Context: an optimization exercise on an open-source flow, tuned for small area. The choices shown serve that exercise and are no tape-out recipe.
Where RTL was checked, it was by simulation tests only, not by an equivalence proof against the original.
Not every run is shown, and edits may drop behaviour that the tests do not exercise.
Function not checked in run 9: the RTL went through the layout flow alone.
Power is estimated from default activity; no workload was simulated.

## flow/flow/run.sh

```bash
#!/bin/bash
# Layout flow: the standard synthesis, then an area-oriented re-mapping of
# its combinational logic (registers untouched), then the standard ORFS steps
# with minimum-size port buffers and a clock tree of small buffers.
set -euo pipefail
HERE=$(pwd)
FLOWDIR=$HERE/flow
RES=$HERE/orfs/results/$FLOW_PLATFORM/vga_top/base
LIB=$FLOW_HOME/platforms/$FLOW_PLATFORM/lib/sky130_fd_sc_hd__tt_025C_1v80.lib

# 1. standard synthesis
bash standard.sh synth > synth.log 2>&1

# 2. re-map the combinational logic for area; flip-flops keep their names and cells
cp $RES/1_2_yosys.v $HERE/std_synth.v
DU="-dont_use sky130_fd_sc_hd__lpflow_bleeder_1 -dont_use sky130_fd_sc_hd__lpflow_clkbufkapwr_1 -dont_use sky130_fd_sc_hd__lpflow_clkbufkapwr_16 -dont_use sky130_fd_sc_hd__lpflow_clkbufkapwr_2 -dont_use sky130_fd_sc_hd__lpflow_clkbufkapwr_4 -dont_use sky130_fd_sc_hd__lpflow_clkbufkapwr_8 -dont_use sky130_fd_sc_hd__lpflow_clkinvkapwr_1 -dont_use sky130_fd_sc_hd__lpflow_clkinvkapwr_16 -dont_use sky130_fd_sc_hd__lpflow_clkinvkapwr_2 -dont_use sky130_fd_sc_hd__lpflow_clkinvkapwr_4 -dont_use sky130_fd_sc_hd__lpflow_clkinvkapwr_8 -dont_use sky130_fd_sc_hd__lpflow_decapkapwr_12 -dont_use sky130_fd_sc_hd__lpflow_decapkapwr_3 -dont_use sky130_fd_sc_hd__lpflow_decapkapwr_4 -dont_use sky130_fd_sc_hd__lpflow_decapkapwr_6 -dont_use sky130_fd_sc_hd__lpflow_decapkapwr_8 -dont_use sky130_fd_sc_hd__lpflow_inputiso0n_1 -dont_use sky130_fd_sc_hd__lpflow_inputiso0p_1 -dont_use sky130_fd_sc_hd__lpflow_inputiso1n_1 -dont_use sky130_fd_sc_hd__lpflow_inputiso1p_1 -dont_use sky130_fd_sc_hd__lpflow_inputisolatch_1 -dont_use sky130_fd_sc_hd__lpflow_isobufsrc_1 -dont_use sky130_fd_sc_hd__lpflow_isobufsrc_16 -dont_use sky130_fd_sc_hd__lpflow_isobufsrc_2 -dont_use sky130_fd_sc_hd__lpflow_isobufsrc_4 -dont_use sky130_fd_sc_hd__lpflow_isobufsrc_8 -dont_use sky130_fd_sc_hd__lpflow_isobufsrckapwr_16 -dont_use sky130_fd_sc_hd__lpflow_lsbuf_lh_hl_isowell_tap_1 -dont_use sky130_fd_sc_hd__lpflow_lsbuf_lh_hl_isowell_tap_2 -dont_use sky130_fd_sc_hd__lpflow_lsbuf_lh_hl_isowell_tap_4 -dont_use sky130_fd_sc_hd__lpflow_lsbuf_lh_isowell_4 -dont_use sky130_fd_sc_hd__lpflow_lsbuf_lh_isowell_tap_1 -dont_use sky130_fd_sc_hd__lpflow_lsbuf_lh_isowell_tap_2 -dont_use sky130_fd_sc_hd__lpflow_lsbuf_lh_isowell_tap_4 -dont_use sky130_fd_sc_hd__probe_p_8 -dont_use sky130_fd_sc_hd__probec_p_8"
cat > reopt.ys <<EOS
read_liberty -ignore_miss_func -ignore_miss_dir $LIB
setattr -mod -set keep_hierarchy 1 sky130_fd_sc_hd__dfxtp_1
read_verilog $HERE/std_synth.v
hierarchy -top vga_top
flatten
rename -hide w:_*_.*
opt_clean -purge
select vga_top
techmap
opt -fast -purge
abc -script $FLOWDIR/reopt.abc -liberty $LIB $DU
opt_clean -purge
hilomap -singleton -hicell sky130_fd_sc_hd__conb_1 HI -locell sky130_fd_sc_hd__conb_1 LO
splitnets
opt_clean -purge
select -clear
tee -o $HERE/reopt_stat.txt stat -liberty $LIB
delete sky130_fd_sc_hd__dfxtp_1
write_verilog -noattr -nohex -nodec $HERE/reopt.v
EOS
yosys -s reopt.ys > reopt.log 2>&1
cp $HERE/reopt.v $RES/1_2_yosys.v
rm -f $RES/1_synth.odb $RES/1_synth.sdc

# 3. the rest of the standard flow
bash standard.sh BUFFER_PORTS_ARGS="-buffer_cell sky130_fd_sc_hd__buf_1" \
  CTS_BUF_LIST="sky130_fd_sc_hd__clkbuf_4" finish > layout.log 2>&1
```

## flow/flow/reopt.abc

```
strash
&get -n
&st
&deepsyn -T 20
&dch -f
&nf -a
&put
topo
```

## flow/standard.sh

```bash
#!/bin/bash
# synth_recipe.tcl (not shown) runs the flow's synth.tcl, then flattens the netlist and writes it again
# the make line also repeats each setting of config.mk as NAME=value (left out here)
make -C /OpenROAD-flow-scripts/flow DESIGN_CONFIG=/design/flow/config.mk WORK_HOME=/design/flow/orfs CLKGATE_MAP_FILE= SYNTH_SCRIPT=/design/flow/synth_recipe.tcl "${@:-finish}"
```

## flow/config.mk

```make
export PLATFORM = sky130hd
export DESIGN_NAME = vga_top
export DESIGN_NICKNAME = vga_top
export VERILOG_FILES = /design/flow/design.v
export SDC_FILE = /design/flow/constraint.sdc
export NUM_CORES = 4
export LEC_CHECK = 0
export CAP_MARGIN = 20
export CORE_MARGIN = 2
export CORE_UTILIZATION = 40
export SLEW_MARGIN = 20
```

## flow/constraint.sdc

```tcl
create_clock -name core_clock -period 100.0 [get_ports {ClkPort}]
set_input_delay 20.0000 -clock core_clock [delete_from_list [all_inputs] [get_ports {ClkPort}]]
set_output_delay 20.0000 -clock core_clock [all_outputs]
set_load 0.01 [all_outputs]
```

## flow/design.v

```verilog
module display_controller(
	input clk,
	input rst,
	input tick,
	output hSync, vSync,
	output reg [9:0] hCount,
	output reg [9:0] vCount
	);
	wire hEnd = &{hCount[9:8], hCount[4:0]};
	wire vEnd = vCount[9] & vCount[3] & vCount[2];
	wire vStep = tick & hEnd;
	wire [9:0] hInc, vInc;
	ripple_inc #(10) hi(.q(hCount), .cin(tick & ~hEnd), .d(hInc));
	ripple_inc #(10) vi(.q(vCount), .cin(vStep), .d(vInc));
	always @(posedge clk) begin
		hCount <= (rst | vStep) ? 10'd0 : hInc;
		vCount <= (rst | (vStep & vEnd)) ? 10'd0 : vInc;
	end
	assign hSync = (hCount < 10'd96);
	assign vSync = (vCount < 10'd2);
endmodule
module ripple_inc #(parameter W = 10) (
	input [W-1:0] q,
	input cin,
	output [W-1:0] d
	);
	wire [W:0] c;
	assign c[0] = cin;
	genvar i;
	generate
		for (i = 0; i < W; i = i + 1) begin : bit_
			assign d[i] = q[i] ^ c[i];
			assign c[i+1] = q[i] & c[i];
		end
	endgenerate
endmodule
module vga_bitchange(
	input clk,
	input rst,
	input [18:0] fallDiv,
	input button,
	input [9:0] hCount, vCount,
	output reg [11:0] rgb,
	output reg [6:0] kilo,       
	output reg [3:0] hund,       
	output reg [3:0] tens,
	output reg [3:0] ones
	);
	parameter BLACK  = 12'b0000_0000_0000;
	parameter RED    = 12'b1111_0000_0000;
	parameter PINK   = 12'b1111_0010_1000;
	parameter PURPLE = 12'b0111_0000_1011;
	parameter BLUE   = 12'b0011_0000_1010;
	parameter TEAL   = 12'b0100_1100_1111;
	reg [18:0] speed;
	wire [18:0] speedInc;
	ripple_inc #(19) si(.q(speed), .cin(1'b1), .d(speedInc));
	wire [19:0] cmp;
	assign cmp[0] = 1'b1;
	genvar i;
	generate
		for (i = 0; i < 19; i = i + 1) begin : cmp_
			assign cmp[i+1] = (speedInc[i] & ~fallDiv[i]) | (cmp[i] & (speedInc[i] | ~fallDiv[i]));
		end
	endgenerate
	wire fall = cmp[19];
	always @(posedge clk)
		speed <= (rst | fall) ? 19'd0 : speedInc;
	reg [9:0] pinkY, purpleY, blueY, tealY;
	wire pinkEnd   = &{pinkY[9:5], pinkY[2:1]};                     
	wire purpleEnd = &{purpleY[9:7], purpleY[1:0]};                 
	wire blueEnd   = &{blueY[9:7], blueY[5:4], blueY[2], blueY[0]};  
	wire tealEnd   = &{tealY[9:8], tealY[6], tealY[4:3], tealY[1]};  
	wire [9:0] pinkInc, purpleInc, blueInc, tealInc;
	ripple_inc #(10) pi(.q(pinkY),   .cin(fall), .d(pinkInc));
	ripple_inc #(10) ui(.q(purpleY), .cin(fall), .d(purpleInc));
	ripple_inc #(10) bi(.q(blueY),   .cin(fall), .d(blueInc));
	ripple_inc #(10) ti(.q(tealY),   .cin(fall), .d(tealInc));
	always @(posedge clk) begin
		pinkY   <= (rst | (fall & pinkEnd))   ? 10'd0 : pinkInc;
		purpleY <= (rst | (fall & purpleEnd)) ? 10'd0 : purpleInc;
		blueY   <= rst ? 10'd320 : (fall & blueEnd) ? 10'd0 : blueInc;
		tealY   <= (rst | (fall & tealEnd))   ? 10'd0 : tealInc;
	end
	reg hitFlag;
	wire hZone = (hCount >= 10'd144) && (hCount <= 10'd784);
	wire hit = !hitFlag && button && hZone && (blueY >= 10'd400) && (blueY <= 10'd475);
	wire o9 = ones[3] & ones[0];
	wire t9 = tens[3] & tens[0];
	wire h9 = hund[3] & hund[0];
	wire wrap = kilo[6] & kilo[0] & (hund == 4'd5) & (tens == 4'd3) & (ones == 4'd5);
	wire clrAll = rst | (hit & wrap);
	wire [3:0] onesInc, tensInc, hundInc;
	wire [6:0] kiloInc;
	ripple_inc #(4) oi(.q(ones), .cin(hit), .d(onesInc));
	ripple_inc #(4) tni(.q(tens), .cin(hit & o9), .d(tensInc));
	ripple_inc #(4) hdi(.q(hund), .cin(hit & o9 & t9), .d(hundInc));
	ripple_inc #(7) ki(.q(kilo), .cin(hit & o9 & t9 & h9), .d(kiloInc));
	always @(posedge clk) begin
		ones <= (clrAll | (hit & o9)) ? 4'd0 : onesInc;
		tens <= (clrAll | (hit & o9 & t9)) ? 4'd0 : tensInc;
		hund <= (clrAll | (hit & o9 & t9 & h9)) ? 4'd0 : hundInc;
		kilo <= clrAll ? 7'd0 : kiloInc;
		hitFlag <= rst ? 1'b0 : hit ? 1'b1 : (blueY <= 10'd20) ? 1'b0 : hitFlag;
	end
	wire bright = (hCount >= 10'd145) && (hCount <= 10'd784) && (vCount >= 10'd35) && (vCount <= 10'd515);
	wire selTeal   = hCount[9];
	wire selBlue   = ~hCount[9] & hCount[8] & hCount[7];
	wire selPurple = ~hCount[9] & hCount[8] & ~hCount[7] & hCount[6];
	wire selPink   = ~selTeal & ~selBlue & ~selPurple;
	wire [9:0] ySel = selTeal ? tealY : selBlue ? blueY : selPurple ? purpleY : pinkY;
	wire [10:0] dy = {1'b0, vCount} - {1'b0, ySel};
	wire rowHit = !dy[10] && (selTeal   ? dy[9:0] <= 10'd100 :
	                          selBlue   ? dy[9:0] <= 10'd70 :
	                          selPurple ? dy[9:0] <= 10'd90 : dy[9:0] <= 10'd60);
	wire colHit = ((hCount >= 10'd220) && (hCount <= 10'd280)) ||
	              ((hCount >= 10'd320) && (hCount <= 10'd380)) ||
	              ((hCount >= 10'd420) && (hCount <= 10'd480)) ||
	              ((hCount >= 10'd520) && (hCount <= 10'd580));
	wire [11:0] blockColor = selTeal ? TEAL : selBlue ? BLUE : selPurple ? PURPLE : PINK;
	wire bottomLineZone = (vCount >= 10'd500);
	always @(*)
		if (~bright)
			rgb = BLACK;
		else if (colHit & rowHit)
			rgb = blockColor;
		else if (bottomLineZone)
			rgb = RED;
		else
			rgb = BLACK;
endmodule
module counter(
	input clk,
	input rst,
	input [3:0] kilo, hund, tens, ones,
	output tick,
	output reg [3:0] anode,
	output reg [6:0] ssdOut
	);
	reg [20:0] refresh;
	reg [3:0] LEDNumber;
	wire [20:0] refreshInc;
	ripple_inc #(21) ri(.q(refresh), .cin(1'b1), .d(refreshInc));
	always @(posedge clk)
		refresh <= rst ? 21'd0 : refreshInc;
	assign tick = (refresh[1:0] == 2'd0);
	always @(*)
		case (refresh[20:19])
		2'b00: begin anode = 4'b0111; LEDNumber = kilo; end
		2'b01: begin anode = 4'b1011; LEDNumber = hund; end
		2'b10: begin anode = 4'b1101; LEDNumber = tens; end
		default: begin anode = 4'b1110; LEDNumber = ones; end
		endcase
	always @(*)
		case (LEDNumber)
		4'b0000: ssdOut = 7'b0000001;
		4'b0001: ssdOut = 7'b1001111;
		4'b0010: ssdOut = 7'b0010010;
		4'b0011: ssdOut = 7'b0000110;
		4'b0100: ssdOut = 7'b1001100;
		4'b0101: ssdOut = 7'b0100100;
		4'b0110: ssdOut = 7'b0100000;
		4'b0111: ssdOut = 7'b0001111;
		4'b1000: ssdOut = 7'b0000000;
		4'b1001: ssdOut = 7'b0000100;
		default: ssdOut = 7'b0000001;
		endcase
endmodule
module vga_top(
	input ClkPort,
	input BtnC,                  
	input BtnU, BtnD, BtnL, BtnR,
	input [18:0] FallDiv,        
	output hSync, vSync,
	output [3:0] vgaR, vgaG, vgaB,
	output An0, An1, An2, An3, An4, An5, An6, An7,
	output Ca, Cb, Cc, Cd, Ce, Cf, Cg, Dp,
	output MemOE, MemWR, RamCS, QuadSpiFlashCS
	);
	wire tick;
	wire [9:0] hc, vc;
	wire [6:0] k;
	wire [3:0] dH, dT, dO;
	wire [6:0] ssdOut;
	wire [3:0] anode;
	wire [11:0] rgb;
	wire button = BtnU | BtnD | BtnL | BtnR;
	display_controller dc(.clk(ClkPort), .rst(BtnC), .tick(tick), .hSync(hSync), .vSync(vSync), .hCount(hc), .vCount(vc));
	vga_bitchange vbc(.clk(ClkPort), .rst(BtnC), .fallDiv(FallDiv), .button(button), .hCount(hc), .vCount(vc),
		.rgb(rgb), .kilo(k), .hund(dH), .tens(dT), .ones(dO));
	counter cnt(.clk(ClkPort), .rst(BtnC), .kilo(k[3:0]), .hund(dH), .tens(dT), .ones(dO), .tick(tick), .anode(anode), .ssdOut(ssdOut));
	assign Dp = 1;
	assign {Ca, Cb, Cc, Cd, Ce, Cf, Cg} = ssdOut[6 : 0];
	assign {An7, An6, An5, An4, An3, An2, An1, An0} = {4'b1111, anode};
	assign vgaR = rgb[11 : 8];
	assign vgaG = rgb[7  : 4];
	assign vgaB = rgb[3  : 0];
	assign {MemOE, MemWR, RamCS, QuadSpiFlashCS} = 4'b1111;
endmodule
```

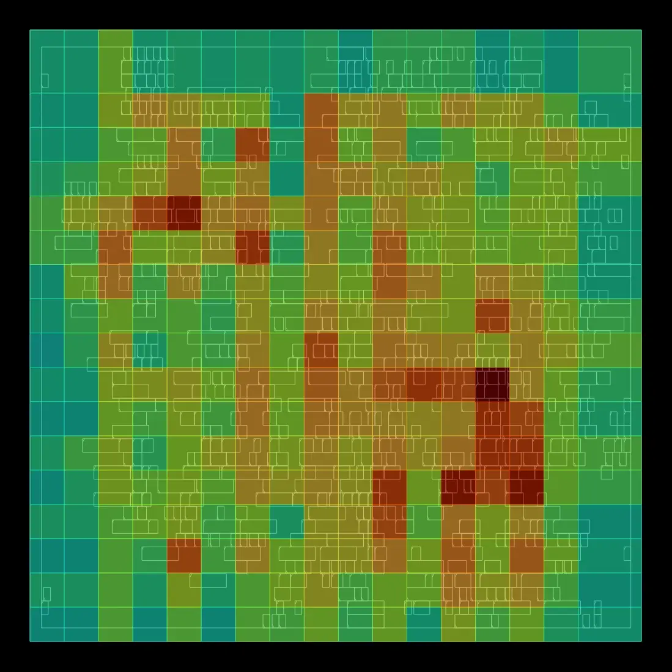
Run 1: routing congestion map
met2 global-route usage: 29.1%
met3 track demand over resource: 5.40%
utilization after layout: 45.9%
total track usage: 18.4%
M1 GR Usage: 23.8%

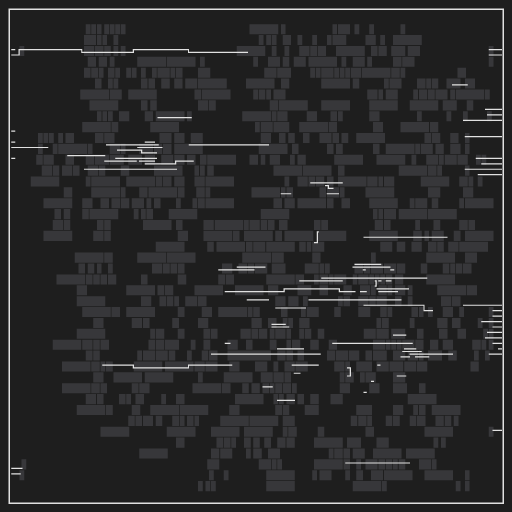
Run 1: met3 routing
Scale: 4 px per um. Cells faint in the background.
share of all routed wire: 5.1%
longest straight run: 27.1 um
wire length on this layer: 673 um

==> metrics.yaml, run 1 <==
drt:
  num_vias: 5324
  drc_errors: 0
  wl_per_cell_um: 14.0
  route.met3.wl_um: 672
  vias_per_cell: 5.60
  drt_iter0_drc: 346
  wl_met1_um: 6210
  wl_um: 13300
  wl_met2_um: 6230
  top_layer: "met4"
  firstDrtPassIters: 8
  postRouteAntennaNets: 0
sta:
  whs_ns: 0.462
  slew_headroom_pct: 57.3
  rsz0062_at_grt: "false"
  period_needed_ns: 25.61
  setup_tns_ns: 0
  hold_viol_final: 0
  fmax_ghz: 0.0390
  setup_viol: 0
  skew_ns: 0.0112
  min_period_over_period_pct: 25.6
  worst_pin_slew_ns: 0.641
  setup_ws_ns: 74.39
  drv_slew: 0
min_path:
  worstHoldStart: "cnt.refresh[0]$_SDFF_PP0_"
  min_to: "cnt.refresh[0]$_SDFF_PP0_"
  worstHoldPathCells: 1
  hold_path_class: "reg -> reg"
power_and_ir_drop:
  p_seq_mw: 0.0484
  pwr-share-clk_pct: 37.2
  p_sw_mw: 0.0194
  powerComb_mw: 0.00266
  swShare_pct: 23.8
  power.static_leakage_nw: 2.35
  p_int_mw: 0.0620
  power_leader: "registers"
  pwr.group.clock_mw: 0.0303
  pwr-share-comb_pct: 3.3
  ir_drop_v: 0.00000605
  p_per_area_nw_per_um2: 12.8
  p_seq_share_pct: 59.5
  finalPower_mw: 0.0814
worst_setup_path:
  rr_startpoint: "vbc.speed[0]$_SDFF_PP0_"
  critPathTopFamily: "simple AND/OR/NAND/NOR gates"
  setup.worst_path.end: "vgaR[2]"
  path_common_cell: "maj3_1"
  slowest_stage: "dfxtp_1"
  r2r-end: "vbc.pinkY[5]$_SDFF_PP0_"
  critPathKind: "reg -> out"
  cp.depth: 16
  critical_path.cell_chain: "nand3b_1 -> nand3_1 -> nor2_1 -> or4_1 -> o21ai_0 -> and3_1 -> o21a_1 -> a21oi_1 -> maj3_1 -> maj3_1 -> maj3_1 -> a221o_1 -> and4b_1 -> nand2b_1 -> o21a_1 -> buf_1"
  cp-startpoint: "dc.hCount[6]$_SDFF_PP0_"
  end_kind: "output port"
  crit_buf_inv: 1
  slowest_delay_ns: 0.54
  critPathLaunchType: "flop"
  critPathArrivalTime_ns: 5.61
  r2r_setup_slack_ns: 94.91
  crit_required_ns: 80.00
  path_max_fanout: 12
  reg2reg_depth: 16
clock_tree:
  clkLatencyLatePin_ns: 0.52
  cts_buffers: 17
  holdBufCountCts: 0
  path_clk_slew_ns: 0.10
  cts_resized: 0
  postCtsSetupRepairBufs: 0
  cts_root_buffer: "clkbuf_4"
  cts_tree: "yes"
  cts_max_level: 4
  cts_num_sinks: 120
  clk_path_buf_depth: 2
global_routing:
  grt_pass1_wl_um: 22100
  grt-ovfl-total: 0
  first_global_vias: 4728
  grt_max_degree: 41
  antenna_found_initial: 1
  grt.busiest_layer: "met2"
floorplan:
  core-area_um2: 13900
  pin_count: 59
  initial_core_util_pct: 40.9
  rows: 43
  die-area_um2: 15200
  die_w_um: 123
  die_height_um: 123
placement:
  placedCellCount: 917
  place_congestion: 0.923
  dp_hpwl_um: 9850
  dpl-instance-area_um2: 6130
  dp_worst_setup_slack_ns: 75.06
  port_buffers: 48
job:
  max_cap_violations: 0
synth:
  netlist_area_um2: 5680
  ys_warn_count: 3
  syn_inst: 678
  syn_avg_cell_area_um2: 8.37
final_layout:
  drive_gt1_share_pct: 4.29
  layoutNonFillerInstCount: 950
  area.growth.synth_to_final_pct: 12.4
  finish.instance_area_um2: 6380
  layout.nets: 781
status:
  outcome: "complete, no violations"
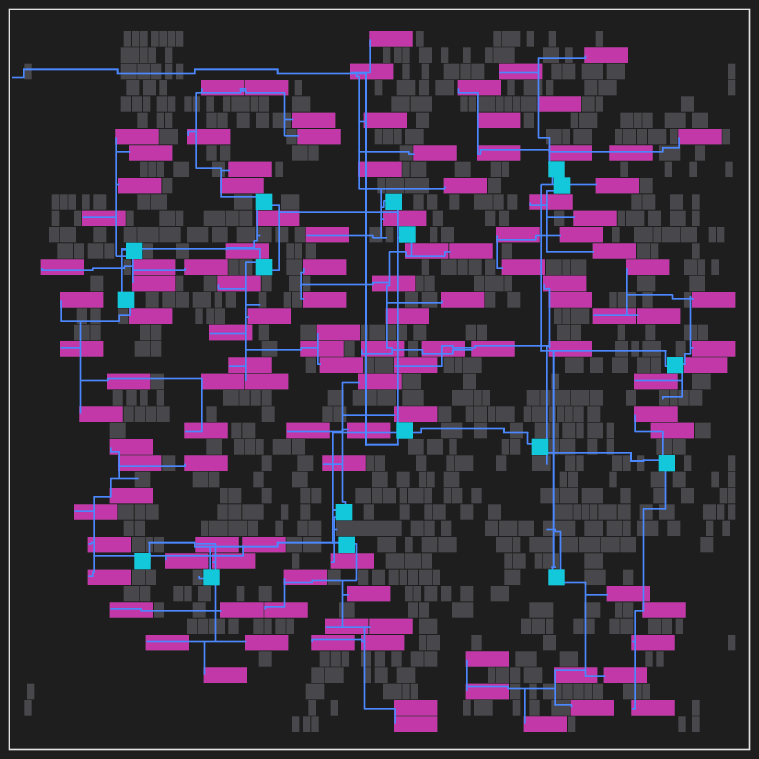
Run 1: clock distribution
Scale: 6 px per um.
[magenta] flip-flops | count: 120
[cyan] clock-net drivers | count: 17
[blue] clock wires | length: 1550 um
routed clock nets: 18

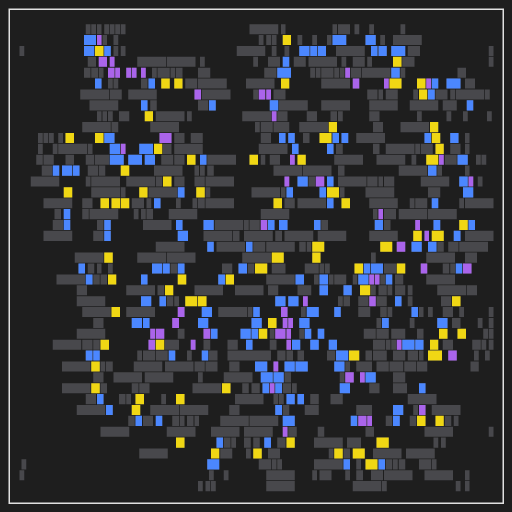
Run 1: selected gate families
Scale: 4 px per um.
| color | family | cells | where |
|---|---|---|---|
| blue | aoi and oai cells | 148 | spread over the die |
| yellow | and/or cells | 78 | spread over the die |
| purple | nand cells | 57 | spread over the die |

-- run 1: area by class of cell --
| type | instances | area [um^2] |
|---|---|---|
| fill | 1432 | 7500 |
| multi-input combinational | 552 | 3250 |
| sequential | 120 | 2400 |
| tap | 180 | 225 |
| timing repair buffer | 51 | 204 |
| clock buffer | 21 | 158 |
| clock inverter | 11 | 82.6 |
| inverter | 14 | 52.6 |
| antenna | 1 | 2.50 |
-- run 1: placed cells by master (no fill, tap or decap), drive strengths merged, types with 7 or more instances in the layout --
cell / instances
a222oi: 7
xnor2: 26
o21ai: 17
xor2: 10
o21a: 13
and3: 30
nor3: 60
nand3: 13
a21oi: 63
clkbuf: 22
o22ai: 11
and2: 20
nor2b: 10
nand2: 34
o21bai: 8
nor2: 95
buf: 50
a31oi: 9
or2: 11
and4: 13
nor4: 9
conb: 10
clkinv: 23
dfxtp: 120
-- run 1: state kept, by name, indices dropped and copies added, names as in the netlist --
name,cells
vbc.purpleY,10
vbc.hitFlag,1
vbc.kilo,7
vbc.speed,19
vbc.blueY,10
cnt.refresh,21
vbc.ones,4
dc.hCount,10
vbc.pinkY,10
vbc.tealY,10
vbc.tens,4
vbc.hund,4
dc.vCount,10
==> run 2: changes to the inputs <==
--- a/flow/flow/run.sh
+++ b/flow/flow/run.sh
@@ -1,7 +1,8 @@
 #!/bin/bash
 # Layout flow: the standard synthesis, then an area-oriented re-mapping of
 # its combinational logic (registers untouched), then the standard ORFS steps
-# with minimum-size port buffers and a clock tree of small buffers.
+# with minimum-size port buffers and a clock tree of small buffers without
+# dummy balancing loads.
 set -euo pipefail
 HERE=$(pwd)
 FLOWDIR=$HERE/flow
@@ -41,4 +42,5 @@
 
 # 3. the rest of the standard flow
 bash standard.sh BUFFER_PORTS_ARGS="-buffer_cell sky130_fd_sc_hd__buf_1" \
-  CTS_BUF_LIST="sky130_fd_sc_hd__clkbuf_4" finish > layout.log 2>&1
+  CTS_ARGS="-sink_clustering_enable -repair_clock_nets -buf_list sky130_fd_sc_hd__clkbuf_4 -dont_use_dummy_load" \
+  finish > layout.log 2>&1
==> flow/flow/reopt.abc (replaced) <==
strash
&get -n
&deepsyn -T 20
&put
dch -f
amap
topo
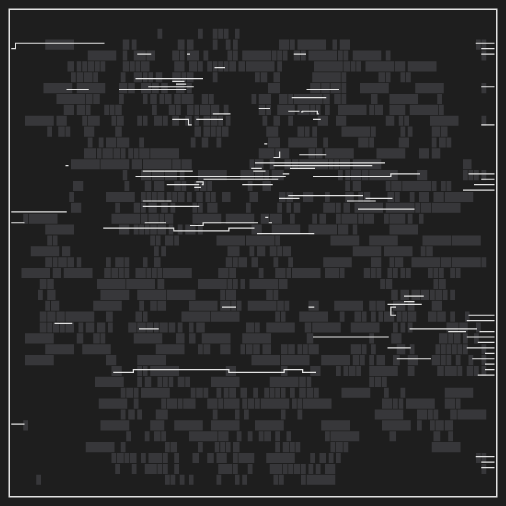
Run 2: met3 routing
Scale: 4 px per um. Cells faint in the background.
share of all routed wire: 5.5%
main direction: horizontal
nets with wire on the layer: 75
longest straight run: 37.3 um
met3 track demand over resource: 4.73%
vias post-DR: 5467
routed wire length: 13300 um

==> run 2 against run 1 <==
Against the previous run: clock power fell by 26%; worst setup slack improved by 0.75 ns; non-clock buffer count fell by 1; largest power group unchanged; power fell by 10%; first-iteration DRC count rose by 25%; die area fell by 2.6%; utilization fell by 0.22 points; via count rose by 2.7%; synthesized cell count rose by 11%.
==> metrics.yaml, run 2 <==
status:
  outcome: "complete, no violations"  # unchanged
power_and_ir_drop:
  pwr-share-clk_pct: 30.8  # was 37.2%
  p_seq_mw: 0.0482  # was 0.0484 mW
  ir_drop_v: 0.00000690  # was 0.00000605 V
  power_leader: "registers"  # unchanged
  finalPower_mw: 0.0731  # was 0.0814 mW
  p_sw_mw: 0.0166  # was 0.0194 mW
  p_int_mw: 0.0565  # was 0.0620 mW
  pwr.group.clock_mw: 0.0225  # was 0.0303 mW
  p_seq_share_pct: 65.9  # was 59.5%
  p_per_area_nw_per_um2: 12.0  # was 12.8 nW/um^2
  powerComb_mw: 0.00242  # was 0.00266 mW
  swShare_pct: 22.7  # was 23.8%
  pwr-share-comb_pct: 3.3  # about the same
  power.static_leakage_nw: 2.05  # was 2.35 nW
sta:
  skew_ns: 0.0357  # was 0.0112 ns
  min_period_over_period_pct: 24.9  # was 25.6%
  whs_ns: 0.458  # was 0.462 ns
  worst_pin_slew_ns: 0.923  # was 0.641 ns
  setup_ws_ns: 75.13  # was 74.39 ns
  fmax_ghz: 0.0402  # was 0.0390 GHz
  setup_viol: 0  # unchanged
  slew_headroom_pct: 38.5  # was 57.3%
  hold_viol_final: 0  # unchanged
  drv_slew: 0  # unchanged
  period_needed_ns: 24.87  # was 25.61 ns
  rsz0062_at_grt: "false"  # unchanged
  setup_tns_ns: 0  # unchanged
worst_setup_path:
  slowest_stage: "dfxtp_1"  # unchanged
  critPathTopFamily: "compound AO/OA/AOI/OAI gates"  # was simple AND/OR/NAND/NOR gates
  path_common_cell: "nor2_1"  # was maj3_1
  critPathKind: "reg -> out"  # unchanged
  crit_required_ns: 80.00  # about the same
  critical_path.cell_chain: "clkinv_1 -> nor2_1 -> clkinv_1 -> nor2_1 -> clkinv_1 -> nand2_1 -> o21ai_0 -> nor2_1 -> a21oi_1 -> nor2_1 -> nand2_1 -> o21ai_0 -> a21oi_1 -> o21ai_0 -> nand2_1 -> a211oi_1 -> nor2_1 -> a21oi_1 -> o2111ai_1 -> clkinv_1 -> nor2_1 -> a31oi_1 -> buf_1"  # was nand3b_1 -> nand3_1 -> nor2_1 -> or4_1 -> o21ai_0 -> and3_1 -> o21a_1 -> a21oi_1 -> maj3_1 -> maj3_1 -> maj3_1 -> a221o_1 -> and4b_1 -> nand2b_1 -> o21a_1 -> buf_1
  path_max_fanout: 11  # was 12
  critPathArrivalTime_ns: 4.87  # was 5.61 ns
  slowest_delay_ns: 0.40  # was 0.54 ns
  end_kind: "output port"  # unchanged
  crit_buf_inv: 5  # was 1
  critPathLaunchType: "flop"  # unchanged
drt:
  vias_per_cell: 5.44  # was 5.60
  top_layer: "met4"  # unchanged
  firstDrtPassIters: 5  # was 8
  drt_iter0_drc: 433  # was 346
  wl_per_cell_um: 13.2  # was 14.0 um
  postRouteAntennaNets: 0  # unchanged
  wl_met2_um: 5670  # was 6230 um
  drc_errors: 0  # unchanged
  route.met3.wl_um: 726  # was 672 um
  wl_met1_um: 6630  # was 6210 um
clock_tree:
  cts_root_buffer: "clkbuf_4"  # unchanged
  cts_tree: "yes"  # unchanged
  cts_resized: 0  # unchanged
  cts_buffers: 17  # unchanged
  clk_path_buf_depth: 2  # unchanged
  path_clk_slew_ns: 0.09  # was 0.10 ns
  holdBufCountCts: 0  # unchanged
  cts_num_sinks: 120  # unchanged
  postCtsSetupRepairBufs: 0  # unchanged
  cts_max_level: 4  # unchanged
  clkLatencyLatePin_ns: 0.51  # was 0.52 ns
final_layout:
  final_common_cell: "nor2_1"  # was dfxtp_1
  fill_cells: 1385  # was 1432
  layoutNonFillerInstCount: 1005  # was 950
  layout.nets: 856  # was 781
  largest_reg_flops: 21  # unchanged
  finish.instance_area_um2: 6100  # was 6380 um^2
  regMostFlops: "cnt.refresh"  # unchanged
  drive_gt1_share_pct: 2.41  # was 4.29%
  largest_registers: "cnt.refresh: 21 flops, vbc.speed: 19 flops"  # unchanged
  area.growth.synth_to_final_pct: 10.5  # was 12.4%
  layout.core_utilization_pct: 45.7  # was 45.9%
  mostFrequentLayoutCells: "nor2_1, dfxtp_1, clkinv_1"  # was dfxtp_1, nor2_1, a21oi_1
  diodes: 0  # was 1
synth:
  syn_inst: 754  # was 678
  netlist_area_um2: 5530  # was 5680 um^2
  syn_avg_cell_area_um2: 7.33  # was 8.37 um^2
  ys_warn_count: 3  # unchanged
floorplan:
  core-area_um2: 13300  # was 13900 um^2
  initial_core_util_pct: 41.4  # was 40.9%
  die_height_um: 122  # was 123 um
  die_w_um: 122  # was 123 um
  pin_count: 59  # unchanged
  die-area_um2: 14800  # was 15200 um^2
  rows: 42  # was 43
global_routing:
  grt_pass1_wl_um: 22000  # was 22100 um
  track_usage_pct: 18.7  # was 18.4%
  antenna_found_initial: 0  # was 1
  grt-ovfl-total: 0  # unchanged
  first_global_vias: 4815  # was 4728
  grt_max_degree: 22  # was 41
placement:
  place_congestion: 0.901  # was 0.923
  port_buffers: 48  # unchanged
  dp_hpwl_um: 10000  # was 9850 um
  placedCellCount: 988  # was 917
  dp_worst_setup_slack_ns: 75.48  # was 75.06 ns
  dpl-instance-area_um2: 5970  # was 6130 um^2
job:
  max_cap_violations: 0  # unchanged
min_path:
  hold_path_class: "reg -> reg"  # unchanged
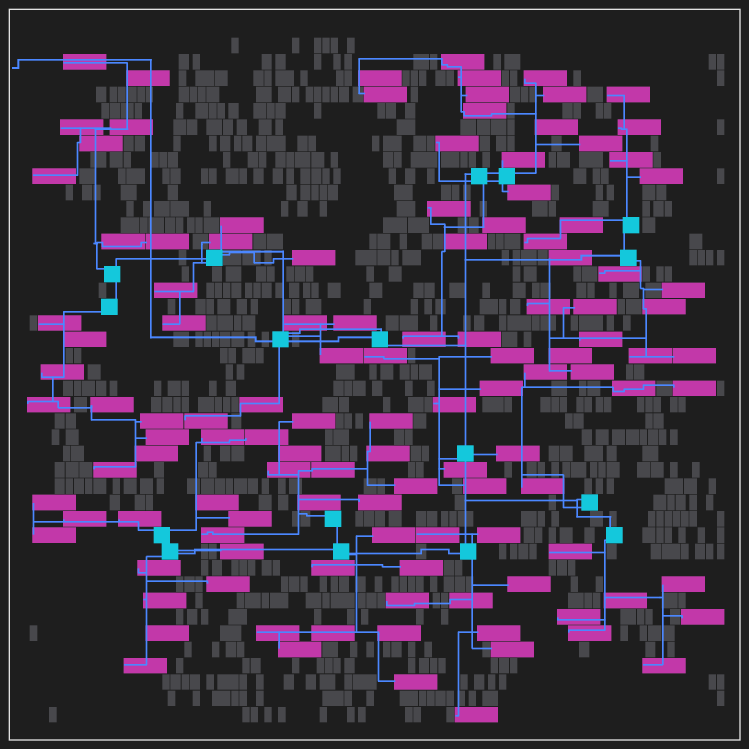
Run 2: clock distribution
Scale: 6 px per um.
[magenta] flip-flops | count: 120
[blue] clock wires | length: 1480 um
[cyan] clock-net drivers | count: 17
routed clock nets: 18

==> run 2: per-layer routing <==
layer  GRT usage, %  vias to the layer above
met2           29.7                      143
met1           25.1                     2476
li1               -                     2828
met4           5.68                        0
met3           4.73                       20
met5              0                        -
==> run 2: final timing paths <==
| path | endpoint | startpoint | cells after the start | slack [ns] |
|---|---|---|---|---|
| min | cnt.refresh[0]$_SDFF_PP0_ | cnt.refresh[0]$_SDFF_PP0_ | 1 | 0.46 |
| max reg2reg | vbc.blueY[8]$_SDFF_PP1_ | vbc.speed[0]$_SDFF_PP0_ | 47 | 94.29 |
| max | vgaR[2] | dc.hCount[6]$_SDFF_PP0_ | 23 | 75.13 |
| min reg2reg | cnt.refresh[0]$_SDFF_PP0_ | cnt.refresh[0]$_SDFF_PP0_ | 1 | 0.46 |
==> run 2: area by class of cell <==
| type | count | area [um^2] | area share, % |
|---|---|---|---|
| clock buffer | 17 | 128 | 2.09 |
| timing repair buffer | 50 | 195 | 3.20 |
| multi-input combinational | 565 | 2870 | 47.0 |
| inverter | 77 | 289 | 4.74 |
| sequential | 120 | 2400 | 39.4 |
| tap | 176 | 220 | 3.61 |
==> run 3: changes to the inputs <==
--- a/flow/flow/run.sh
+++ b/flow/flow/run.sh
@@ -43,4 +43,5 @@
 # 3. the rest of the standard flow
 bash standard.sh BUFFER_PORTS_ARGS="-buffer_cell sky130_fd_sc_hd__buf_1" \
   CTS_ARGS="-sink_clustering_enable -repair_clock_nets -buf_list sky130_fd_sc_hd__clkbuf_4 -dont_use_dummy_load" \
+  SKIP_REPAIR_TIE_FANOUT=1 GPL_TIMING_DRIVEN=0 CAP_MARGIN=0 SLEW_MARGIN=0 \
   finish > layout.log 2>&1
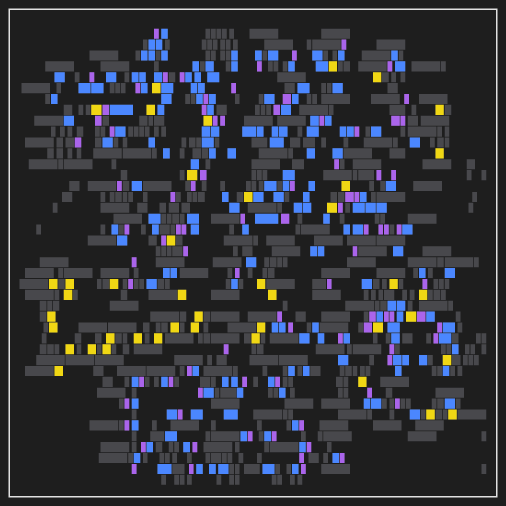
Run 3: selected gate families
Scale: 4 px per um.
| color | family | cells |
|---|---|---|
| yellow | and/or cells | 42 |
| blue | aoi and oai cells | 166 |
| purple | nand cells | 88 |

==> run 3 against run 2 <==
Against the previous run: cell count down 0.90%; sequential power about the same; clock power about the same; area after synthesis unchanged; worst setup slack worse by 0.36 ns; critical path depth unchanged; sequential share of layout area up 0.21 points; clock skew up 0.00080 ns; non-clock buffer count down 2; wire length down 2.0%; critical path type unchanged; critical endpoint unchanged.
==> metrics.yaml, run 3 <==
floorplan:
  die_w_um: 122  # unchanged
  rows: 42  # unchanged
  pin_count: 59  # unchanged
  die-area_um2: 14800  # unchanged
  die_height_um: 122  # unchanged
  core-area_um2: 13300  # unchanged
  initial_core_util_pct: 41.4  # unchanged
sta:
  drv_slew: 0  # unchanged
  slew_headroom_pct: 23.2  # was 38.5%
  skew_ns: 0.0365  # was 0.0357 ns
  rsz0062_at_grt: "false"  # unchanged
  period_needed_ns: 25.23  # was 24.87 ns
  setup_ws_ns: 74.77  # was 75.13 ns
  min_period_over_period_pct: 25.2  # was 24.9%
  setup_tns_ns: 0  # unchanged
  worst_pin_slew_ns: 1.14  # was 0.923 ns
  setup_viol: 0  # unchanged
  hold_viol_final: 0  # unchanged
  fmax_ghz: 0.0396  # was 0.0402 GHz
global_routing:
  grt-ovfl-total: 0  # unchanged
  antenna_found_initial: 1  # was 0
  track_usage_pct: 18.7  # about the same
  use_met2_pct: 29.5  # was 29.7%
  first_global_vias: 4872  # was 4815
  grt.met1_usage_pct: 25.2  # was 25.1%
worst_setup_path:
  critical_path.cell_chain: "clkinv_1 -> nor2_1 -> clkinv_1 -> nor2_1 -> clkinv_1 -> nand2_1 -> o21ai_0 -> nor2_1 -> a21oi_1 -> nor2_1 -> nand2_1 -> o21ai_0 -> a21oi_1 -> o21ai_0 -> nand2_1 -> a211oi_1 -> nor2_1 -> a21oi_1 -> o2111ai_1 -> clkinv_1 -> nor2_1 -> a31oi_1 -> buf_1"  # unchanged
  cp.depth: 23  # unchanged
  critPathTopFamily: "compound AO/OA/AOI/OAI gates"  # unchanged
  slowest_stage: "dfxtp_1"  # unchanged
  path_max_fanout: 11  # unchanged
  setup.worst_path.end: "vgaR[2]"  # unchanged
  r2r-end: "vbc.blueY[8]$_SDFF_PP1_"  # unchanged
  critPathLaunchType: "flop"  # unchanged
  slowest_delay_ns: 0.41  # was 0.40 ns
  crit_required_ns: 80.00  # about the same
  path_common_cell: "nor2_1"  # unchanged
  critPathKind: "reg -> out"  # unchanged
  critPathArrivalTime_ns: 5.23  # was 4.87 ns
  reg2reg_depth: 38  # was 47
  r2r_setup_slack_ns: 94.36  # was 94.29 ns
  crit_buf_inv: 5  # unchanged
final_layout:
  drive_gt1_share_pct: 2.32  # was 2.41%
  mostFrequentLayoutCells: "nor2_1, dfxtp_1, clkinv_1"  # unchanged
  regMostFlops: "cnt.refresh"  # unchanged
  layout.nets: 846  # was 856
  area.growth.synth_to_final_pct: 9.87  # was 10.5%
  largest_registers: "cnt.refresh: 21 flops, vbc.speed: 19 flops"  # unchanged
min_path:
  worstHoldPathCells: 1  # unchanged
  worstHoldStart: "cnt.refresh[0]$_SDFF_PP0_"  # unchanged
  hold_path_class: "reg -> reg"  # unchanged
clock_tree:
  clkLatencyLatePin_ns: 0.53  # was 0.51 ns
  clk_path_buf_depth: 2  # unchanged
  holdBufCountCts: 0  # unchanged
  postCtsSetupRepairBufs: 0  # unchanged
  path_clk_slew_ns: 0.07  # was 0.09 ns
  cts_max_level: 4  # unchanged
  cts_num_sinks: 120  # unchanged
  cts_tree: "yes"  # unchanged
  cts_root_buffer: "clkbuf_4"  # unchanged
  cts_resized: 0  # unchanged
  cts_buffers: 17  # unchanged
placement:
  dp_worst_setup_slack_ns: 75.42  # was 75.48 ns
  port_buffers: 48  # unchanged
  place_congestion: 0.920  # was 0.901
  dp_hpwl_um: 9800  # was 10000 um
synth:
  syn_avg_cell_area_um2: 7.33  # unchanged
  ys_warn_count: 3  # unchanged
  netlist_area_um2: 5530  # unchanged
drt:
  wl_um: 13000  # was 13300 um
  vias_per_cell: 5.37  # was 5.44
  postRouteAntennaNets: 0  # unchanged
  wl_met2_um: 5700  # was 5670 um
  wl_met1_um: 6510  # was 6630 um
  firstDrtPassIters: 5  # unchanged
  route.met3.wl_um: 600  # was 726 um
  drt_iter0_drc: 352  # was 433
  num_vias: 5346  # was 5467
  top_layer: "met4"  # unchanged
power_and_ir_drop:
  p_per_area_nw_per_um2: 12.1  # was 12.0 nW/um^2
  power.static_leakage_nw: 2.02  # was 2.05 nW
job:
  max_cap_violations: 0  # unchanged
status:
  outcome: "complete, no violations"  # unchanged
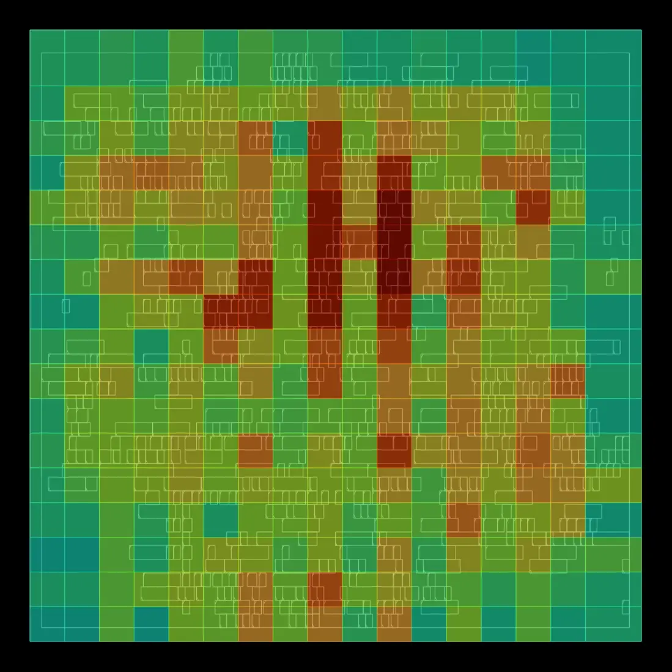
Run 3: routing congestion map
Most Used Layer, Global Route: met2
utilization after layout: 45.5%
met3 track demand over resource: 5.01%
drt wl/cell: 13.0 um

run 3: cell types whose count changed in the layout (fill, tap and decap cells not counted), sizes merged:
cell   before  now
buf        50   48
conb       10    2
diode       0    1
run 3: final cells by class:
| cell class | count | area (um^2) |
|---|---|---|
| multi-input combinational | 557 | 2850 |
| antenna | 1 | 2.50 |
| timing repair buffer | 48 | 180 |
| inverter | 77 | 289 |
| tap | 176 | 220 |
| fill | 1373 | 7280 |
| clock buffer | 17 | 128 |
| sequential | 120 | 2400 |
run 3: metrics by stage:
step	power (mW)	cell area (um^2)	hold slack (ns)	cells	utilization, %
after global placement	0.0516	5930	0.430	978	44.4
final	0.0733	6070	0.453	996	45.5
after CTS	0.0744	6070	0.457	995	45.5
after detailed placement	0.0517	5940	0.439	978	44.5
after global routing	0.0768	6070	0.492	996	45.5
after floorplan	0.0507	5530	0.418	754	-
run 3: power by group:
group / leakage [nW] / switching [mW] / total [mW] / internal (mW)
sequential: 0.968 / 0.000174 / 0.0482 / 0.0480
combinational: 0.969 / 0.00168 / 0.00236 / 0.000674
clock: 0.0782 / 0.0150 / 0.0228 / 0.00774
total: 2.02 / 0.0169 / 0.0733 / 0.0564
==> run 4: changes to the inputs <==
--- a/flow/flow/run.sh
+++ b/flow/flow/run.sh
@@ -43,5 +43,4 @@
 # 3. the rest of the standard flow
 bash standard.sh BUFFER_PORTS_ARGS="-buffer_cell sky130_fd_sc_hd__buf_1" \
   CTS_ARGS="-sink_clustering_enable -repair_clock_nets -buf_list sky130_fd_sc_hd__clkbuf_4 -dont_use_dummy_load" \
-  SKIP_REPAIR_TIE_FANOUT=1 GPL_TIMING_DRIVEN=0 CAP_MARGIN=0 SLEW_MARGIN=0 \
-  finish > layout.log 2>&1
+  SKIP_REPAIR_TIE_FANOUT=1 finish > layout.log 2>&1
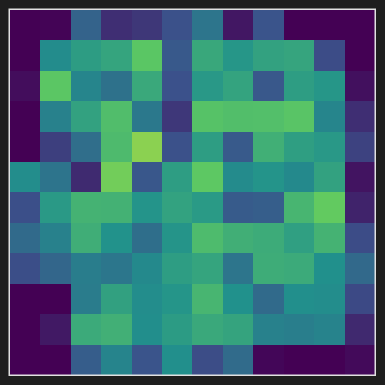
Run 4: placement density heat map
Scale: 3 px per um. The die is cut into 12 by 12 equal tiles; dark purple is low, yellow is high, 0 to 100% covered.
fullest tile: 82%
tiles over 75% full: 2.1%
emptiest ninth of the die: lower left
mean over tiles: 40%
nearly empty tiles: 12%
utilization after layout: 45.5%
Core ar.: 13300 um^2
Starting Density: 41.4%

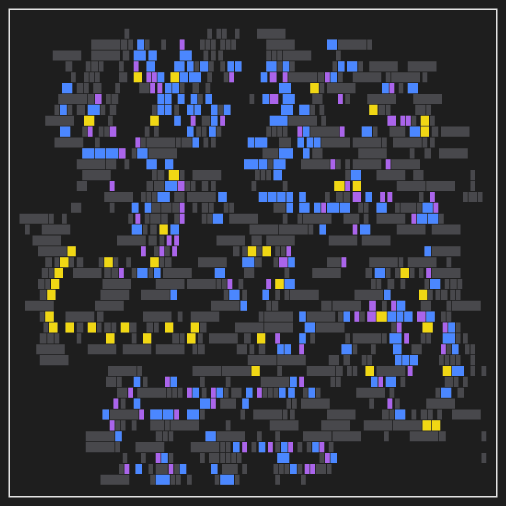
Run 4: selected gate families
Scale: 4 px per um.
| color | family | cells |
|---|---|---|
| yellow | and/or cells | 42 |
| blue | aoi and oai cells | 166 |
| purple | nand cells | 88 |
non-filler cells, final: 997
multi-input combinational area share: 46.7%
commonest non-fill, non-tap cell in the layout: nor2_1

==> run 4 against run 3 <==
Against the previous run: worst hold slack better by 0.0042 ns; area after synthesis unchanged; die area unchanged; sequential cell count unchanged; sequential power about the same; wire length up 0.58%; clock skew down 0.010 ns; final area about the same; cell count up 0.10%; non-clock buffer count up 2; count of clock-buffer cells in the layout unchanged; critical endpoint is now vgaR[0].
==> metrics.yaml, run 4 <==
power_and_ir_drop:
  p_int_mw: 0.0565  # was 0.0564 mW
  finalPower_mw: 0.0729  # was 0.0733 mW
  power_leader: "registers"  # unchanged
  p_seq_share_pct: 66.1  # was 65.7%
  pwr-share-clk_pct: 30.7  # was 31.0%
  p_sw_mw: 0.0165  # was 0.0169 mW
  pwr.group.clock_mw: 0.0224  # was 0.0228 mW
  p_per_area_nw_per_um2: 12.0  # was 12.1 nW/um^2
  ir_drop_v: 0.00000668  # was 0.00000926 V
  powerComb_mw: 0.00239  # was 0.00236 mW
  pwr-share-comb_pct: 3.3  # was 3.2%
  p_seq_mw: 0.0482  # about the same
  power.static_leakage_nw: 2.02  # about the same
  swShare_pct: 22.6  # was 23.0%
worst_setup_path:
  critical_path.cell_chain: "clkinv_1 -> nor2_1 -> clkinv_1 -> nor2_1 -> clkinv_1 -> nand2_1 -> o21ai_0 -> nor2_1 -> a21oi_1 -> nor2_1 -> nand2_1 -> o21ai_0 -> a21oi_1 -> o21ai_0 -> nand2_1 -> a211oi_1 -> nor2_1 -> a21oi_1 -> o2111ai_1 -> nor2_1 -> nor2_1 -> buf_1"  # was clkinv_1 -> nor2_1 -> clkinv_1 -> nor2_1 -> clkinv_1 -> nand2_1 -> o21ai_0 -> nor2_1 -> a21oi_1 -> nor2_1 -> nand2_1 -> o21ai_0 -> a21oi_1 -> o21ai_0 -> nand2_1 -> a211oi_1 -> nor2_1 -> a21oi_1 -> o2111ai_1 -> clkinv_1 -> nor2_1 -> a31oi_1 -> buf_1
  crit_buf_inv: 4  # was 5
  slowest_delay_ns: 0.41  # about the same
  path_max_fanout: 11  # unchanged
  crit_required_ns: 80.00  # about the same
  critPathKind: "reg -> out"  # unchanged
  critPathArrivalTime_ns: 5.00  # was 5.23 ns
  critPathTopFamily: "simple AND/OR/NAND/NOR gates"  # was compound AO/OA/AOI/OAI gates
  slowest_stage: "dfxtp_1"  # unchanged
  path_common_cell: "nor2_1"  # unchanged
  end_kind: "output port"  # unchanged
  critPathLaunchType: "flop"  # unchanged
drt:
  wl_met2_um: 5710  # was 5700 um
  drt_iter0_drc: 404  # was 352
  route.met3.wl_um: 753  # was 600 um
  vias_per_cell: 5.42  # was 5.37
  wl_per_cell_um: 13.1  # was 13.0 um
  wl_met1_um: 6430  # was 6510 um
  num_vias: 5408  # was 5346
  firstDrtPassIters: 6  # was 5
  wl_um: 13100  # was 13000 um
  drc_errors: 0  # unchanged
  top_layer: "met4"  # unchanged
  postRouteAntennaNets: 0  # unchanged
min_path:
  hold_path_class: "reg -> reg"  # unchanged
global_routing:
  grt.met1_usage_pct: 25.1  # was 25.2%
  antenna_found_initial: 0  # was 1
  grt-ovfl-total: 0  # unchanged
  use_met3_pct: 4.07  # was 5.01%
  use_met2_pct: 29.0  # was 29.5%
  track_usage_pct: 18.5  # was 18.7%
  grt_max_degree: 22  # unchanged
  grt_pass1_wl_um: 21800  # was 22100 um
  grt.busiest_layer: "met2"  # unchanged
  first_global_vias: 4782  # was 4872
floorplan:
  die_height_um: 122  # unchanged
  die_w_um: 122  # unchanged
  rows: 42  # unchanged
  pin_count: 59  # unchanged
  die-area_um2: 14800  # unchanged
clock_tree:
  holdBufCountCts: 0  # unchanged
  postCtsSetupRepairBufs: 0  # unchanged
  cts_resized: 0  # unchanged
  cts_tree: "yes"  # unchanged
  path_clk_slew_ns: 0.09  # was 0.07 ns
  cts_buffers: 17  # unchanged
  cts_root_buffer: "clkbuf_4"  # unchanged
  cts_max_level: 4  # unchanged
  clk_path_buf_depth: 2  # unchanged
  cts_num_sinks: 120  # unchanged
  clkLatencyLatePin_ns: 0.52  # was 0.53 ns
sta:
  skew_ns: 0.0261  # was 0.0365 ns
  setup_tns_ns: 0  # unchanged
  fmax_ghz: 0.0400  # was 0.0396 GHz
  period_needed_ns: 25.00  # was 25.23 ns
  whs_ns: 0.457  # was 0.453 ns
  slew_headroom_pct: 36.1  # was 23.2%
  min_period_over_period_pct: 25.0  # was 25.2%
  rsz0062_at_grt: "false"  # unchanged
  drv_slew: 0  # unchanged
  setup_viol: 0  # unchanged
  setup_ws_ns: 75.00  # was 74.77 ns
  hold_viol_final: 0  # unchanged
  worst_pin_slew_ns: 0.959  # was 1.14 ns
final_layout:
  mostFrequentLayoutCells: "nor2_1, dfxtp_1, clkinv_1"  # unchanged
  fill_cells: 1382  # was 1373
  regMostFlops: "cnt.refresh"  # unchanged
  drive_gt1_share_pct: 2.44  # was 2.32%
  diodes: 0  # was 1
  layout.nets: 848  # was 846
  largest_registers: "cnt.refresh: 21 flops, vbc.speed: 19 flops"  # unchanged
  area.growth.synth_to_final_pct: 9.92  # was 9.87%
  largest_reg_flops: 21  # unchanged
  finish.instance_area_um2: 6070  # about the same
synth:
  syn_avg_cell_area_um2: 7.33  # unchanged
  ys_warn_count: 3  # unchanged
  syn_inst: 754  # unchanged
  netlist_area_um2: 5530  # unchanged
placement:
  dp_hpwl_um: 10000  # was 9800 um
  placedCellCount: 980  # was 978
  dpl-instance-area_um2: 5940  # unchanged
  place_congestion: 0.903  # was 0.920
  dp_worst_setup_slack_ns: 75.44  # was 75.42 ns
  port_buffers: 48  # unchanged
status:
  outcome: "complete, no violations"  # unchanged
job:
  max_cap_violations: 0  # unchanged
[run 4: cell count changes in the layout (fill, tap and decap cells not counted)]
cell | before | now
buf_4 | 0 | 2
o41ai_1 | 0 | 2
o41ai_2 | 2 | 0
diode_2 | 1 | 0
o21ai_0 | 54 | 53
o21ai_1 | 0 | 1
o31ai_1 | 1 | 0
o31ai_2 | 0 | 1
[run 4: worst paths after layout]
check,start,to,slack (ns),depth (start not counted)
setup / recovery,dc.hCount[6]$_SDFF_PP0_,vgaR[0],75.00,22
hold / removal,cnt.refresh[18]$_SDFF_PP0_,cnt.refresh[18]$_SDFF_PP0_,0.46,1
setup reg to reg,vbc.speed[0]$_SDFF_PP0_,vbc.blueY[8]$_SDFF_PP1_,94.28,47
hold reg to reg,cnt.refresh[18]$_SDFF_PP0_,cnt.refresh[18]$_SDFF_PP0_,0.46,1
[run 4: cell type report]
type,count,area [um^2],share of cell area (%)
multi-input combinational,557,2840,46.7
sequential,120,2400,39.6
inverter,77,289,4.76
tap,176,220,3.63
timing repair buffer,50,195,3.21
clock buffer,17,128,2.10
Run 4, clock distribution:
Scale: 6 px per um.
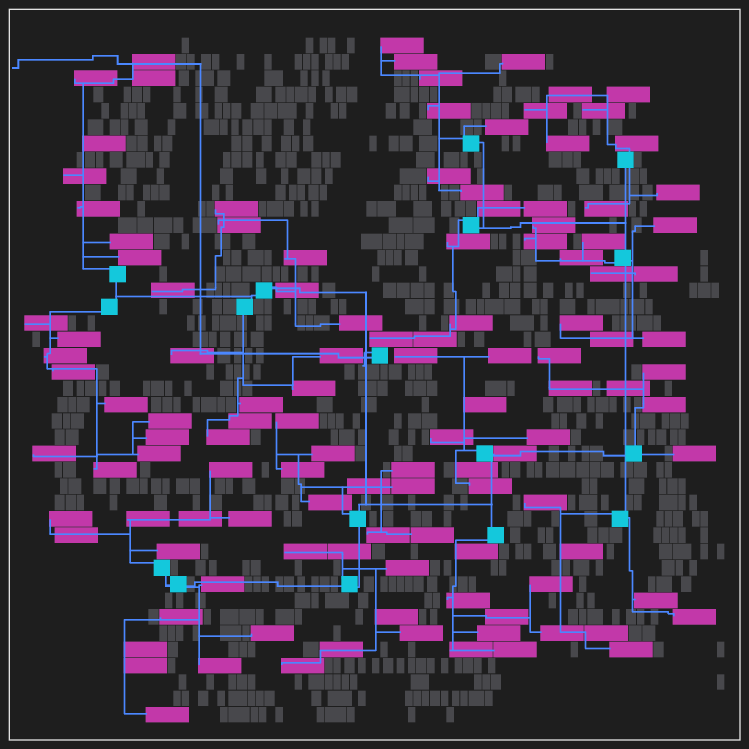

==> run 5: changes to the inputs <==
--- a/flow/design.v
+++ b/flow/design.v
@@ -1,19 +1,23 @@
 module display_controller(
 	input clk,
 	input rst,
-	input tick,
+	input [4:0] hLow,          
+	input hLowWrap,            
 	output hSync, vSync,
-	output reg [9:0] hCount,
+	output [9:0] hCount,
 	output reg [9:0] vCount
 	);
-	wire hEnd = &{hCount[9:8], hCount[4:0]};
+	reg [4:0] hHigh;
+	assign hCount = {hHigh, hLow};
+	wire hHighEnd = hHigh[4] & hHigh[3];
 	wire vEnd = vCount[9] & vCount[3] & vCount[2];
-	wire vStep = tick & hEnd;
-	wire [9:0] hInc, vInc;
-	ripple_inc #(10) hi(.q(hCount), .cin(tick & ~hEnd), .d(hInc));
+	wire vStep = hLowWrap & hHighEnd;    
+	wire [4:0] hHighInc;
+	wire [9:0] vInc;
+	ripple_inc #(5) hi(.q(hHigh), .cin(hLowWrap), .d(hHighInc));
 	ripple_inc #(10) vi(.q(vCount), .cin(vStep), .d(vInc));
 	always @(posedge clk) begin
-		hCount <= (rst | vStep) ? 10'd0 : hInc;
+		hHigh <= (rst | vStep) ? 5'd0 : hHighInc;
 		vCount <= (rst | (vStep & vEnd)) ? 10'd0 : vInc;
 	end
 	assign hSync = (hCount < 10'd96);
@@ -133,19 +137,22 @@
 	input clk,
 	input rst,
 	input [3:0] kilo, hund, tens, ones,
-	output tick,
+	output [4:0] hLow,         
+	output hLowWrap,           
 	output reg [3:0] anode,
 	output reg [6:0] ssdOut
 	);
-	reg [20:0] refresh;
+	reg [20:0] rfsh3;
 	reg [3:0] LEDNumber;
-	wire [20:0] refreshInc;
-	ripple_inc #(21) ri(.q(refresh), .cin(1'b1), .d(refreshInc));
+	wire [20:0] rfsh3Inc;
+	ripple_inc #(21) ri(.q(rfsh3), .cin(1'b1), .d(rfsh3Inc));
 	always @(posedge clk)
-		refresh <= rst ? 21'd0 : refreshInc;
-	assign tick = (refresh[1:0] == 2'd0);
+		rfsh3 <= rst ? 21'd3 : rfsh3Inc;
+	assign hLow = rfsh3[6:2];
+	assign hLowWrap = &rfsh3[6:0];
+	wire [1:0] digit = rfsh3[20:19] - {1'b0, ~(|rfsh3[18:2]) & ~(rfsh3[1] & rfsh3[0])};
 	always @(*)
-		case (refresh[20:19])
+		case (digit)
 		2'b00: begin anode = 4'b0111; LEDNumber = kilo; end
 		2'b01: begin anode = 4'b1011; LEDNumber = hund; end
 		2'b10: begin anode = 4'b1101; LEDNumber = tens; end
@@ -177,7 +184,8 @@
 	output Ca, Cb, Cc, Cd, Ce, Cf, Cg, Dp,
 	output MemOE, MemWR, RamCS, QuadSpiFlashCS
 	);
-	wire tick;
+	wire hLowWrap;
+	wire [4:0] hLow;
 	wire [9:0] hc, vc;
 	wire [6:0] k;
 	wire [3:0] dH, dT, dO;
@@ -185,10 +193,10 @@
 	wire [3:0] anode;
 	wire [11:0] rgb;
 	wire button = BtnU | BtnD | BtnL | BtnR;
-	display_controller dc(.clk(ClkPort), .rst(BtnC), .tick(tick), .hSync(hSync), .vSync(vSync), .hCount(hc), .vCount(vc));
+	display_controller dc(.clk(ClkPort), .rst(BtnC), .hLow(hLow), .hLowWrap(hLowWrap), .hSync(hSync), .vSync(vSync), .hCount(hc), .vCount(vc));
 	vga_bitchange vbc(.clk(ClkPort), .rst(BtnC), .fallDiv(FallDiv), .button(button), .hCount(hc), .vCount(vc),
 		.rgb(rgb), .kilo(k), .hund(dH), .tens(dT), .ones(dO));
-	counter cnt(.clk(ClkPort), .rst(BtnC), .kilo(k[3:0]), .hund(dH), .tens(dT), .ones(dO), .tick(tick), .anode(anode), .ssdOut(ssdOut));
+	counter cnt(.clk(ClkPort), .rst(BtnC), .kilo(k[3:0]), .hund(dH), .tens(dT), .ones(dO), .hLow(hLow), .hLowWrap(hLowWrap), .anode(anode), .ssdOut(ssdOut));
 	assign Dp = 1;
 	assign {Ca, Cb, Cc, Cd, Ce, Cf, Cg} = ssdOut[6 : 0];
 	assign {An7, An6, An5, An4, An3, An2, An1, An0} = {4'b1111, anode};
--- a/flow/flow/run.sh
+++ b/flow/flow/run.sh
@@ -43,4 +43,5 @@
 # 3. the rest of the standard flow
 bash standard.sh BUFFER_PORTS_ARGS="-buffer_cell sky130_fd_sc_hd__buf_1" \
   CTS_ARGS="-sink_clustering_enable -repair_clock_nets -buf_list sky130_fd_sc_hd__clkbuf_4 -dont_use_dummy_load" \
-  SKIP_REPAIR_TIE_FANOUT=1 finish > layout.log 2>&1
+  SKIP_REPAIR_TIE_FANOUT=1 GPL_TIMING_DRIVEN=0 CAP_MARGIN=0 SLEW_MARGIN=0 \
+  finish > layout.log 2>&1
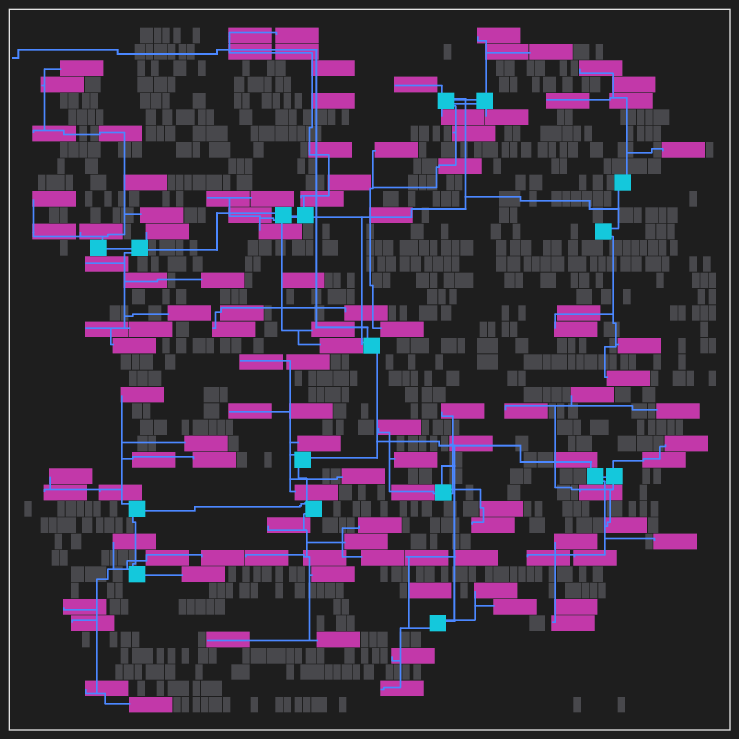
Run 5: clock distribution
Scale: 6 px per um.
[blue] clock wires | length: 1390 um
[cyan] clock-net drivers | count: 17
[magenta] flip-flops | count: 115
flops lie: spread over the die
routed clock nets: 18

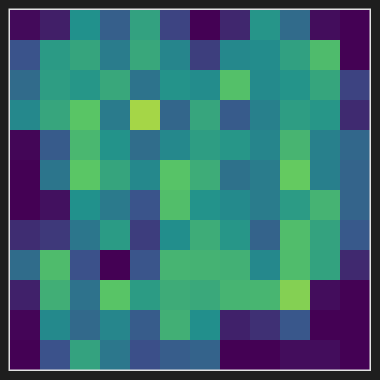
Run 5: placement density heat map
Scale: 3 px per um. The die is cut into 12 by 12 equal tiles; dark purple is low, yellow is high, 0 to 100% covered.
mean over tiles: 40%
tiles over 75% full: 2.1%
fullest tile: 86%
nearly empty tiles: 10%
emptiest ninth of the die: lower right

==> run 5 against run 4 <==
Against the previous run: sequential share of layout area shrank 0.60 points; die area shrank 2.7%; synthesized cell count shrank 1.1%; largest cell class unchanged; sequential cell count shrank 5; combinational power grew 27%; via count shrank 3.0%; critical path type unchanged; power shrank 2.7%; first-iteration DRC count grew 8.9%.
==> metrics.yaml, run 5 <==
status:
  outcome: "complete, no violations"  # unchanged
min_path:
  worstHoldPathCells: 1  # unchanged
  hold_path_class: "reg -> reg"  # unchanged
worst_setup_path:
  slowest_delay_ns: 0.45  # was 0.41 ns
  critPathArrivalTime_ns: 5.90  # was 5.00 ns
  path_common_cell: "nor2_1"  # unchanged
  critPathKind: "reg -> out"  # unchanged
  critPathLaunchType: "flop"  # unchanged
  slowest_stage: "dfxtp_1"  # unchanged
  reg2reg_depth: 50  # was 47
  path_max_fanout: 15  # was 11
  end_kind: "output port"  # unchanged
  crit_required_ns: 80.00  # about the same
placement:
  dp_worst_setup_slack_ns: 74.68  # was 75.44 ns
  dp_hpwl_um: 9670  # was 10000 um
  placedCellCount: 971  # was 980
  dpl-instance-area_um2: 5780  # was 5940 um^2
  port_buffers: 48  # unchanged
  place_congestion: 0.877  # was 0.903
sta:
  setup_viol: 0  # unchanged
  rsz0062_at_grt: "false"  # unchanged
  setup_ws_ns: 74.10  # was 75.00 ns
  setup_tns_ns: 0  # unchanged
  worst_pin_slew_ns: 1.21  # was 0.959 ns
  hold_viol_final: 0  # unchanged
  slew_headroom_pct: 18.8  # was 36.1%
  min_period_over_period_pct: 25.9  # was 25.0%
  fmax_ghz: 0.0386  # was 0.0400 GHz
  skew_ns: 0.0303  # was 0.0261 ns
  whs_ns: 0.417  # was 0.457 ns
  drv_slew: 0  # unchanged
  period_needed_ns: 25.90  # was 25.00 ns
synth:
  syn_inst: 746  # was 754
  netlist_area_um2: 5370  # was 5530 um^2
  ys_warn_count: 3  # unchanged
  syn_avg_cell_area_um2: 7.20  # was 7.33 um^2
global_routing:
  grt.met1_usage_pct: 23.6  # was 25.1%
  grt_pass1_wl_um: 21500  # was 21800 um
  antenna_found_initial: 0  # unchanged
  use_met2_pct: 29.9  # was 29.0%
  grt_max_degree: 22  # unchanged
  first_global_vias: 4852  # was 4782
  track_usage_pct: 18.6  # was 18.5%
  grt-ovfl-total: 0  # unchanged
  use_met3_pct: 5.23  # was 4.07%
  grt.busiest_layer: "met2"  # unchanged
final_layout:
  layoutNonFillerInstCount: 988  # was 997
  mostFrequentLayoutCells: "nor2_1, dfxtp_1, clkinv_1"  # unchanged
  diodes: 0  # unchanged
  largest_reg_flops: 21  # unchanged
  layout.nets: 839  # was 848
  drive_gt1_share_pct: 2.34  # was 2.44%
  final_common_cell: "nor2_1"  # unchanged
  area.growth.synth_to_final_pct: 10.1  # was 9.92%
  largest_registers: "cnt.rfsh3: 21 flops, vbc.speed: 19 flops"  # was cnt.refresh: 21 flops, vbc.speed: 19 flops
  layout.core_utilization_pct: 44.8  # was 45.5%
  finish.instance_area_um2: 5910  # was 6070 um^2
  regMostFlops: "cnt.rfsh3"  # was cnt.refresh
  fill_cells: 1335  # was 1382
clock_tree:
  cts_root_buffer: "clkbuf_4"  # unchanged
  cts_tree: "yes"  # unchanged
  cts_buffers: 17  # unchanged
  cts_max_level: 4  # unchanged
  holdBufCountCts: 0  # unchanged
  cts_resized: 0  # unchanged
  clk_path_buf_depth: 2  # unchanged
  path_clk_slew_ns: 0.10  # was 0.09 ns
  postCtsSetupRepairBufs: 0  # unchanged
  cts_num_sinks: 115  # was 120
  clkLatencyLatePin_ns: 0.52  # about the same
drt:
  postRouteAntennaNets: 0  # unchanged
  route.met3.wl_um: 666  # was 753 um
  top_layer: "met4"  # unchanged
  drc_errors: 0  # unchanged
  wl_met1_um: 5950  # was 6430 um
  wl_um: 12600  # was 13100 um
  vias_per_cell: 5.31  # was 5.42
  wl_met2_um: 5690  # was 5710 um
  drt_iter0_drc: 440  # was 404
  firstDrtPassIters: 7  # was 6
  num_vias: 5247  # was 5408
  wl_per_cell_um: 12.7  # was 13.1 um
power_and_ir_drop:
  finalPower_mw: 0.0710  # was 0.0729 mW
  pwr.group.clock_mw: 0.0218  # was 0.0224 mW
  swShare_pct: 23.1  # was 22.6%
  p_sw_mw: 0.0164  # was 0.0165 mW
  p_seq_mw: 0.0462  # was 0.0482 mW
  p_seq_share_pct: 65.1  # was 66.1%
  p_int_mw: 0.0546  # was 0.0565 mW
  pwr-share-comb_pct: 4.3  # was 3.3%
  ir_drop_v: 0.00000939  # was 0.00000668 V
  power_leader: "registers"  # unchanged
  powerComb_mw: 0.00304  # was 0.00239 mW
  power.static_leakage_nw: 1.91  # was 2.02 nW
  pwr-share-clk_pct: 30.7  # about the same
  p_per_area_nw_per_um2: 12.0  # about the same
floorplan:
  die-area_um2: 14400  # was 14800 um^2
  core-area_um2: 13200  # was 13300 um^2
  die_w_um: 120  # was 122 um
  rows: 42  # unchanged
  die_height_um: 120  # was 122 um
  initial_core_util_pct: 40.7  # was 41.4%
  pin_count: 59  # unchanged
job:
  max_cap_violations: 0  # unchanged
run 5: critical path: cells and delay by family (launching register included):
| family | cells | cell delay [ns] |
|---|---|---|
| AOI/OAI and AO/OA | 7 | 1.14 |
| buffers and inverters | 5 | 1.05 |
| DFF | 1 | 0.45 |
| and+or+nand+nor | 16 | 2.78 |
run 5: worst paths after layout:
check | startpoint | end | slack, ns
worst min register to register | cnt.rfsh3[0]$_SDFF_PP1_ | cnt.rfsh3[0]$_SDFF_PP1_ | 0.42
worst max-delay path | dc.hHigh[4]$_SDFF_PP0_ | vgaR[0] | 74.10
worst min-delay path | cnt.rfsh3[0]$_SDFF_PP1_ | cnt.rfsh3[0]$_SDFF_PP1_ | 0.42
worst max register to register | vbc.speed[0]$_SDFF_PP0_ | vbc.blueY[8]$_SDFF_PP1_ | 94.31
run 5: cell type report:
type	instances	area (um^2)	area share [%]
Timing Repair Buffer	49	185	3.13
Inverter	95	357	6.03
Sequential cell	115	2300	39.0
Tap cell	176	220	3.73
Multi-Input combinational cell	536	2720	46.0
Clock buffer	17	128	2.16
Run 5, selected gate families:
Scale: 4 px per um.
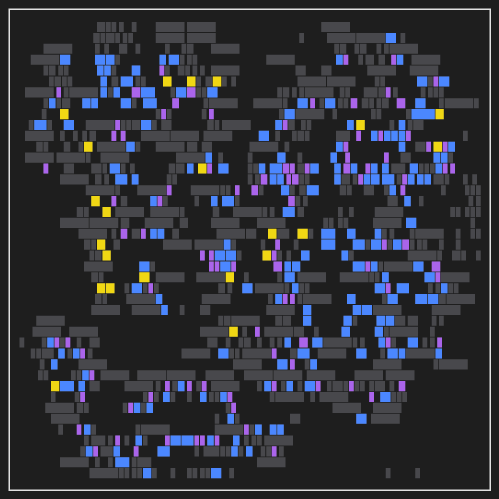

==> run 6: changes to the inputs <==
--- a/flow/design.v
+++ b/flow/design.v
@@ -70,7 +70,9 @@
 	wire fall = cmp[19];
 	always @(posedge clk)
 		speed <= (rst | fall) ? 19'd0 : speedInc;
-	reg [9:0] pinkY, purpleY, blueY, tealY;
+	reg [9:0] pinkY, purpleY, tealY;
+	reg [9:1] blueY1;
+	wire [9:0] blueY = {blueY1, purpleY[0]};
 	wire pinkEnd   = &{pinkY[9:5], pinkY[2:1]};                     
 	wire purpleEnd = &{purpleY[9:7], purpleY[1:0]};                 
 	wire blueEnd   = &{blueY[9:7], blueY[5:4], blueY[2], blueY[0]};  
@@ -83,7 +85,7 @@
 	always @(posedge clk) begin
 		pinkY   <= (rst | (fall & pinkEnd))   ? 10'd0 : pinkInc;
 		purpleY <= (rst | (fall & purpleEnd)) ? 10'd0 : purpleInc;
-		blueY   <= rst ? 10'd320 : (fall & blueEnd) ? 10'd0 : blueInc;
+		blueY1  <= rst ? 9'd160 : (fall & blueEnd) ? 9'd0 : blueInc[9:1];
 		tealY   <= (rst | (fall & tealEnd))   ? 10'd0 : tealInc;
 	end
 	reg hitFlag;
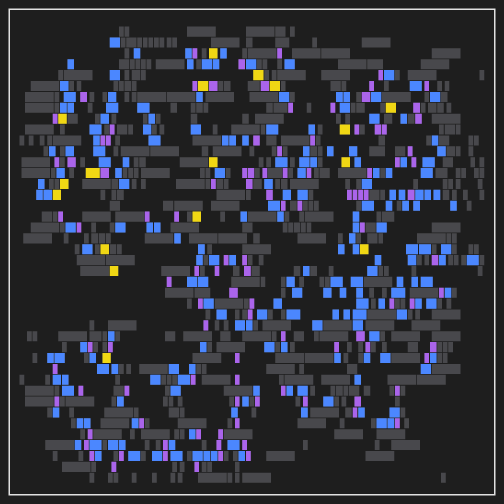
Run 6: selected gate families
Scale: 4 px per um.
| color | family | cells |
|---|---|---|
| purple | nand cells | 106 |
| blue | aoi and oai cells | 197 |
| yellow | and/or cells | 17 |
multi-input combinational area share: 46.3%
non-filler cells, final: 1004

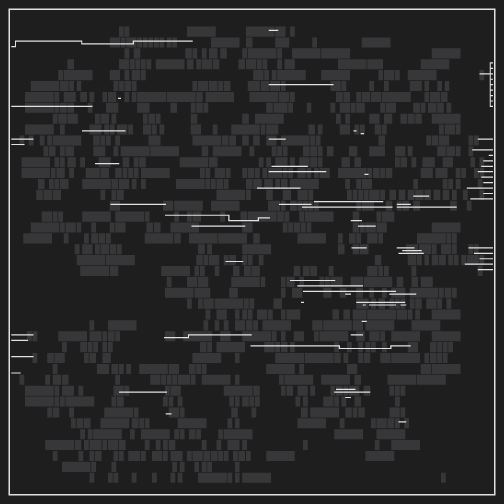
Run 6: met3 routing
Scale: 4 px per um. Cells faint in the background.
longest straight run: 23.0 um
wire length on this layer: 569 um
nets with wire on the layer: 52
share of all routed wire: 4.3%
main direction: horizontal
met3 track demand over resource: 4.51%
vias post-DR: 5379
routed wire length: 13300 um

==> run 6 against run 5 <==
Against the previous run: still clean on timing, DRC and antenna; combinational power increased by 4%; critical path depth shrank 7; worst hold slack worse by 0.0079 ns; die area up 1.9%; critical path type unchanged.
==> metrics.yaml, run 6 <==
floorplan:
  die_height_um: 121  # was 120 um
  die-area_um2: 14600  # was 14400 um^2
  initial_core_util_pct: 41.2  # was 40.7%
  pin_count: 59  # unchanged
  core-area_um2: 13300  # was 13200 um^2
  rows: 42  # unchanged
  die_w_um: 121  # was 120 um
final_layout:
  mostFrequentLayoutCells: "nor2_1, dfxtp_1, clkinv_1"  # unchanged
  layout.core_utilization_pct: 45.2  # was 44.8%
  layout.nets: 855  # was 839
  area.growth.synth_to_final_pct: 9.64  # was 10.1%
  final_common_cell: "nor2_1"  # unchanged
  fill_cells: 1350  # was 1335
  finish.instance_area_um2: 6000  # was 5910 um^2
  regMostFlops: "cnt.rfsh3"  # unchanged
  drive_gt1_share_pct: 2.05  # was 2.34%
  largest_reg_flops: 21  # unchanged
  diodes: 0  # unchanged
  largest_registers: "cnt.rfsh3: 21 flops, vbc.speed: 19 flops"  # unchanged
global_routing:
  track_usage_pct: 19.0  # was 18.6%
  use_met2_pct: 30.7  # was 29.9%
  grt-ovfl-total: 0  # unchanged
  first_global_vias: 4891  # was 4852
  grt.met1_usage_pct: 24.1  # was 23.6%
  antenna_found_initial: 0  # unchanged
  grt_max_degree: 22  # unchanged
  grt_pass1_wl_um: 22100  # was 21500 um
  grt.busiest_layer: "met2"  # unchanged
sta:
  drv_slew: 0  # unchanged
  hold_viol_final: 0  # unchanged
  min_period_over_period_pct: 25.2  # was 25.9%
  slew_headroom_pct: 23.9  # was 18.8%
  setup_viol: 0  # unchanged
  setup_ws_ns: 74.75  # was 74.10 ns
  period_needed_ns: 25.25  # was 25.90 ns
  whs_ns: 0.409  # was 0.417 ns
  fmax_ghz: 0.0396  # was 0.0386 GHz
  worst_pin_slew_ns: 1.13  # was 1.21 ns
  skew_ns: 0.0274  # was 0.0303 ns
  setup_tns_ns: 0  # unchanged
  rsz0062_at_grt: "false"  # unchanged
placement:
  placedCellCount: 987  # was 971
  port_buffers: 48  # unchanged
  dpl-instance-area_um2: 5880  # was 5780 um^2
  dp_worst_setup_slack_ns: 75.32  # was 74.68 ns
  dp_hpwl_um: 10100  # was 9670 um
  place_congestion: 0.896  # was 0.877
worst_setup_path:
  cp-startpoint: "dc.hHigh[2]$_SDFF_PP0_"  # was dc.hHigh[4]$_SDFF_PP0_
  r2r-end: "vbc.purpleY[9]$_SDFF_PP0_"  # was vbc.blueY[8]$_SDFF_PP1_
  path_max_fanout: 11  # was 15
  end_kind: "output port"  # unchanged
  slowest_delay_ns: 0.65  # was 0.45 ns
  reg2reg_depth: 49  # was 50
  r2r_setup_slack_ns: 94.46  # was 94.31 ns
  critPathLaunchType: "flop"  # unchanged
  critPathArrivalTime_ns: 5.25  # was 5.90 ns
  critical_path.cell_chain: "clkinv_1 -> nor2_1 -> clkinv_1 -> o221ai_1 -> or2_0 -> nand2_1 -> nor2_1 -> nand2_1 -> o211ai_1 -> o21ai_0 -> nand2_1 -> nand2_1 -> a2111oi_0 -> o221ai_1 -> a31oi_1 -> o21ai_0 -> nor2_1 -> clkinv_1 -> nor2_1 -> nor2_1 -> buf_1"
  critPathKind: "reg -> out"  # unchanged
  crit_required_ns: 80.00  # about the same
  rr_startpoint: "vbc.speed[0]$_SDFF_PP0_"  # unchanged
  slowest_stage: "nor2_1"  # was dfxtp_1
  path_common_cell: "nor2_1"  # unchanged
power_and_ir_drop:
  ir_drop_v: 0.00000754  # was 0.00000939 V
  finalPower_mw: 0.0715  # was 0.0710 mW
  power.static_leakage_nw: 1.92  # was 1.91 nW
  p_per_area_nw_per_um2: 11.9  # was 12.0 nW/um^2
drt:
  wl_met2_um: 6010  # was 5690 um
  firstDrtPassIters: 5  # was 7
  drc_errors: 0  # unchanged
  route.met3.wl_um: 569  # was 666 um
  wl_met1_um: 6340  # was 5950 um
  wl_per_cell_um: 13.2  # was 12.7 um
  postRouteAntennaNets: 0  # unchanged
  vias_per_cell: 5.36  # was 5.31
  top_layer: "met4"  # unchanged
  drt_iter0_drc: 347  # was 440
clock_tree:
  cts_buffers: 17  # unchanged
  cts_tree: "yes"  # unchanged
  clk_path_buf_depth: 2  # unchanged
  cts_num_sinks: 114  # was 115
  path_clk_slew_ns: 0.09  # was 0.10 ns
  cts_root_buffer: "clkbuf_4"  # unchanged
  cts_max_level: 4  # unchanged
  cts_resized: 0  # unchanged
  holdBufCountCts: 0  # unchanged
  clkLatencyLatePin_ns: 0.53  # was 0.52 ns
  postCtsSetupRepairBufs: 0  # unchanged
min_path:
  min_to: "cnt.rfsh3[0]$_SDFF_PP1_"  # unchanged
  hold_path_class: "reg -> reg"  # unchanged
  worstHoldStart: "cnt.rfsh3[0]$_SDFF_PP1_"  # unchanged
  worstHoldPathCells: 1  # unchanged
synth:
  netlist_area_um2: 5480  # was 5370 um^2
  ys_warn_count: 3  # unchanged
  syn_inst: 763  # was 746
  syn_avg_cell_area_um2: 7.18  # was 7.20 um^2
job:
  max_cap_violations: 0  # unchanged
status:
  outcome: "complete, no violations"  # unchanged
run 6: final cells by class:
| type | count | area (um^2) | area share, % |
|---|---|---|---|
| Tap cell | 176 | 220 | 3.67 |
| Multi-Input combinational cell | 538 | 2780 | 46.3 |
| Timing Repair Buffer | 48 | 180 | 3.00 |
| Inverter | 111 | 417 | 6.94 |
| Sequential cell | 114 | 2280 | 38.0 |
| Clock buffer | 17 | 128 | 2.13 |
run 6: critical path, delay by kind of cell (launching register included):
family | cells | cell delay, ns
DFF | 1 | 0.46
AOI/OAI and AO/OA | 7 | 1.65
and+or+nand+nor | 10 | 1.75
buffers and inverters | 4 | 0.86
run 6: how the worst max path moves through the flow:
stage | to | slack [ns] | cells past startpoint
after global routing | vgaR[3] | 74.04 | 21
after detailed placement | vgaR[3] | 75.32 | 21
after floorplan | vgaR[3] | 76.10 | 25
after global placement | vgaR[3] | 75.41 | 21
final | vgaR[3] | 74.75 | 21
after CTS | vgaR[3] | 74.73 | 21
run 6: where the power goes:
group / internal, mW / total (mW) / switching, mW
registers: 0.0456 / 0.0458 / 0.000150
logic: 0.000846 / 0.00315 / 0.00230
clock network: 0.00774 / 0.0226 / 0.0148
==> run 7: changes to the inputs <==
--- a/flow/design.v
+++ b/flow/design.v
@@ -70,9 +70,7 @@
 	wire fall = cmp[19];
 	always @(posedge clk)
 		speed <= (rst | fall) ? 19'd0 : speedInc;
-	reg [9:0] pinkY, purpleY, tealY;
-	reg [9:1] blueY1;
-	wire [9:0] blueY = {blueY1, purpleY[0]};
+	reg [9:0] pinkY, purpleY, blueY, tealY;
 	wire pinkEnd   = &{pinkY[9:5], pinkY[2:1]};                     
 	wire purpleEnd = &{purpleY[9:7], purpleY[1:0]};                 
 	wire blueEnd   = &{blueY[9:7], blueY[5:4], blueY[2], blueY[0]};  
@@ -85,7 +83,7 @@
 	always @(posedge clk) begin
 		pinkY   <= (rst | (fall & pinkEnd))   ? 10'd0 : pinkInc;
 		purpleY <= (rst | (fall & purpleEnd)) ? 10'd0 : purpleInc;
-		blueY1  <= rst ? 9'd160 : (fall & blueEnd) ? 9'd0 : blueInc[9:1];
+		blueY   <= rst ? 10'd320 : (fall & blueEnd) ? 10'd0 : blueInc;
 		tealY   <= (rst | (fall & tealEnd))   ? 10'd0 : tealInc;
 	end
 	reg hitFlag;
--- a/flow/flow/run.sh
+++ b/flow/flow/run.sh
@@ -17,7 +17,7 @@
 DU="-dont_use sky130_fd_sc_hd__lpflow_bleeder_1 -dont_use sky130_fd_sc_hd__lpflow_clkbufkapwr_1 -dont_use sky130_fd_sc_hd__lpflow_clkbufkapwr_16 -dont_use sky130_fd_sc_hd__lpflow_clkbufkapwr_2 -dont_use sky130_fd_sc_hd__lpflow_clkbufkapwr_4 -dont_use sky130_fd_sc_hd__lpflow_clkbufkapwr_8 -dont_use sky130_fd_sc_hd__lpflow_clkinvkapwr_1 -dont_use sky130_fd_sc_hd__lpflow_clkinvkapwr_16 -dont_use sky130_fd_sc_hd__lpflow_clkinvkapwr_2 -dont_use sky130_fd_sc_hd__lpflow_clkinvkapwr_4 -dont_use sky130_fd_sc_hd__lpflow_clkinvkapwr_8 -dont_use sky130_fd_sc_hd__lpflow_decapkapwr_12 -dont_use sky130_fd_sc_hd__lpflow_decapkapwr_3 -dont_use sky130_fd_sc_hd__lpflow_decapkapwr_4 -dont_use sky130_fd_sc_hd__lpflow_decapkapwr_6 -dont_use sky130_fd_sc_hd__lpflow_decapkapwr_8 -dont_use sky130_fd_sc_hd__lpflow_inputiso0n_1 -dont_use sky130_fd_sc_hd__lpflow_inputiso0p_1 -dont_use sky130_fd_sc_hd__lpflow_inputiso1n_1 -dont_use sky130_fd_sc_hd__lpflow_inputiso1p_1 -dont_use sky130_fd_sc_hd__lpflow_inputisolatch_1 -dont_use sky130_fd_sc_hd__lpflow_isobufsrc_1 -dont_use sky130_fd_sc_hd__lpflow_isobufsrc_16 -dont_use sky130_fd_sc_hd__lpflow_isobufsrc_2 -dont_use sky130_fd_sc_hd__lpflow_isobufsrc_4 -dont_use sky130_fd_sc_hd__lpflow_isobufsrc_8 -dont_use sky130_fd_sc_hd__lpflow_isobufsrckapwr_16 -dont_use sky130_fd_sc_hd__lpflow_lsbuf_lh_hl_isowell_tap_1 -dont_use sky130_fd_sc_hd__lpflow_lsbuf_lh_hl_isowell_tap_2 -dont_use sky130_fd_sc_hd__lpflow_lsbuf_lh_hl_isowell_tap_4 -dont_use sky130_fd_sc_hd__lpflow_lsbuf_lh_isowell_4 -dont_use sky130_fd_sc_hd__lpflow_lsbuf_lh_isowell_tap_1 -dont_use sky130_fd_sc_hd__lpflow_lsbuf_lh_isowell_tap_2 -dont_use sky130_fd_sc_hd__lpflow_lsbuf_lh_isowell_tap_4 -dont_use sky130_fd_sc_hd__probe_p_8 -dont_use sky130_fd_sc_hd__probec_p_8"
 cat > reopt.ys <<EOS
 read_liberty -ignore_miss_func -ignore_miss_dir $LIB
-setattr -mod -set keep_hierarchy 1 sky130_fd_sc_hd__dfxtp_1
+setattr -mod -set keep_hierarchy 1 sky130_fd_sc_hd__df* sky130_fd_sc_hd__edf* sky130_fd_sc_hd__sdf*
 read_verilog $HERE/std_synth.v
 hierarchy -top vga_top
 flatten
@@ -33,11 +33,18 @@
 opt_clean -purge
 select -clear
 tee -o $HERE/reopt_stat.txt stat -liberty $LIB
-delete sky130_fd_sc_hd__dfxtp_1
+delete sky130_fd_sc_hd__df* sky130_fd_sc_hd__edf* sky130_fd_sc_hd__sdf*
 write_verilog -noattr -nohex -nodec $HERE/reopt.v
 EOS
-yosys -s reopt.ys > reopt.log 2>&1
-cp $HERE/reopt.v $RES/1_2_yosys.v
+yosys -s reopt.ys > reopt.log 2>&1 || echo "yosys re-mapping failed" >> reopt.log
+# keep the re-mapped netlist only if it has the same flip-flop instances
+flops() { grep -oE '^ *sky130_fd_sc_hd__(df|edf|sdf)[a-z0-9_]+ +[^ ]+' "$1" | sed 's/^ *//' | sort; }
+if [[ -s $HERE/reopt.v ]] && cmp -s <(flops $HERE/std_synth.v) <(flops $HERE/reopt.v); then
+  cp $HERE/reopt.v $RES/1_2_yosys.v
+else
+  echo "re-mapped netlist rejected: flip-flops differ" >> reopt.log
+  cp $HERE/std_synth.v $RES/1_2_yosys.v
+fi
 rm -f $RES/1_synth.odb $RES/1_synth.sdc
 
 # 3. the rest of the standard flow
==> flow/flow/reopt.abc (replaced) <==
strash
&get -n
&deepsyn -J 50 -T 120
&put
dch -f
amap
topo
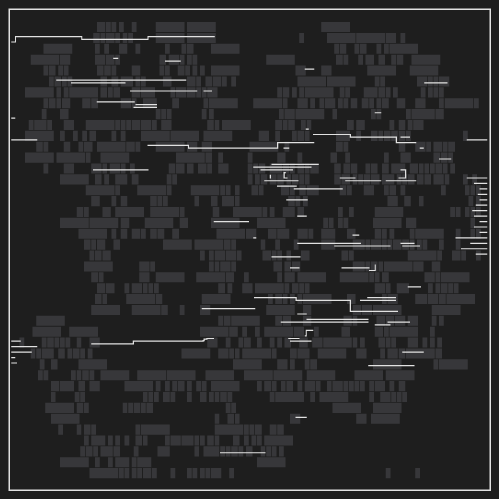
Run 7: met3 routing
Scale: 4 px per um. Cells faint in the background.
longest straight run: 32.2 um
share of all routed wire: 5.3%

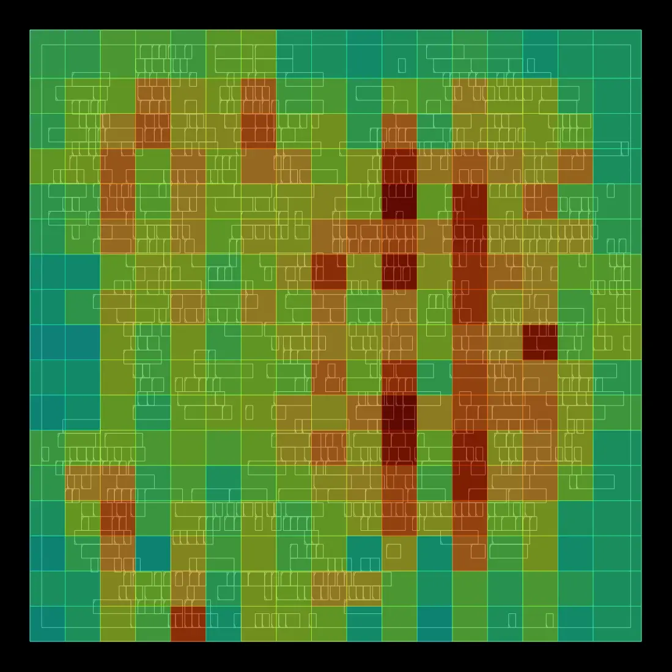
Run 7: routing congestion map
met2 global-route usage: 29.9%
M1 GR Usage: 23.6%
drt wl/cell: 12.7 um

==> run 7 against run 6 <==
Against the previous run: clock power shrank 4%; critical path depth grew 7; sequential cell count increased by 1; sequential power rose by 0.9%; largest power group unchanged; combinational power is 3% lower; final area down 1.6%.
==> metrics.yaml, run 7 <==
status:
  outcome: "complete, no violations"  # unchanged
final_layout:
  final_common_cell: "nor2_1"  # unchanged
  diodes: 0  # unchanged
  num-nonclk-buffers: 49  # was 48
  regMostFlops: "cnt.rfsh3"  # unchanged
  drive_gt1_share_pct: 2.34  # was 2.05%
  area_dominant_class: "multi-input combinational cells"  # unchanged
  layout.nets: 839  # was 855
  clk_share_pct: 2.16  # was 2.13%
  largest_registers: "cnt.rfsh3: 21 flops, vbc.speed: 19 flops"  # unchanged
  seq_area_share_pct: 39.0  # was 38.0%
  regArea_um2: 2300  # was 2280 um^2
  seq_cells: 115  # was 114
  area.growth.synth_to_final_pct: 10.1  # was 9.64%
  layout.core_utilization_pct: 44.8  # was 45.2%
  bufAreaShareNonClock_pct: 3.13  # was 3.00%
  fill_cells: 1335  # was 1350
  multi_input_area_share_pct: 46.0  # was 46.3%
  clockBufferCount: 17  # unchanged
  multi_input_area_um2: 2720  # was 2780 um^2
floorplan:
  die_height_um: 120  # was 121 um
  initial_core_util_pct: 40.7  # was 41.2%
  rows: 42  # unchanged
  die_w_um: 120  # was 121 um
  nWellTaps: 176  # unchanged
  die-area_um2: 14400  # was 14600 um^2
  core-area_um2: 13200  # was 13300 um^2
  pin_count: 59  # unchanged
worst_setup_path:
  slowest_stage: "dfxtp_1"  # was nor2_1
  cp.depth: 28  # was 21
  end_kind: "output port"  # unchanged
  path_common_cell: "nor2_1"  # unchanged
  crit_required_ns: 80.00  # about the same
  critPathKind: "reg -> out"  # unchanged
  reg2reg_depth: 50  # was 49
  critPathTopFamily: "simple AND/OR/NAND/NOR gates"  # unchanged
  r2r_setup_slack_ns: 94.31  # was 94.46 ns
  path_max_fanout: 15  # was 11
  critPathArrivalTime_ns: 5.90  # was 5.25 ns
  slowest_delay_ns: 0.45  # was 0.65 ns
drt:
  wl_um: 12600  # was 13300 um
  top_layer: "met4"  # unchanged
  postRouteAntennaNets: 0  # unchanged
  route.met3.wl_um: 666  # was 569 um
  wl_met2_um: 5690  # was 6010 um
  num_vias: 5247  # was 5379
  drt_iter0_drc: 440  # was 347
  firstDrtPassIters: 7  # was 5
  drc_errors: 0  # unchanged
  vias_per_cell: 5.31  # was 5.36
  wl_met1_um: 5950  # was 6340 um
clock_tree:
  clk_path_buf_depth: 2  # unchanged
  clkLatencyLatePin_ns: 0.52  # was 0.53 ns
  cts_root_buffer: "clkbuf_4"  # unchanged
  postCtsSetupRepairBufs: 0  # unchanged
  path_clk_slew_ns: 0.10  # was 0.09 ns
  cts_num_sinks: 115  # was 114
  cts_resized: 0  # unchanged
  cts_tree: "yes"  # unchanged
  holdBufCountCts: 0  # unchanged
  cts_buffers: 17  # unchanged
power_and_ir_drop:
  power.static_leakage_nw: 1.91  # was 1.92 nW
  p_per_area_nw_per_um2: 12.0  # was 11.9 nW/um^2
  ir_drop_v: 0.00000939  # was 0.00000754 V
sta:
  fmax_ghz: 0.0386  # was 0.0396 GHz
  setup_viol: 0  # unchanged
  setup_tns_ns: 0  # unchanged
  slew_headroom_pct: 18.8  # was 23.9%
  rsz0062_at_grt: "false"  # unchanged
  worst_pin_slew_ns: 1.21  # was 1.13 ns
  skew_ns: 0.0303  # was 0.0274 ns
  hold_viol_final: 0  # unchanged
placement:
  port_buffers: 48  # unchanged
  place_congestion: 0.877  # was 0.896
global_routing:
  grt_pass1_wl_um: 21500  # was 22100 um
  use_met3_pct: 5.23  # was 4.51%
  track_usage_pct: 18.6  # was 19.0%
  grt.busiest_layer: "met2"  # unchanged
  antenna_found_initial: 0  # unchanged
  grt_max_degree: 22  # unchanged
min_path:
  hold_path_class: "reg -> reg"  # unchanged
  worstHoldPathCells: 1  # unchanged
synth:
  syn_avg_cell_area_um2: 7.20  # was 7.18 um^2
  netlist_area_um2: 5370  # was 5480 um^2
  syn_inst: 746  # was 763
  ys_warn_count: 3  # unchanged
job:
  max_cap_violations: 0  # unchanged
run 7: stage by stage:
stage	hold WS (ns)	instance area [um^2]	std cells	setup WS (ns)	power, mW
floorplan	0.380	5370	746	75.55	0.0490
global placement	0.389	5770	970	74.73	0.0501
detailed placement	0.395	5780	971	74.68	0.0503
CTS	0.420	5910	988	74.06	0.0722
global route	0.449	5910	988	73.34	0.0747
finish	0.417	5910	988	74.10	0.0710
run 7: report_power, final:
group	internal (mW)	leakage (nW)	total (mW)	switching, mW
registers	0.0460	0.928	0.0462	0.000152
logic	0.000834	0.902	0.00304	0.00220
clock network	0.00774	0.0782	0.0218	0.0140
total	0.0546	1.91	0.0710	0.0164
run 7: final timing paths:
check | from | to
max reg2reg | vbc.speed[0]$_SDFF_PP0_ | vbc.blueY[8]$_SDFF_PP1_
min reg2reg | cnt.rfsh3[0]$_SDFF_PP1_ | cnt.rfsh3[0]$_SDFF_PP1_
max | dc.hHigh[4]$_SDFF_PP0_ | vgaR[0]
min | cnt.rfsh3[0]$_SDFF_PP1_ | cnt.rfsh3[0]$_SDFF_PP1_
==> run 8: changes to the inputs <==
--- a/flow/design.v
+++ b/flow/design.v
@@ -1,23 +1,19 @@
 module display_controller(
 	input clk,
 	input rst,
-	input [4:0] hLow,          
-	input hLowWrap,            
+	input tick,
 	output hSync, vSync,
-	output [9:0] hCount,
+	output reg [9:0] hCount,
 	output reg [9:0] vCount
 	);
-	reg [4:0] hHigh;
-	assign hCount = {hHigh, hLow};
-	wire hHighEnd = hHigh[4] & hHigh[3];
+	wire hEnd = &{hCount[9:8], hCount[4:0]};
 	wire vEnd = vCount[9] & vCount[3] & vCount[2];
-	wire vStep = hLowWrap & hHighEnd;    
-	wire [4:0] hHighInc;
-	wire [9:0] vInc;
-	ripple_inc #(5) hi(.q(hHigh), .cin(hLowWrap), .d(hHighInc));
+	wire vStep = tick & hEnd;
+	wire [9:0] hInc, vInc;
+	ripple_inc #(10) hi(.q(hCount), .cin(tick & ~hEnd), .d(hInc));
 	ripple_inc #(10) vi(.q(vCount), .cin(vStep), .d(vInc));
 	always @(posedge clk) begin
-		hHigh <= (rst | vStep) ? 5'd0 : hHighInc;
+		hCount <= (rst | vStep) ? 10'd0 : hInc;
 		vCount <= (rst | (vStep & vEnd)) ? 10'd0 : vInc;
 	end
 	assign hSync = (hCount < 10'd96);
@@ -137,22 +133,19 @@
 	input clk,
 	input rst,
 	input [3:0] kilo, hund, tens, ones,
-	output [4:0] hLow,         
-	output hLowWrap,           
+	output tick,
 	output reg [3:0] anode,
 	output reg [6:0] ssdOut
 	);
-	reg [20:0] rfsh3;
+	reg [20:0] refresh;
 	reg [3:0] LEDNumber;
-	wire [20:0] rfsh3Inc;
-	ripple_inc #(21) ri(.q(rfsh3), .cin(1'b1), .d(rfsh3Inc));
+	wire [20:0] refreshInc;
+	ripple_inc #(21) ri(.q(refresh), .cin(1'b1), .d(refreshInc));
 	always @(posedge clk)
-		rfsh3 <= rst ? 21'd3 : rfsh3Inc;
-	assign hLow = rfsh3[6:2];
-	assign hLowWrap = &rfsh3[6:0];
-	wire [1:0] digit = rfsh3[20:19] - {1'b0, ~(|rfsh3[18:2]) & ~(rfsh3[1] & rfsh3[0])};
+		refresh <= rst ? 21'd0 : refreshInc;
+	assign tick = (refresh[1:0] == 2'd0);
 	always @(*)
-		case (digit)
+		case (refresh[20:19])
 		2'b00: begin anode = 4'b0111; LEDNumber = kilo; end
 		2'b01: begin anode = 4'b1011; LEDNumber = hund; end
 		2'b10: begin anode = 4'b1101; LEDNumber = tens; end
@@ -184,8 +177,7 @@
 	output Ca, Cb, Cc, Cd, Ce, Cf, Cg, Dp,
 	output MemOE, MemWR, RamCS, QuadSpiFlashCS
 	);
-	wire hLowWrap;
-	wire [4:0] hLow;
+	wire tick;
 	wire [9:0] hc, vc;
 	wire [6:0] k;
 	wire [3:0] dH, dT, dO;
@@ -193,10 +185,10 @@
 	wire [3:0] anode;
 	wire [11:0] rgb;
 	wire button = BtnU | BtnD | BtnL | BtnR;
-	display_controller dc(.clk(ClkPort), .rst(BtnC), .hLow(hLow), .hLowWrap(hLowWrap), .hSync(hSync), .vSync(vSync), .hCount(hc), .vCount(vc));
+	display_controller dc(.clk(ClkPort), .rst(BtnC), .tick(tick), .hSync(hSync), .vSync(vSync), .hCount(hc), .vCount(vc));
 	vga_bitchange vbc(.clk(ClkPort), .rst(BtnC), .fallDiv(FallDiv), .button(button), .hCount(hc), .vCount(vc),
 		.rgb(rgb), .kilo(k), .hund(dH), .tens(dT), .ones(dO));
-	counter cnt(.clk(ClkPort), .rst(BtnC), .kilo(k[3:0]), .hund(dH), .tens(dT), .ones(dO), .hLow(hLow), .hLowWrap(hLowWrap), .anode(anode), .ssdOut(ssdOut));
+	counter cnt(.clk(ClkPort), .rst(BtnC), .kilo(k[3:0]), .hund(dH), .tens(dT), .ones(dO), .tick(tick), .anode(anode), .ssdOut(ssdOut));
 	assign Dp = 1;
 	assign {Ca, Cb, Cc, Cd, Ce, Cf, Cg} = ssdOut[6 : 0];
 	assign {An7, An6, An5, An4, An3, An2, An1, An0} = {4'b1111, anode};
==> flow/run.sh (new file) <==
#!/bin/bash
# synth_recipe.tcl (not shown) runs the flow's synth.tcl, then flattens the netlist and writes it again
# the make line also repeats each setting of config.mk as NAME=value (left out here)
make -C /OpenROAD-flow-scripts/flow DESIGN_CONFIG=/design/flow/config.mk WORK_HOME=/design/flow/orfs CLKGATE_MAP_FILE= SYNTH_SCRIPT=/design/flow/synth_recipe.tcl finish
removed: flow/flow/run.sh
removed: flow/flow/reopt.abc
removed: flow/standard.sh
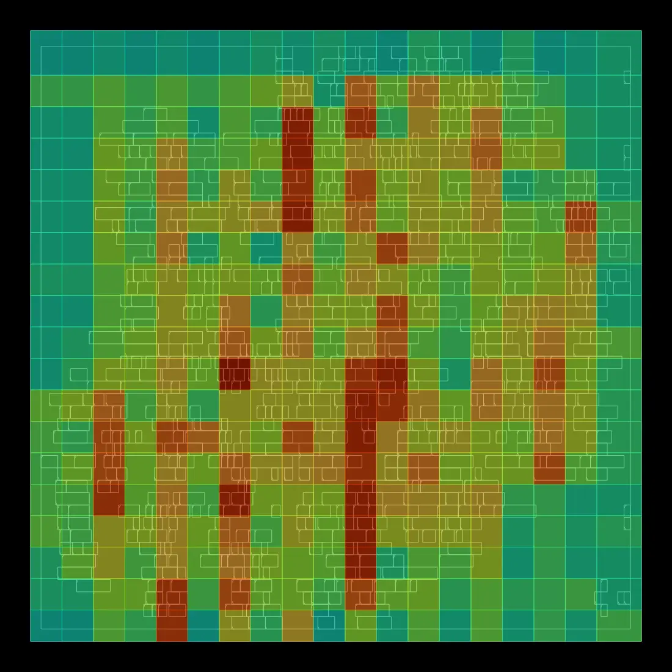
Run 8: routing congestion map
drt wl/cell: 14.5 um
M1 GR Usage: 19.4%
total track usage: 16.6%

==> run 8 against run 7 <==
Against the previous run: wire length grew 13%; count of clock-buffer cells in the layout grew 7; largest power group is now clock; still clean on timing, DRC and antenna; worst hold slack better by 0.035 ns.
==> metrics.yaml, run 8 <==
status:
  outcome: "complete, no violations"  # unchanged
job:
  max_cap_violations: 0  # unchanged
floorplan:
  nWellTaps: 220  # was 176
  initial_core_util_pct: 40.9  # was 40.7%
  core-area_um2: 16500  # was 13200 um^2
  die_height_um: 134  # was 120 um
  die-area_um2: 18000  # was 14400 um^2
  pin_count: 59  # unchanged
  rows: 47  # was 42
  die_w_um: 134  # was 120 um
min_path:
  worstHoldPathCells: 1  # unchanged
  hold_path_class: "reg -> reg"  # unchanged
  worstHoldStart: "cnt.refresh[0]$_SDFF_PP0_"  # was cnt.rfsh3[0]$_SDFF_PP1_
  min_to: "cnt.refresh[0]$_SDFF_PP0_"  # was cnt.rfsh3[0]$_SDFF_PP1_
sta:
  period_needed_ns: 25.57  # was 25.90 ns
  setup_ws_ns: 74.43  # was 74.10 ns
  slew_headroom_pct: 31.5  # was 18.8%
  skew_ns: 0.00570  # was 0.0303 ns
  setup_tns_ns: 0  # unchanged
  fmax_ghz: 0.0391  # was 0.0386 GHz
  hold_viol_final: 0  # unchanged
  whs_ns: 0.452  # was 0.417 ns
  worst_pin_slew_ns: 1.02  # was 1.21 ns
  setup_viol: 0  # unchanged
  min_period_over_period_pct: 25.6  # was 25.9%
  rsz0062_at_grt: "false"  # unchanged
  drv_slew: 0  # unchanged
power_and_ir_drop:
  power.static_leakage_nw: 3.81  # was 1.91 nW
  p_per_area_nw_per_um2: 13.9  # was 12.0 nW/um^2
  p_int_mw: 0.0877  # was 0.0546 mW
  ir_drop_v: 0.0000125  # was 0.00000939 V
  swShare_pct: 20.9  # was 23.1%
  powerComb_mw: 0.00346  # was 0.00304 mW
  pwr-share-comb_pct: 3.1  # was 4.3%
  p_sw_mw: 0.0232  # was 0.0164 mW
  power_leader: "clock"  # was registers
  finalPower_mw: 0.111  # was 0.0710 mW
  pwr.group.clock_mw: 0.0588  # was 0.0218 mW
  p_seq_share_pct: 43.8  # was 65.1%
  pwr-share-clk_pct: 53.1  # was 30.7%
  p_seq_mw: 0.0486  # was 0.0462 mW
worst_setup_path:
  critPathLaunchType: "flop"  # unchanged
  critPathArrivalTime_ns: 5.57  # was 5.90 ns
  end_kind: "output port"  # unchanged
  reg2reg_depth: 34  # was 50
  crit_buf_inv: 1  # was 5
  critical_path.cell_chain: "nor2b_1 -> nand2_1 -> o22ai_1 -> nor3_1 -> ha_1 -> fa_1 -> nor2b_1 -> o211ai_1 -> a31oi_1 -> o221ai_1 -> a22oi_2 -> nand4_2 -> or4_1 -> nor2_1 -> clkdlybuf4s50_1"
  slowest_delay_ns: 0.69  # was 0.45 ns
  path_common_cell: "nor2b_1"  # was nor2_1
  critPathKind: "reg -> out"  # unchanged
  slowest_stage: "or4_1"  # was dfxtp_1
  path_max_fanout: 15  # unchanged
  r2r_setup_slack_ns: 93.07  # was 94.31 ns
  crit_required_ns: 80.00  # about the same
  critPathTopFamily: "simple AND/OR/NAND/NOR gates"  # unchanged
  r2r-end: "vbc.blueY[9]$_SDFF_PP0_"  # was vbc.blueY[8]$_SDFF_PP1_
  rr_startpoint: "vbc.speed[0]$_SDFF_PP0_"  # unchanged
  cp-startpoint: "dc.hCount[9]$_SDFF_PP0_"  # was dc.hHigh[4]$_SDFF_PP0_
synth:
  synth_top_flop_cell: "dfxtp_1"
  syn_avg_cell_area_um2: 9.67  # was 7.20 um^2
  netlist_area_um2: 6760  # was 5370 um^2
  yosysSeqAreaShare_pct: 35.5
  syn_inst: 699  # was 746
  ys_async_sr_fraction_pct: 0
  synth_top_area_share_pct: 35.5
  ys_ff_latch: 120
  synth_area_leaders: "dfxtp_1, ha_1, nor2b_1"
  synthTopCellsByCount: "dfxtp_1, ha_1, nor2b_1"
  synth_top_area_cell: "dfxtp_1"
  synthDistinctLibCells: 64
  synth-edff-count: 0
  ys_warn_count: 3  # unchanged
final_layout:
  largest_reg_flops: 21  # unchanged
  num-nonclk-buffers: 50  # was 49
  nNonClkInverters: 38  # was 95
  layout.nets: 893  # was 839
  mostFrequentLayoutCells: "ha_1, dfxtp_1, nor2b_1"  # was nor2_1, dfxtp_1, clkinv_1
  area_dominant_class: "multi-input combinational cells"  # unchanged
  finish.instance_area_um2: 7970  # was 5910 um^2
  regArea_um2: 2400  # was 2300 um^2
  layoutNonFillerInstCount: 980  # was 988
  fill_cells: 1511  # was 1335
  diodes: 0  # unchanged
  area.growth.synth_to_final_pct: 17.9  # was 10.1%
  multi_input_area_share_pct: 51.3  # was 46.0%
  drive_gt1_share_pct: 6.58  # was 2.34%
  layout.core_utilization_pct: 48.2  # was 44.8%
  bufAreaShareNonClock_pct: 6.15  # was 3.13%
  seq_area_share_pct: 30.1  # was 39.0%
  comb.multi_input.count: 520  # was 536
  multi_input_area_um2: 4090  # was 2720 um^2
  seq_cells: 120  # was 115
  clk_share_pct: 7.13  # was 2.16%
  largest_registers: "cnt.refresh: 21 flops, vbc.speed: 19 flops"  # was cnt.rfsh3: 21 flops, vbc.speed: 19 flops
  regMostFlops: "cnt.refresh"  # was cnt.rfsh3
  clockBufferCount: 24  # was 17
placement:
  dp_worst_setup_slack_ns: 74.90  # was 74.68 ns
  port_buffers: 48  # unchanged
  dpl-instance-area_um2: 7400  # was 5780 um^2
  placedCellCount: 948  # was 971
  dp_hpwl_um: 10800  # was 9670 um
  place_congestion: 0.913  # was 0.877
drt:
  firstDrtPassIters: 5  # was 7
  drt_iter0_drc: 273  # was 440
  postRouteAntennaNets: 0  # unchanged
  num_vias: 5139  # was 5247
  vias_per_cell: 5.24  # was 5.31
  drc_errors: 0  # unchanged
clock_tree:
  postCtsSetupRepairBufs: 0  # unchanged
  cts_root_buffer: "clkbuf_16"  # was clkbuf_4
  cts_buffers: 17  # unchanged
  holdBufCountCts: 0  # unchanged
  cts_resized: 0  # unchanged
  clk_path_buf_depth: 2  # unchanged
  clkLatencyLatePin_ns: 0.41  # was 0.52 ns
  cts_max_level: 4  # unchanged
  cts_tree: "yes"  # unchanged
  cts_num_sinks: 120  # was 115
  path_clk_slew_ns: 0.05  # was 0.10 ns
global_routing:
  first_global_vias: 4969  # was 4852
  antenna_found_initial: 0  # unchanged
  grt-ovfl-total: 0  # unchanged
  grt_max_degree: 52  # was 22
  grt_pass1_wl_um: 23600  # was 21500 um
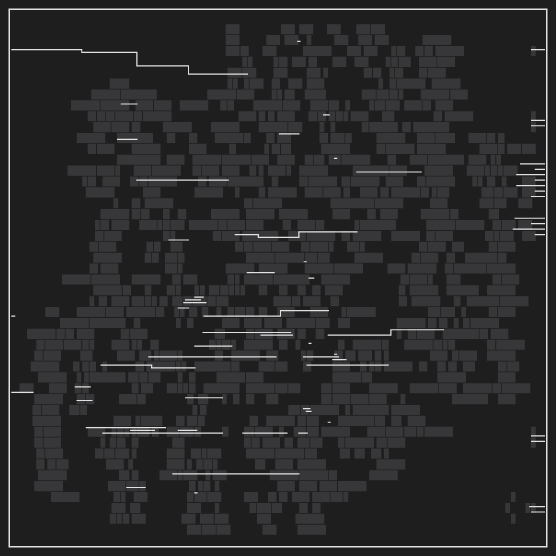
Run 8: met3 routing
Scale: 4 px per um. Cells faint in the background.
longest straight run: 31.7 um
wire length on this layer: 576 um
nets with wire on the layer: 47
share of all routed wire: 4.0%
routed wire length: 14300 um
met3 track demand over resource: 5.14%

## run 8: cell families (layout without fill, tap and decap cells)
| group | after synthesis | count (layout) | synth area share (%) |
|---|---|---|---|
| flip-flops | 120 | 120 | 35.5 |
| adder cells (fa/ha/maj) | 127 | 127 | 23.4 |
| XOR/XNOR | 18 | 18 | 2.33 |
| buffers and inverters | 67 | 120 | 4.48 |
| multiplexers | 9 | 9 | 2.07 |
| AND/OR/NAND/NOR | 259 | 259 | 21.9 |
| AO/OA/AOI/OAI | 97 | 97 | 10.2 |
| other | 2 | 10 | 0.111 |
## run 8: worst max-delay path by stage
stage	endpoint	cells past startpoint
2_1_floorplan	vgaR[1]	17
3_3_place_gp	vgaR[0]	15
3_5_place_dp	vgaG[2]	15
4_1_cts	vgaG[2]	15
5_1_grt	vgaG[2]	15
6_report	vgaG[2]	15
## run 8: metal layers
| metal | vias to the layer above | wire length [um] | global-route usage (%) |
|---|---|---|---|
| li1 | 2578 | - | - |
| met1 | 2446 | 6300 | 19.4 |
| met2 | 88 | 7060 | 28.4 |
| met3 | 27 | 576 | 5.14 |
| met4 | 0 | 314 | 6.80 |
| met5 | - | 0 | 0 |
Run 8, clock distribution:
Scale: 6 px per um.
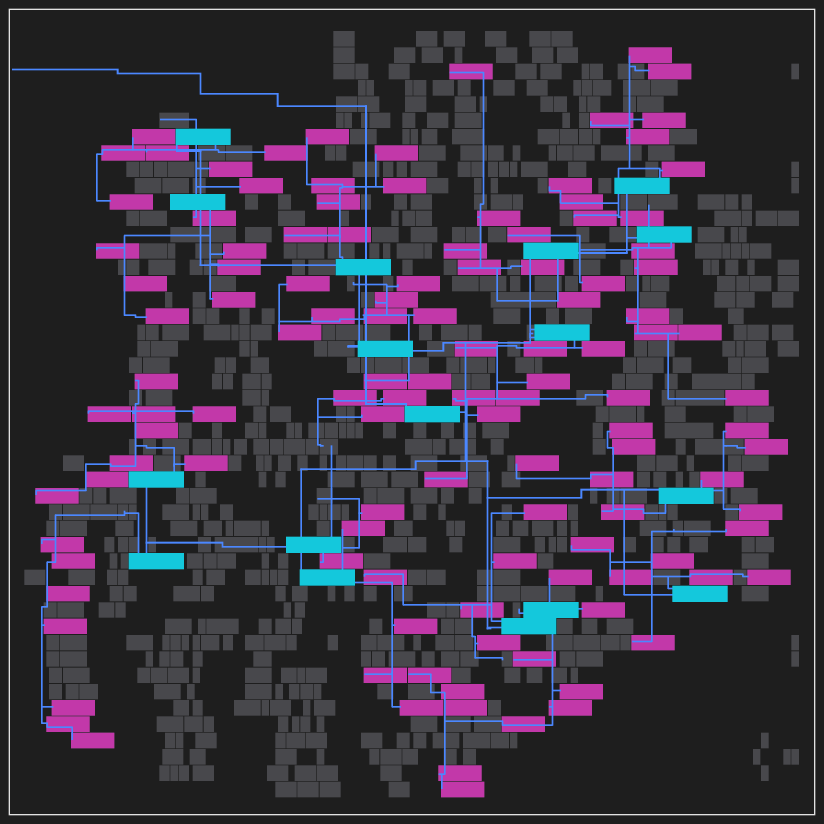

--- run 9: outline of the changes from run 8 ---
flow/design.v: 199 -> 257 lines; modules unchanged: 0
  display_controller: edited, 21 -> 51 lines
  vga_bitchange: edited, 95 -> 117 lines
  counter: edited, 37 -> 56 lines
  vga_top: edited, 31 -> 29 lines
  removed: ripple_inc
==> module vga_top as of run 9 <==
module vga_top(
	input ClkPort,
	input BtnC,                  
        input BtnU, BtnD, BtnL, BtnR,
	input [18:0] FallDiv,        
	output hSync, vSync,
	output [3:0] vgaR, vgaG, vgaB,
	output An0, An1, An2, An3, An4, An5, An6, An7,
	output Ca, Cb, Cc, Cd, Ce, Cf, Cg, Dp,
	output MemOE, MemWR, RamCS, QuadSpiFlashCS
	);
	wire bright;
	wire[9:0] hc, vc;
	wire[15:0] score;
	wire [6:0] ssdOut;
	wire [3:0] anode;
	wire [11:0] rgb;
	wire button = BtnU | BtnD | BtnL | BtnR;
	display_controller dc(.clk(ClkPort), .rst(BtnC), .hSync(hSync), .vSync(vSync), .bright(bright), .hCount(hc), .vCount(vc));
        vga_bitchange vbc(.clk(ClkPort), .rst(BtnC), .fallDiv(FallDiv), .bright(bright), .button(button), .hCount(hc), .vCount(vc), .rgb(rgb), .score(score));
	counter cnt(.clk(ClkPort), .rst(BtnC), .displayNumber(score), .anode(anode), .ssdOut(ssdOut));
	assign Dp = 1;
	assign {Ca, Cb, Cc, Cd, Ce, Cf, Cg} = ssdOut[6 : 0];
    assign {An7, An6, An5, An4, An3, An2, An1, An0} = {4'b1111, anode};
	assign vgaR = rgb[11 : 8];
	assign vgaG = rgb[7  : 4];
	assign vgaB = rgb[3  : 0];
	assign {MemOE, MemWR, RamCS, QuadSpiFlashCS} = 4'b1111;
endmodule
==> module display_controller as of run 9 <==
module display_controller(
	input clk,
	input rst,
	output hSync, vSync,
	output reg bright,
	output reg[9:0] hCount, 
	output reg [9:0] vCount  
	);
	reg [1:0] div;
	wire clk25 = (div == 2'd0);
	always @(posedge clk)
		if (rst)
			div <= 2'd0;
		else
			div <= div + 2'd1;
	always @ (posedge clk)
		if (rst)
			begin
			hCount <= 0;
			vCount <= 0;
			end
		else if (clk25)
		begin
		if (hCount < 10'd799)
			begin
			hCount <= hCount + 1;
			end
		else if (vCount < 10'd524)
			begin
			hCount <= 0;
			vCount <= vCount + 1;
			end
		else
			begin
			hCount <= 0;
			vCount <= 0;
			end
		end
	assign hSync = (hCount < 96) ? 1:0;
	assign vSync = (vCount < 2) ? 1:0;
	always @(posedge clk)
		if (rst)
			bright <= 0;
		else if (clk25)
		begin
		if(hCount > 10'd143 && hCount < 10'd784 && vCount > 10'd34 && vCount < 10'd516)
			bright <= 1;
		else
			bright <= 0;
		end	
endmodule
==> module counter as of run 9 <==
module counter(
	input clk,
	input rst,
	input[15:0] displayNumber,
	output reg [3:0] anode,
	output reg [6:0] ssdOut	
    );
	reg [20:0] refresh;
	reg [3:0] LEDNumber;
	wire [1:0] LEDCounter;
	always @ (posedge clk)
	begin
		if (rst)
			refresh <= 21'd0;
		else
			refresh <= refresh + 21'd1;
	end
	assign LEDCounter = refresh[20:19];
	always @ (*)
	 begin
		case (LEDCounter)
		2'b00: begin
			anode = 4'b0111;
			LEDNumber = displayNumber/1000;
				end
		2'b01: begin
			anode = 4'b1011;
			LEDNumber = (displayNumber % 1000)/100;
				end
		2'b10: begin
			anode = 4'b1101;
			LEDNumber = ((displayNumber % 1000)%100)/10;
				end
		2'b11: begin
			anode = 4'b1110;
			LEDNumber = ((displayNumber % 1000)%100)%10;
				end		
		endcase
	end
	always @ (*)
    begin
        case (LEDNumber)
        4'b0000: ssdOut = 7'b0000001;     
        4'b0001: ssdOut = 7'b1001111; 
        4'b0010: ssdOut = 7'b0010010; 
        4'b0011: ssdOut = 7'b0000110;  
        4'b0100: ssdOut = 7'b1001100;  
        4'b0101: ssdOut = 7'b0100100; 
        4'b0110: ssdOut = 7'b0100000;  
        4'b0111: ssdOut = 7'b0001111;  
        4'b1000: ssdOut = 7'b0000000;     
        4'b1001: ssdOut = 7'b0000100; 
        default: ssdOut = 7'b0000001; 
        endcase
    end
endmodule
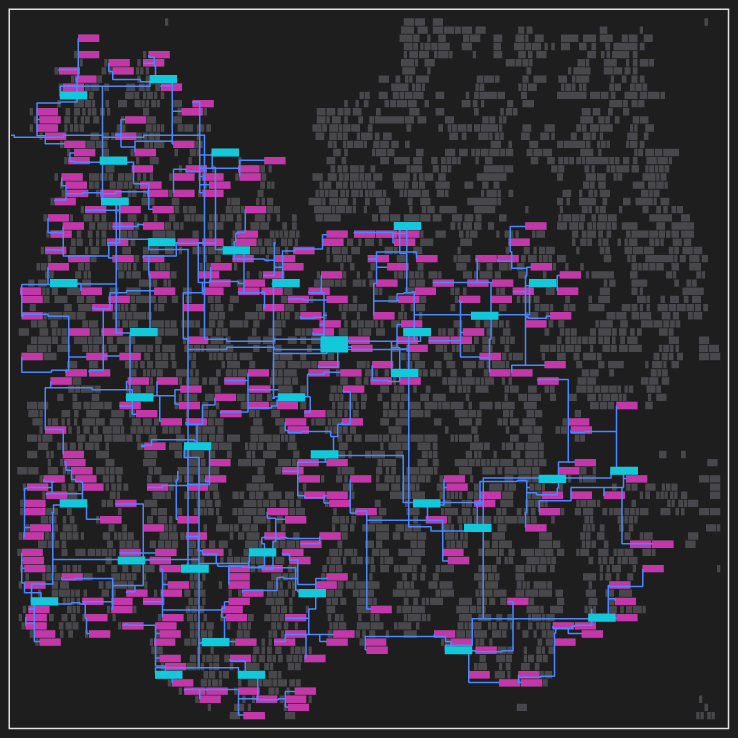
Run 9: clock distribution
Scale: 3 px per um.
[magenta] flip-flops | count: 301
[cyan] clock-net drivers | count: 36
[blue] clock wires | length: 4240 um
routed clock nets: 37
flops lie: spread over the die
clock power share: 46.2%
clock latency (worst-skew pair): 0.54 ns

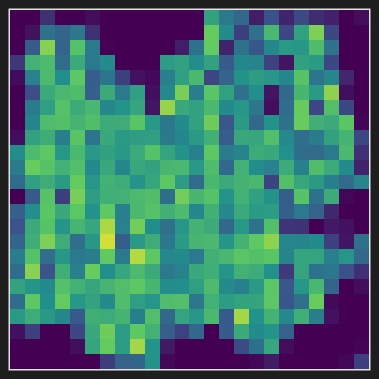
Run 9: placement density heat map
Scale: 1.5 px per um. The die is cut into 24 by 24 equal tiles; dark purple is low, yellow is high, 0 to 100% covered.
emptiest ninth of the die: lower right
mean over tiles: 42%
fullest tile: 93%

==> run 9 against run 8 <==
Against the previous run: clock skew rose by 0.021 ns; clock power rose by 110%; critical path depth rose by 31; die area rose to 3.2 times the previous value; count of clock-buffer cells in the layout rose by 27; sequential share of layout area fell by 5.7 points; sequential cell count rose by 181; critical endpoint is now Ce; largest cell class unchanged; critical path type unchanged; worst hold slack got worse by 0.043 ns; fmax fell by 26%.
==> metrics.yaml, run 9 <==
worst_setup_path:
  slowest_delay_ns: 0.75  # was 0.69 ns
  crit_buf_inv: 3  # was 1
  path_max_fanout: 16  # was 15
  slowest_stage: "xnor2_1"  # was or4_1
  end_kind: "output port"  # unchanged
  crit_required_ns: 80.00  # about the same
  critPathTopFamily: "compound AO/OA/AOI/OAI gates"  # was simple AND/OR/NAND/NOR gates
  critPathLaunchType: "flop"  # unchanged
  critPathArrivalTime_ns: 14.40  # was 5.57 ns
  critPathKind: "reg -> out"  # unchanged
floorplan:
  nWellTaps: 704  # was 220
  initial_core_util_pct: 40.3  # was 40.9%
  pin_count: 59  # unchanged
  rows: 86  # was 47
  die-area_um2: 57300  # was 18000 um^2
  die_w_um: 239  # was 134 um
  core-area_um2: 54900  # was 16500 um^2
  die_height_um: 239  # was 134 um
synth:
  synthTopCellsByCount: "dfxtp_1, nor2_1, nand2_1"  # was dfxtp_1, ha_1, nor2b_1
  yosys.area_share.adder_pct: 10.8  # was 23.4%
  synth_top_flop_cell: "dfxtp_1"  # unchanged
  synth_top_area_share_pct: 27.2  # was 35.5%
  synth-edff-count: 0  # unchanged
  synth_top_area_cell: "dfxtp_1"  # unchanged
  ys_ff_latch: 301  # was 120
  syn_avg_cell_area_um2: 8.05  # was 9.67 um^2
  ys_warn_count: 3  # unchanged
  ys_async_sr_fraction_pct: 0  # unchanged
  synth_xor_area_share_pct: 8.71  # was 2.33%
  synth_top_family_by_area: "simple AND/OR/NAND/NOR gates"  # was adder cells
  syn_inst: 2752  # was 699
  synthDistinctLibCells: 129  # was 64
  synth-simple-area-share_pct: 26.7  # was 21.9%
  netlist_area_um2: 22100  # was 6760 um^2
  muxShareOfSynthArea_pct: 1.70  # was 2.07%
  yosysSeqAreaShare_pct: 27.2  # was 35.5%
  synth_area_leaders: "dfxtp_1, ha_1, xnor2_1"  # was dfxtp_1, ha_1, nor2b_1
  yosysMostFrequentCell: "dfxtp_1"
  synth_compound_area_share_pct: 20.6  # was 10.2%
drt:
  wl_per_cell_um: 15.5  # was 14.5 um
  drc_errors: 0  # unchanged
  wl_met2_um: 26100  # was 7060 um
  vias_per_cell: 5.60  # was 5.24
  wl_um: 55900  # was 14300 um
  top_layer: "met4"  # unchanged
  num_vias: 20100  # was 5139
  drt_iter0_drc: 1258  # was 273
  route.met3.wl_um: 2580  # was 576 um
  postRouteAntennaNets: 0  # unchanged
  firstDrtPassIters: 8  # was 5
  wl_met1_um: 25900  # was 6300 um
final_layout:
  bufAreaShareNonClock_pct: 2.11  # was 6.15%
  finish.instance_area_um2: 24600  # was 7970 um^2
  multi_input_area_um2: 15700  # was 4090 um^2
  layout.nets: 3082  # was 893
  fill_cells: 5381  # was 1511
  seq_area_share_pct: 24.5  # was 30.1%
  clk_share_pct: 4.47  # was 7.13%
  mostFrequentLayoutCells: "dfxtp_1, nor2_1, nand2_1"  # was ha_1, dfxtp_1, nor2b_1
  clockBufferCount: 51  # was 24
  layoutNonFillerInstCount: 3595  # was 980
  area_dominant_class: "multi-input combinational cells"  # unchanged
  multi_input_area_share_pct: 63.6  # was 51.3%
  diodes: 0  # unchanged
  seq_cells: 301  # was 120
  drive_gt1_share_pct: 5.33  # was 6.58%
  layout.core_utilization_pct: 44.9  # was 48.2%
  area.growth.synth_to_final_pct: 11.3  # was 17.9%
  num-nonclk-buffers: 54  # was 50
  final_common_cell: "dfxtp_1"
  regArea_um2: 6030  # was 2400 um^2
  comb.multi_input.count: 2360  # was 520
  nNonClkInverters: 115  # was 38
global_routing:
  antenna_found_initial: 0  # unchanged
  grt-ovfl-total: 0  # unchanged
  grt.busiest_layer: "met2"  # unchanged
  grt.met1_usage_pct: 25.5  # was 19.4%
  use_met2_pct: 33.1  # was 28.4%
  track_usage_pct: 19.4  # was 16.6%
  use_met3_pct: 2.33  # was 5.14%
  grt_max_degree: 60  # was 52
  first_global_vias: 19000  # was 4969
  grt_pass1_wl_um: 93300  # was 23600 um
clock_tree:
  postCtsSetupRepairBufs: 0  # unchanged
  path_clk_slew_ns: 0.06  # was 0.05 ns
  cts_buffers: 36  # was 17
  cts_num_sinks: 301  # was 120
  holdBufCountCts: 0  # unchanged
  clk_path_buf_depth: 3  # was 2
  cts_resized: 0  # unchanged
  cts_tree: "yes"  # unchanged
  cts_root_buffer: "clkbuf_16"  # unchanged
  cts_max_level: 2  # was 4
placement:
  port_buffers: 48  # unchanged
  dpl-instance-area_um2: 23500  # was 7400 um^2
  place_congestion: 0.867  # was 0.913
  placedCellCount: 3534  # was 948
  dp_hpwl_um: 41800  # was 10800 um
  dp_worst_setup_slack_ns: 66.30  # was 74.90 ns
min_path:
  hold_path_class: "reg -> reg"  # unchanged
sta:
  setup_tns_ns: 0  # unchanged
  whs_ns: 0.409  # was 0.452 ns
  skew_ns: 0.0269  # was 0.00570 ns
  fmax_ghz: 0.0291  # was 0.0391 GHz
  drv_slew: 0  # unchanged
  slew_headroom_pct: 29.4  # was 31.5%
  rsz0062_at_grt: "false"  # unchanged
  setup_ws_ns: 65.60  # was 74.43 ns
  hold_viol_final: 0  # unchanged
  min_period_over_period_pct: 34.4  # was 25.6%
  period_needed_ns: 34.40  # was 25.57 ns
  setup_viol: 0  # unchanged
  worst_pin_slew_ns: 1.06  # was 1.02 ns
power_and_ir_drop:
  ir_drop_v: 0.0000123  # was 0.0000125 V
  finalPower_mw: 0.268  # was 0.111 mW
  p_per_area_nw_per_um2: 10.9  # was 13.9 nW/um^2
  power.static_leakage_nw: 9.97  # was 3.81 nW
status:
  outcome: "complete, no violations"  # unchanged
job:
  max_cap_violations: 0  # unchanged
run 9: changes by cell type after synthesis, moves of 69 or more:
cell / change
and3_1: +78
nor2_1: +235
dfxtp_1: +181
o21ai_0: +100
xnor2_1: +124
nand3_1: +140
a21oi_1: +123
nand2_1: +168
ha_1: +69
nand4_1: +80
xor2_1: +72
inv_1: +73
run 9: final timing paths:
kind                                                  startpoint                             end  slack, ns  depth (start not counted)
worst max-delay path                  vbc.score[14]$_SDFFE_PP0P_                              Ce      65.60                         46
worst min register to register              dc.div[0]$_SDFF_PP0_            dc.div[0]$_SDFF_PP0_       0.41                          1
worst min-delay path                        dc.div[0]$_SDFF_PP0_            dc.div[0]$_SDFF_PP0_       0.41                          1
worst max register to register  vbc.pinkBlockSpeed[0]$_SDFF_PP0_  vbc.pinkBlockY[4]$_SDFFE_PP0P_      94.38                         20
run 9: kinds of logic after synthesis:
group	Yosys count
and+or+nand+nor	1151
AOI/OAI and AO/OA	631
buffers and inverters	223
muxes	36
adders and majority gates	191
other	2
DFF	301
xor gates and xnor gates	217
run 9: report_power, final:
group / internal (mW) / switching (mW)
logic: 0.00705 / 0.00907
registers: 0.124 / 0.00424
clock network: 0.0727 / 0.0508

==> layout pictures side by side <==
Placement density heat map.
shot_01.png
Scale: 3 px per um. The die is cut into 12 by 12 equal tiles; dark purple is low, yellow is high, 0 to 100% covered.
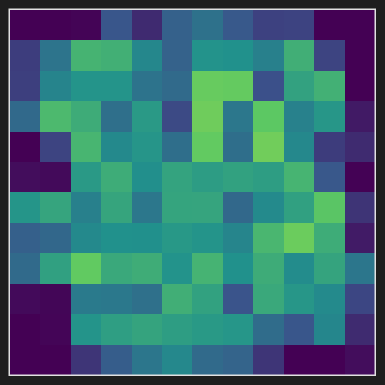
shot_02.png
Scale: 3 px per um. The die is cut into 12 by 12 equal tiles; dark purple is low, yellow is high, 0 to 100% covered.
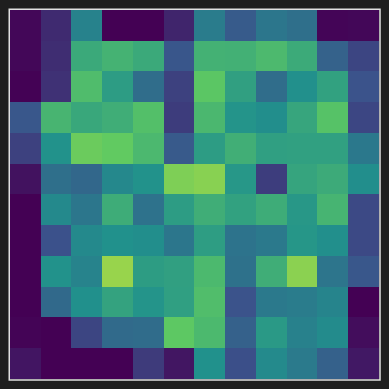
shot_03.png
Scale: 3 px per um. The die is cut into 12 by 12 equal tiles; dark purple is low, yellow is high, 0 to 100% covered.
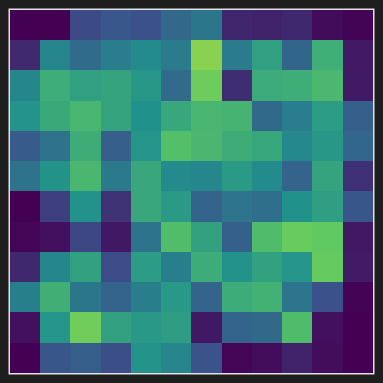
shot_04.png
Scale: 3 px per um. The die is cut into 12 by 12 equal tiles; dark purple is low, yellow is high, 0 to 100% covered.
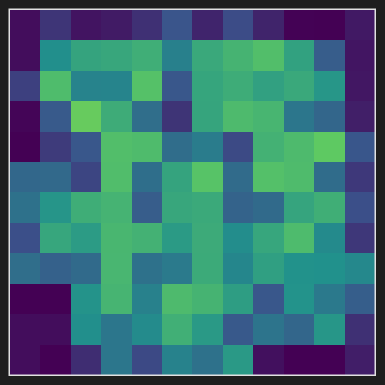
shot_05.png
Scale: 3 px per um. The die is cut into 13 by 13 equal tiles; dark purple is low, yellow is high, 0 to 100% covered.
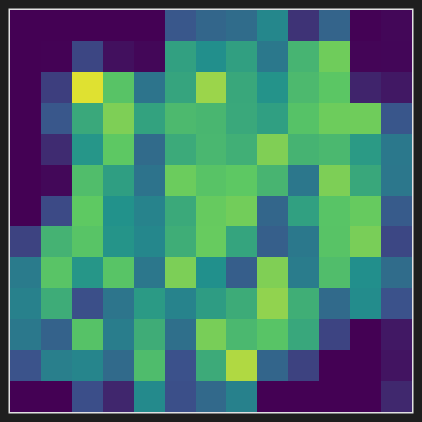
Of these, largest die: shot_05.png
run 8 -> shot_05.png
run 3 -> shot_01.png
run 6 -> shot_03.png
run 1 -> shot_02.png
run 2 -> shot_04.png


==> gallery <==
Met3 routing.
Plate I
Scale: 2 px per um. Cells faint in the background.
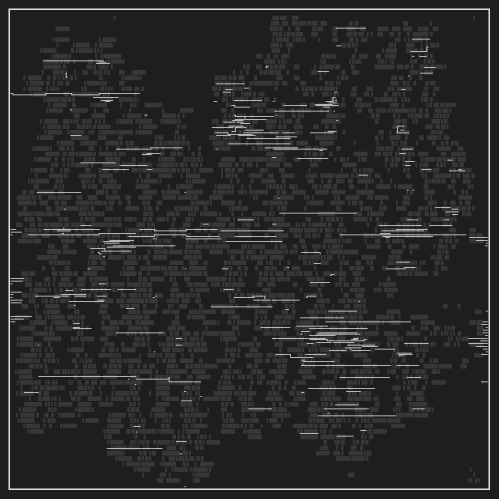
Plate II
Scale: 4 px per um. Cells faint in the background.
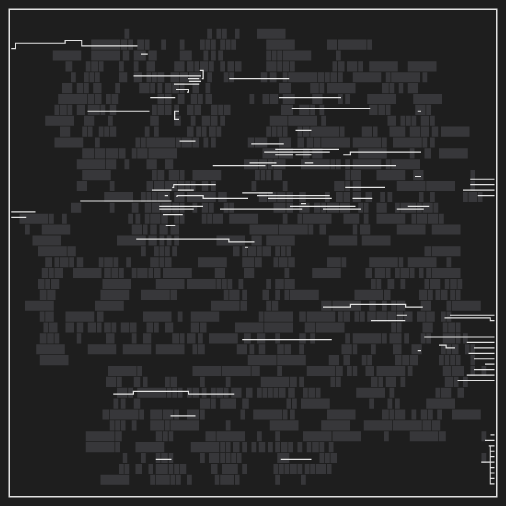
Plate III
Scale: 4 px per um. Cells faint in the background.
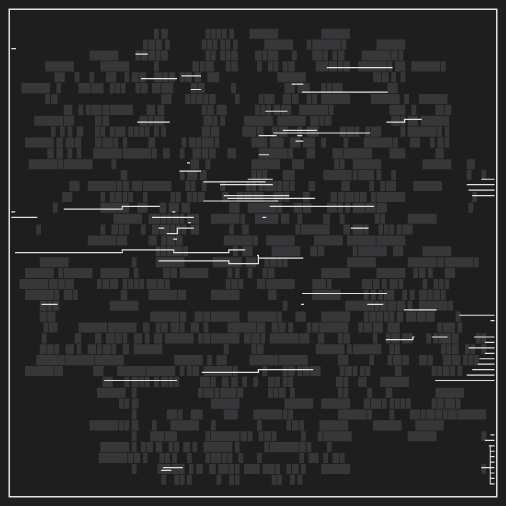
Of these, largest die: Plate I
run 4 -> Plate II
run 9 -> Plate I
run 3 -> Plate III

Key to Plate I:
main direction: horizontal
nets with wire on the layer: 205
wire length on this layer: 2580 um
share of all routed wire: 4.6%
longest straight run: 63.0 um

-- what the ideal ports hide --
The flow's constraints put no driver on any port. The routed layouts listed below were extracted and timed again, unchanged, in two steps.
Step 1 assumes that a clkbuf_16 drives the clock port and a buf_2 every other input.
Step 2 times the ports against the registers' clock, not the clock port: input delays grow and output delays shrink by t, the midpoint of the rising clock arrivals with the driver on.
a / b / c = ideal ports / drivers / drivers and shift; a / b = the first two.
| run | t (ns) | setup WS [ns] | clock arrival spread, ns |
|---|---|---|---|
| run 1 | 0.551 | 74.386 / 74.347 / 74.898 | 0.012 / 0.012 |
| run 2 | 0.521 | 75.132 / 75.100 / 75.438 | 0.036 / 0.036 |
| run 3 | 0.540 | 74.769 / 74.737 / 75.277 | 0.037 / 0.036 |
| run 4 | 0.543 | 74.998 / 74.962 / 75.415 | 0.026 / 0.026 |
| run 5 | 0.533 | 74.102 / 74.067 / 74.600 | 0.036 / 0.036 |
| run 6 | 0.551 | 74.751 / 74.717 / 75.269 | 0.033 / 0.033 |
| run 7 | 0.533 | 74.102 / 74.067 / 74.600 | 0.036 / 0.036 |
| run 8 | 0.453 | 74.428 / 74.386 / 74.839 | 0.005 / 0.006 |
| run 9 | 0.579 | 65.600 / 65.549 / 66.127 | 0.027 / 0.027 |
After both steps every run listed still meets setup and hold.
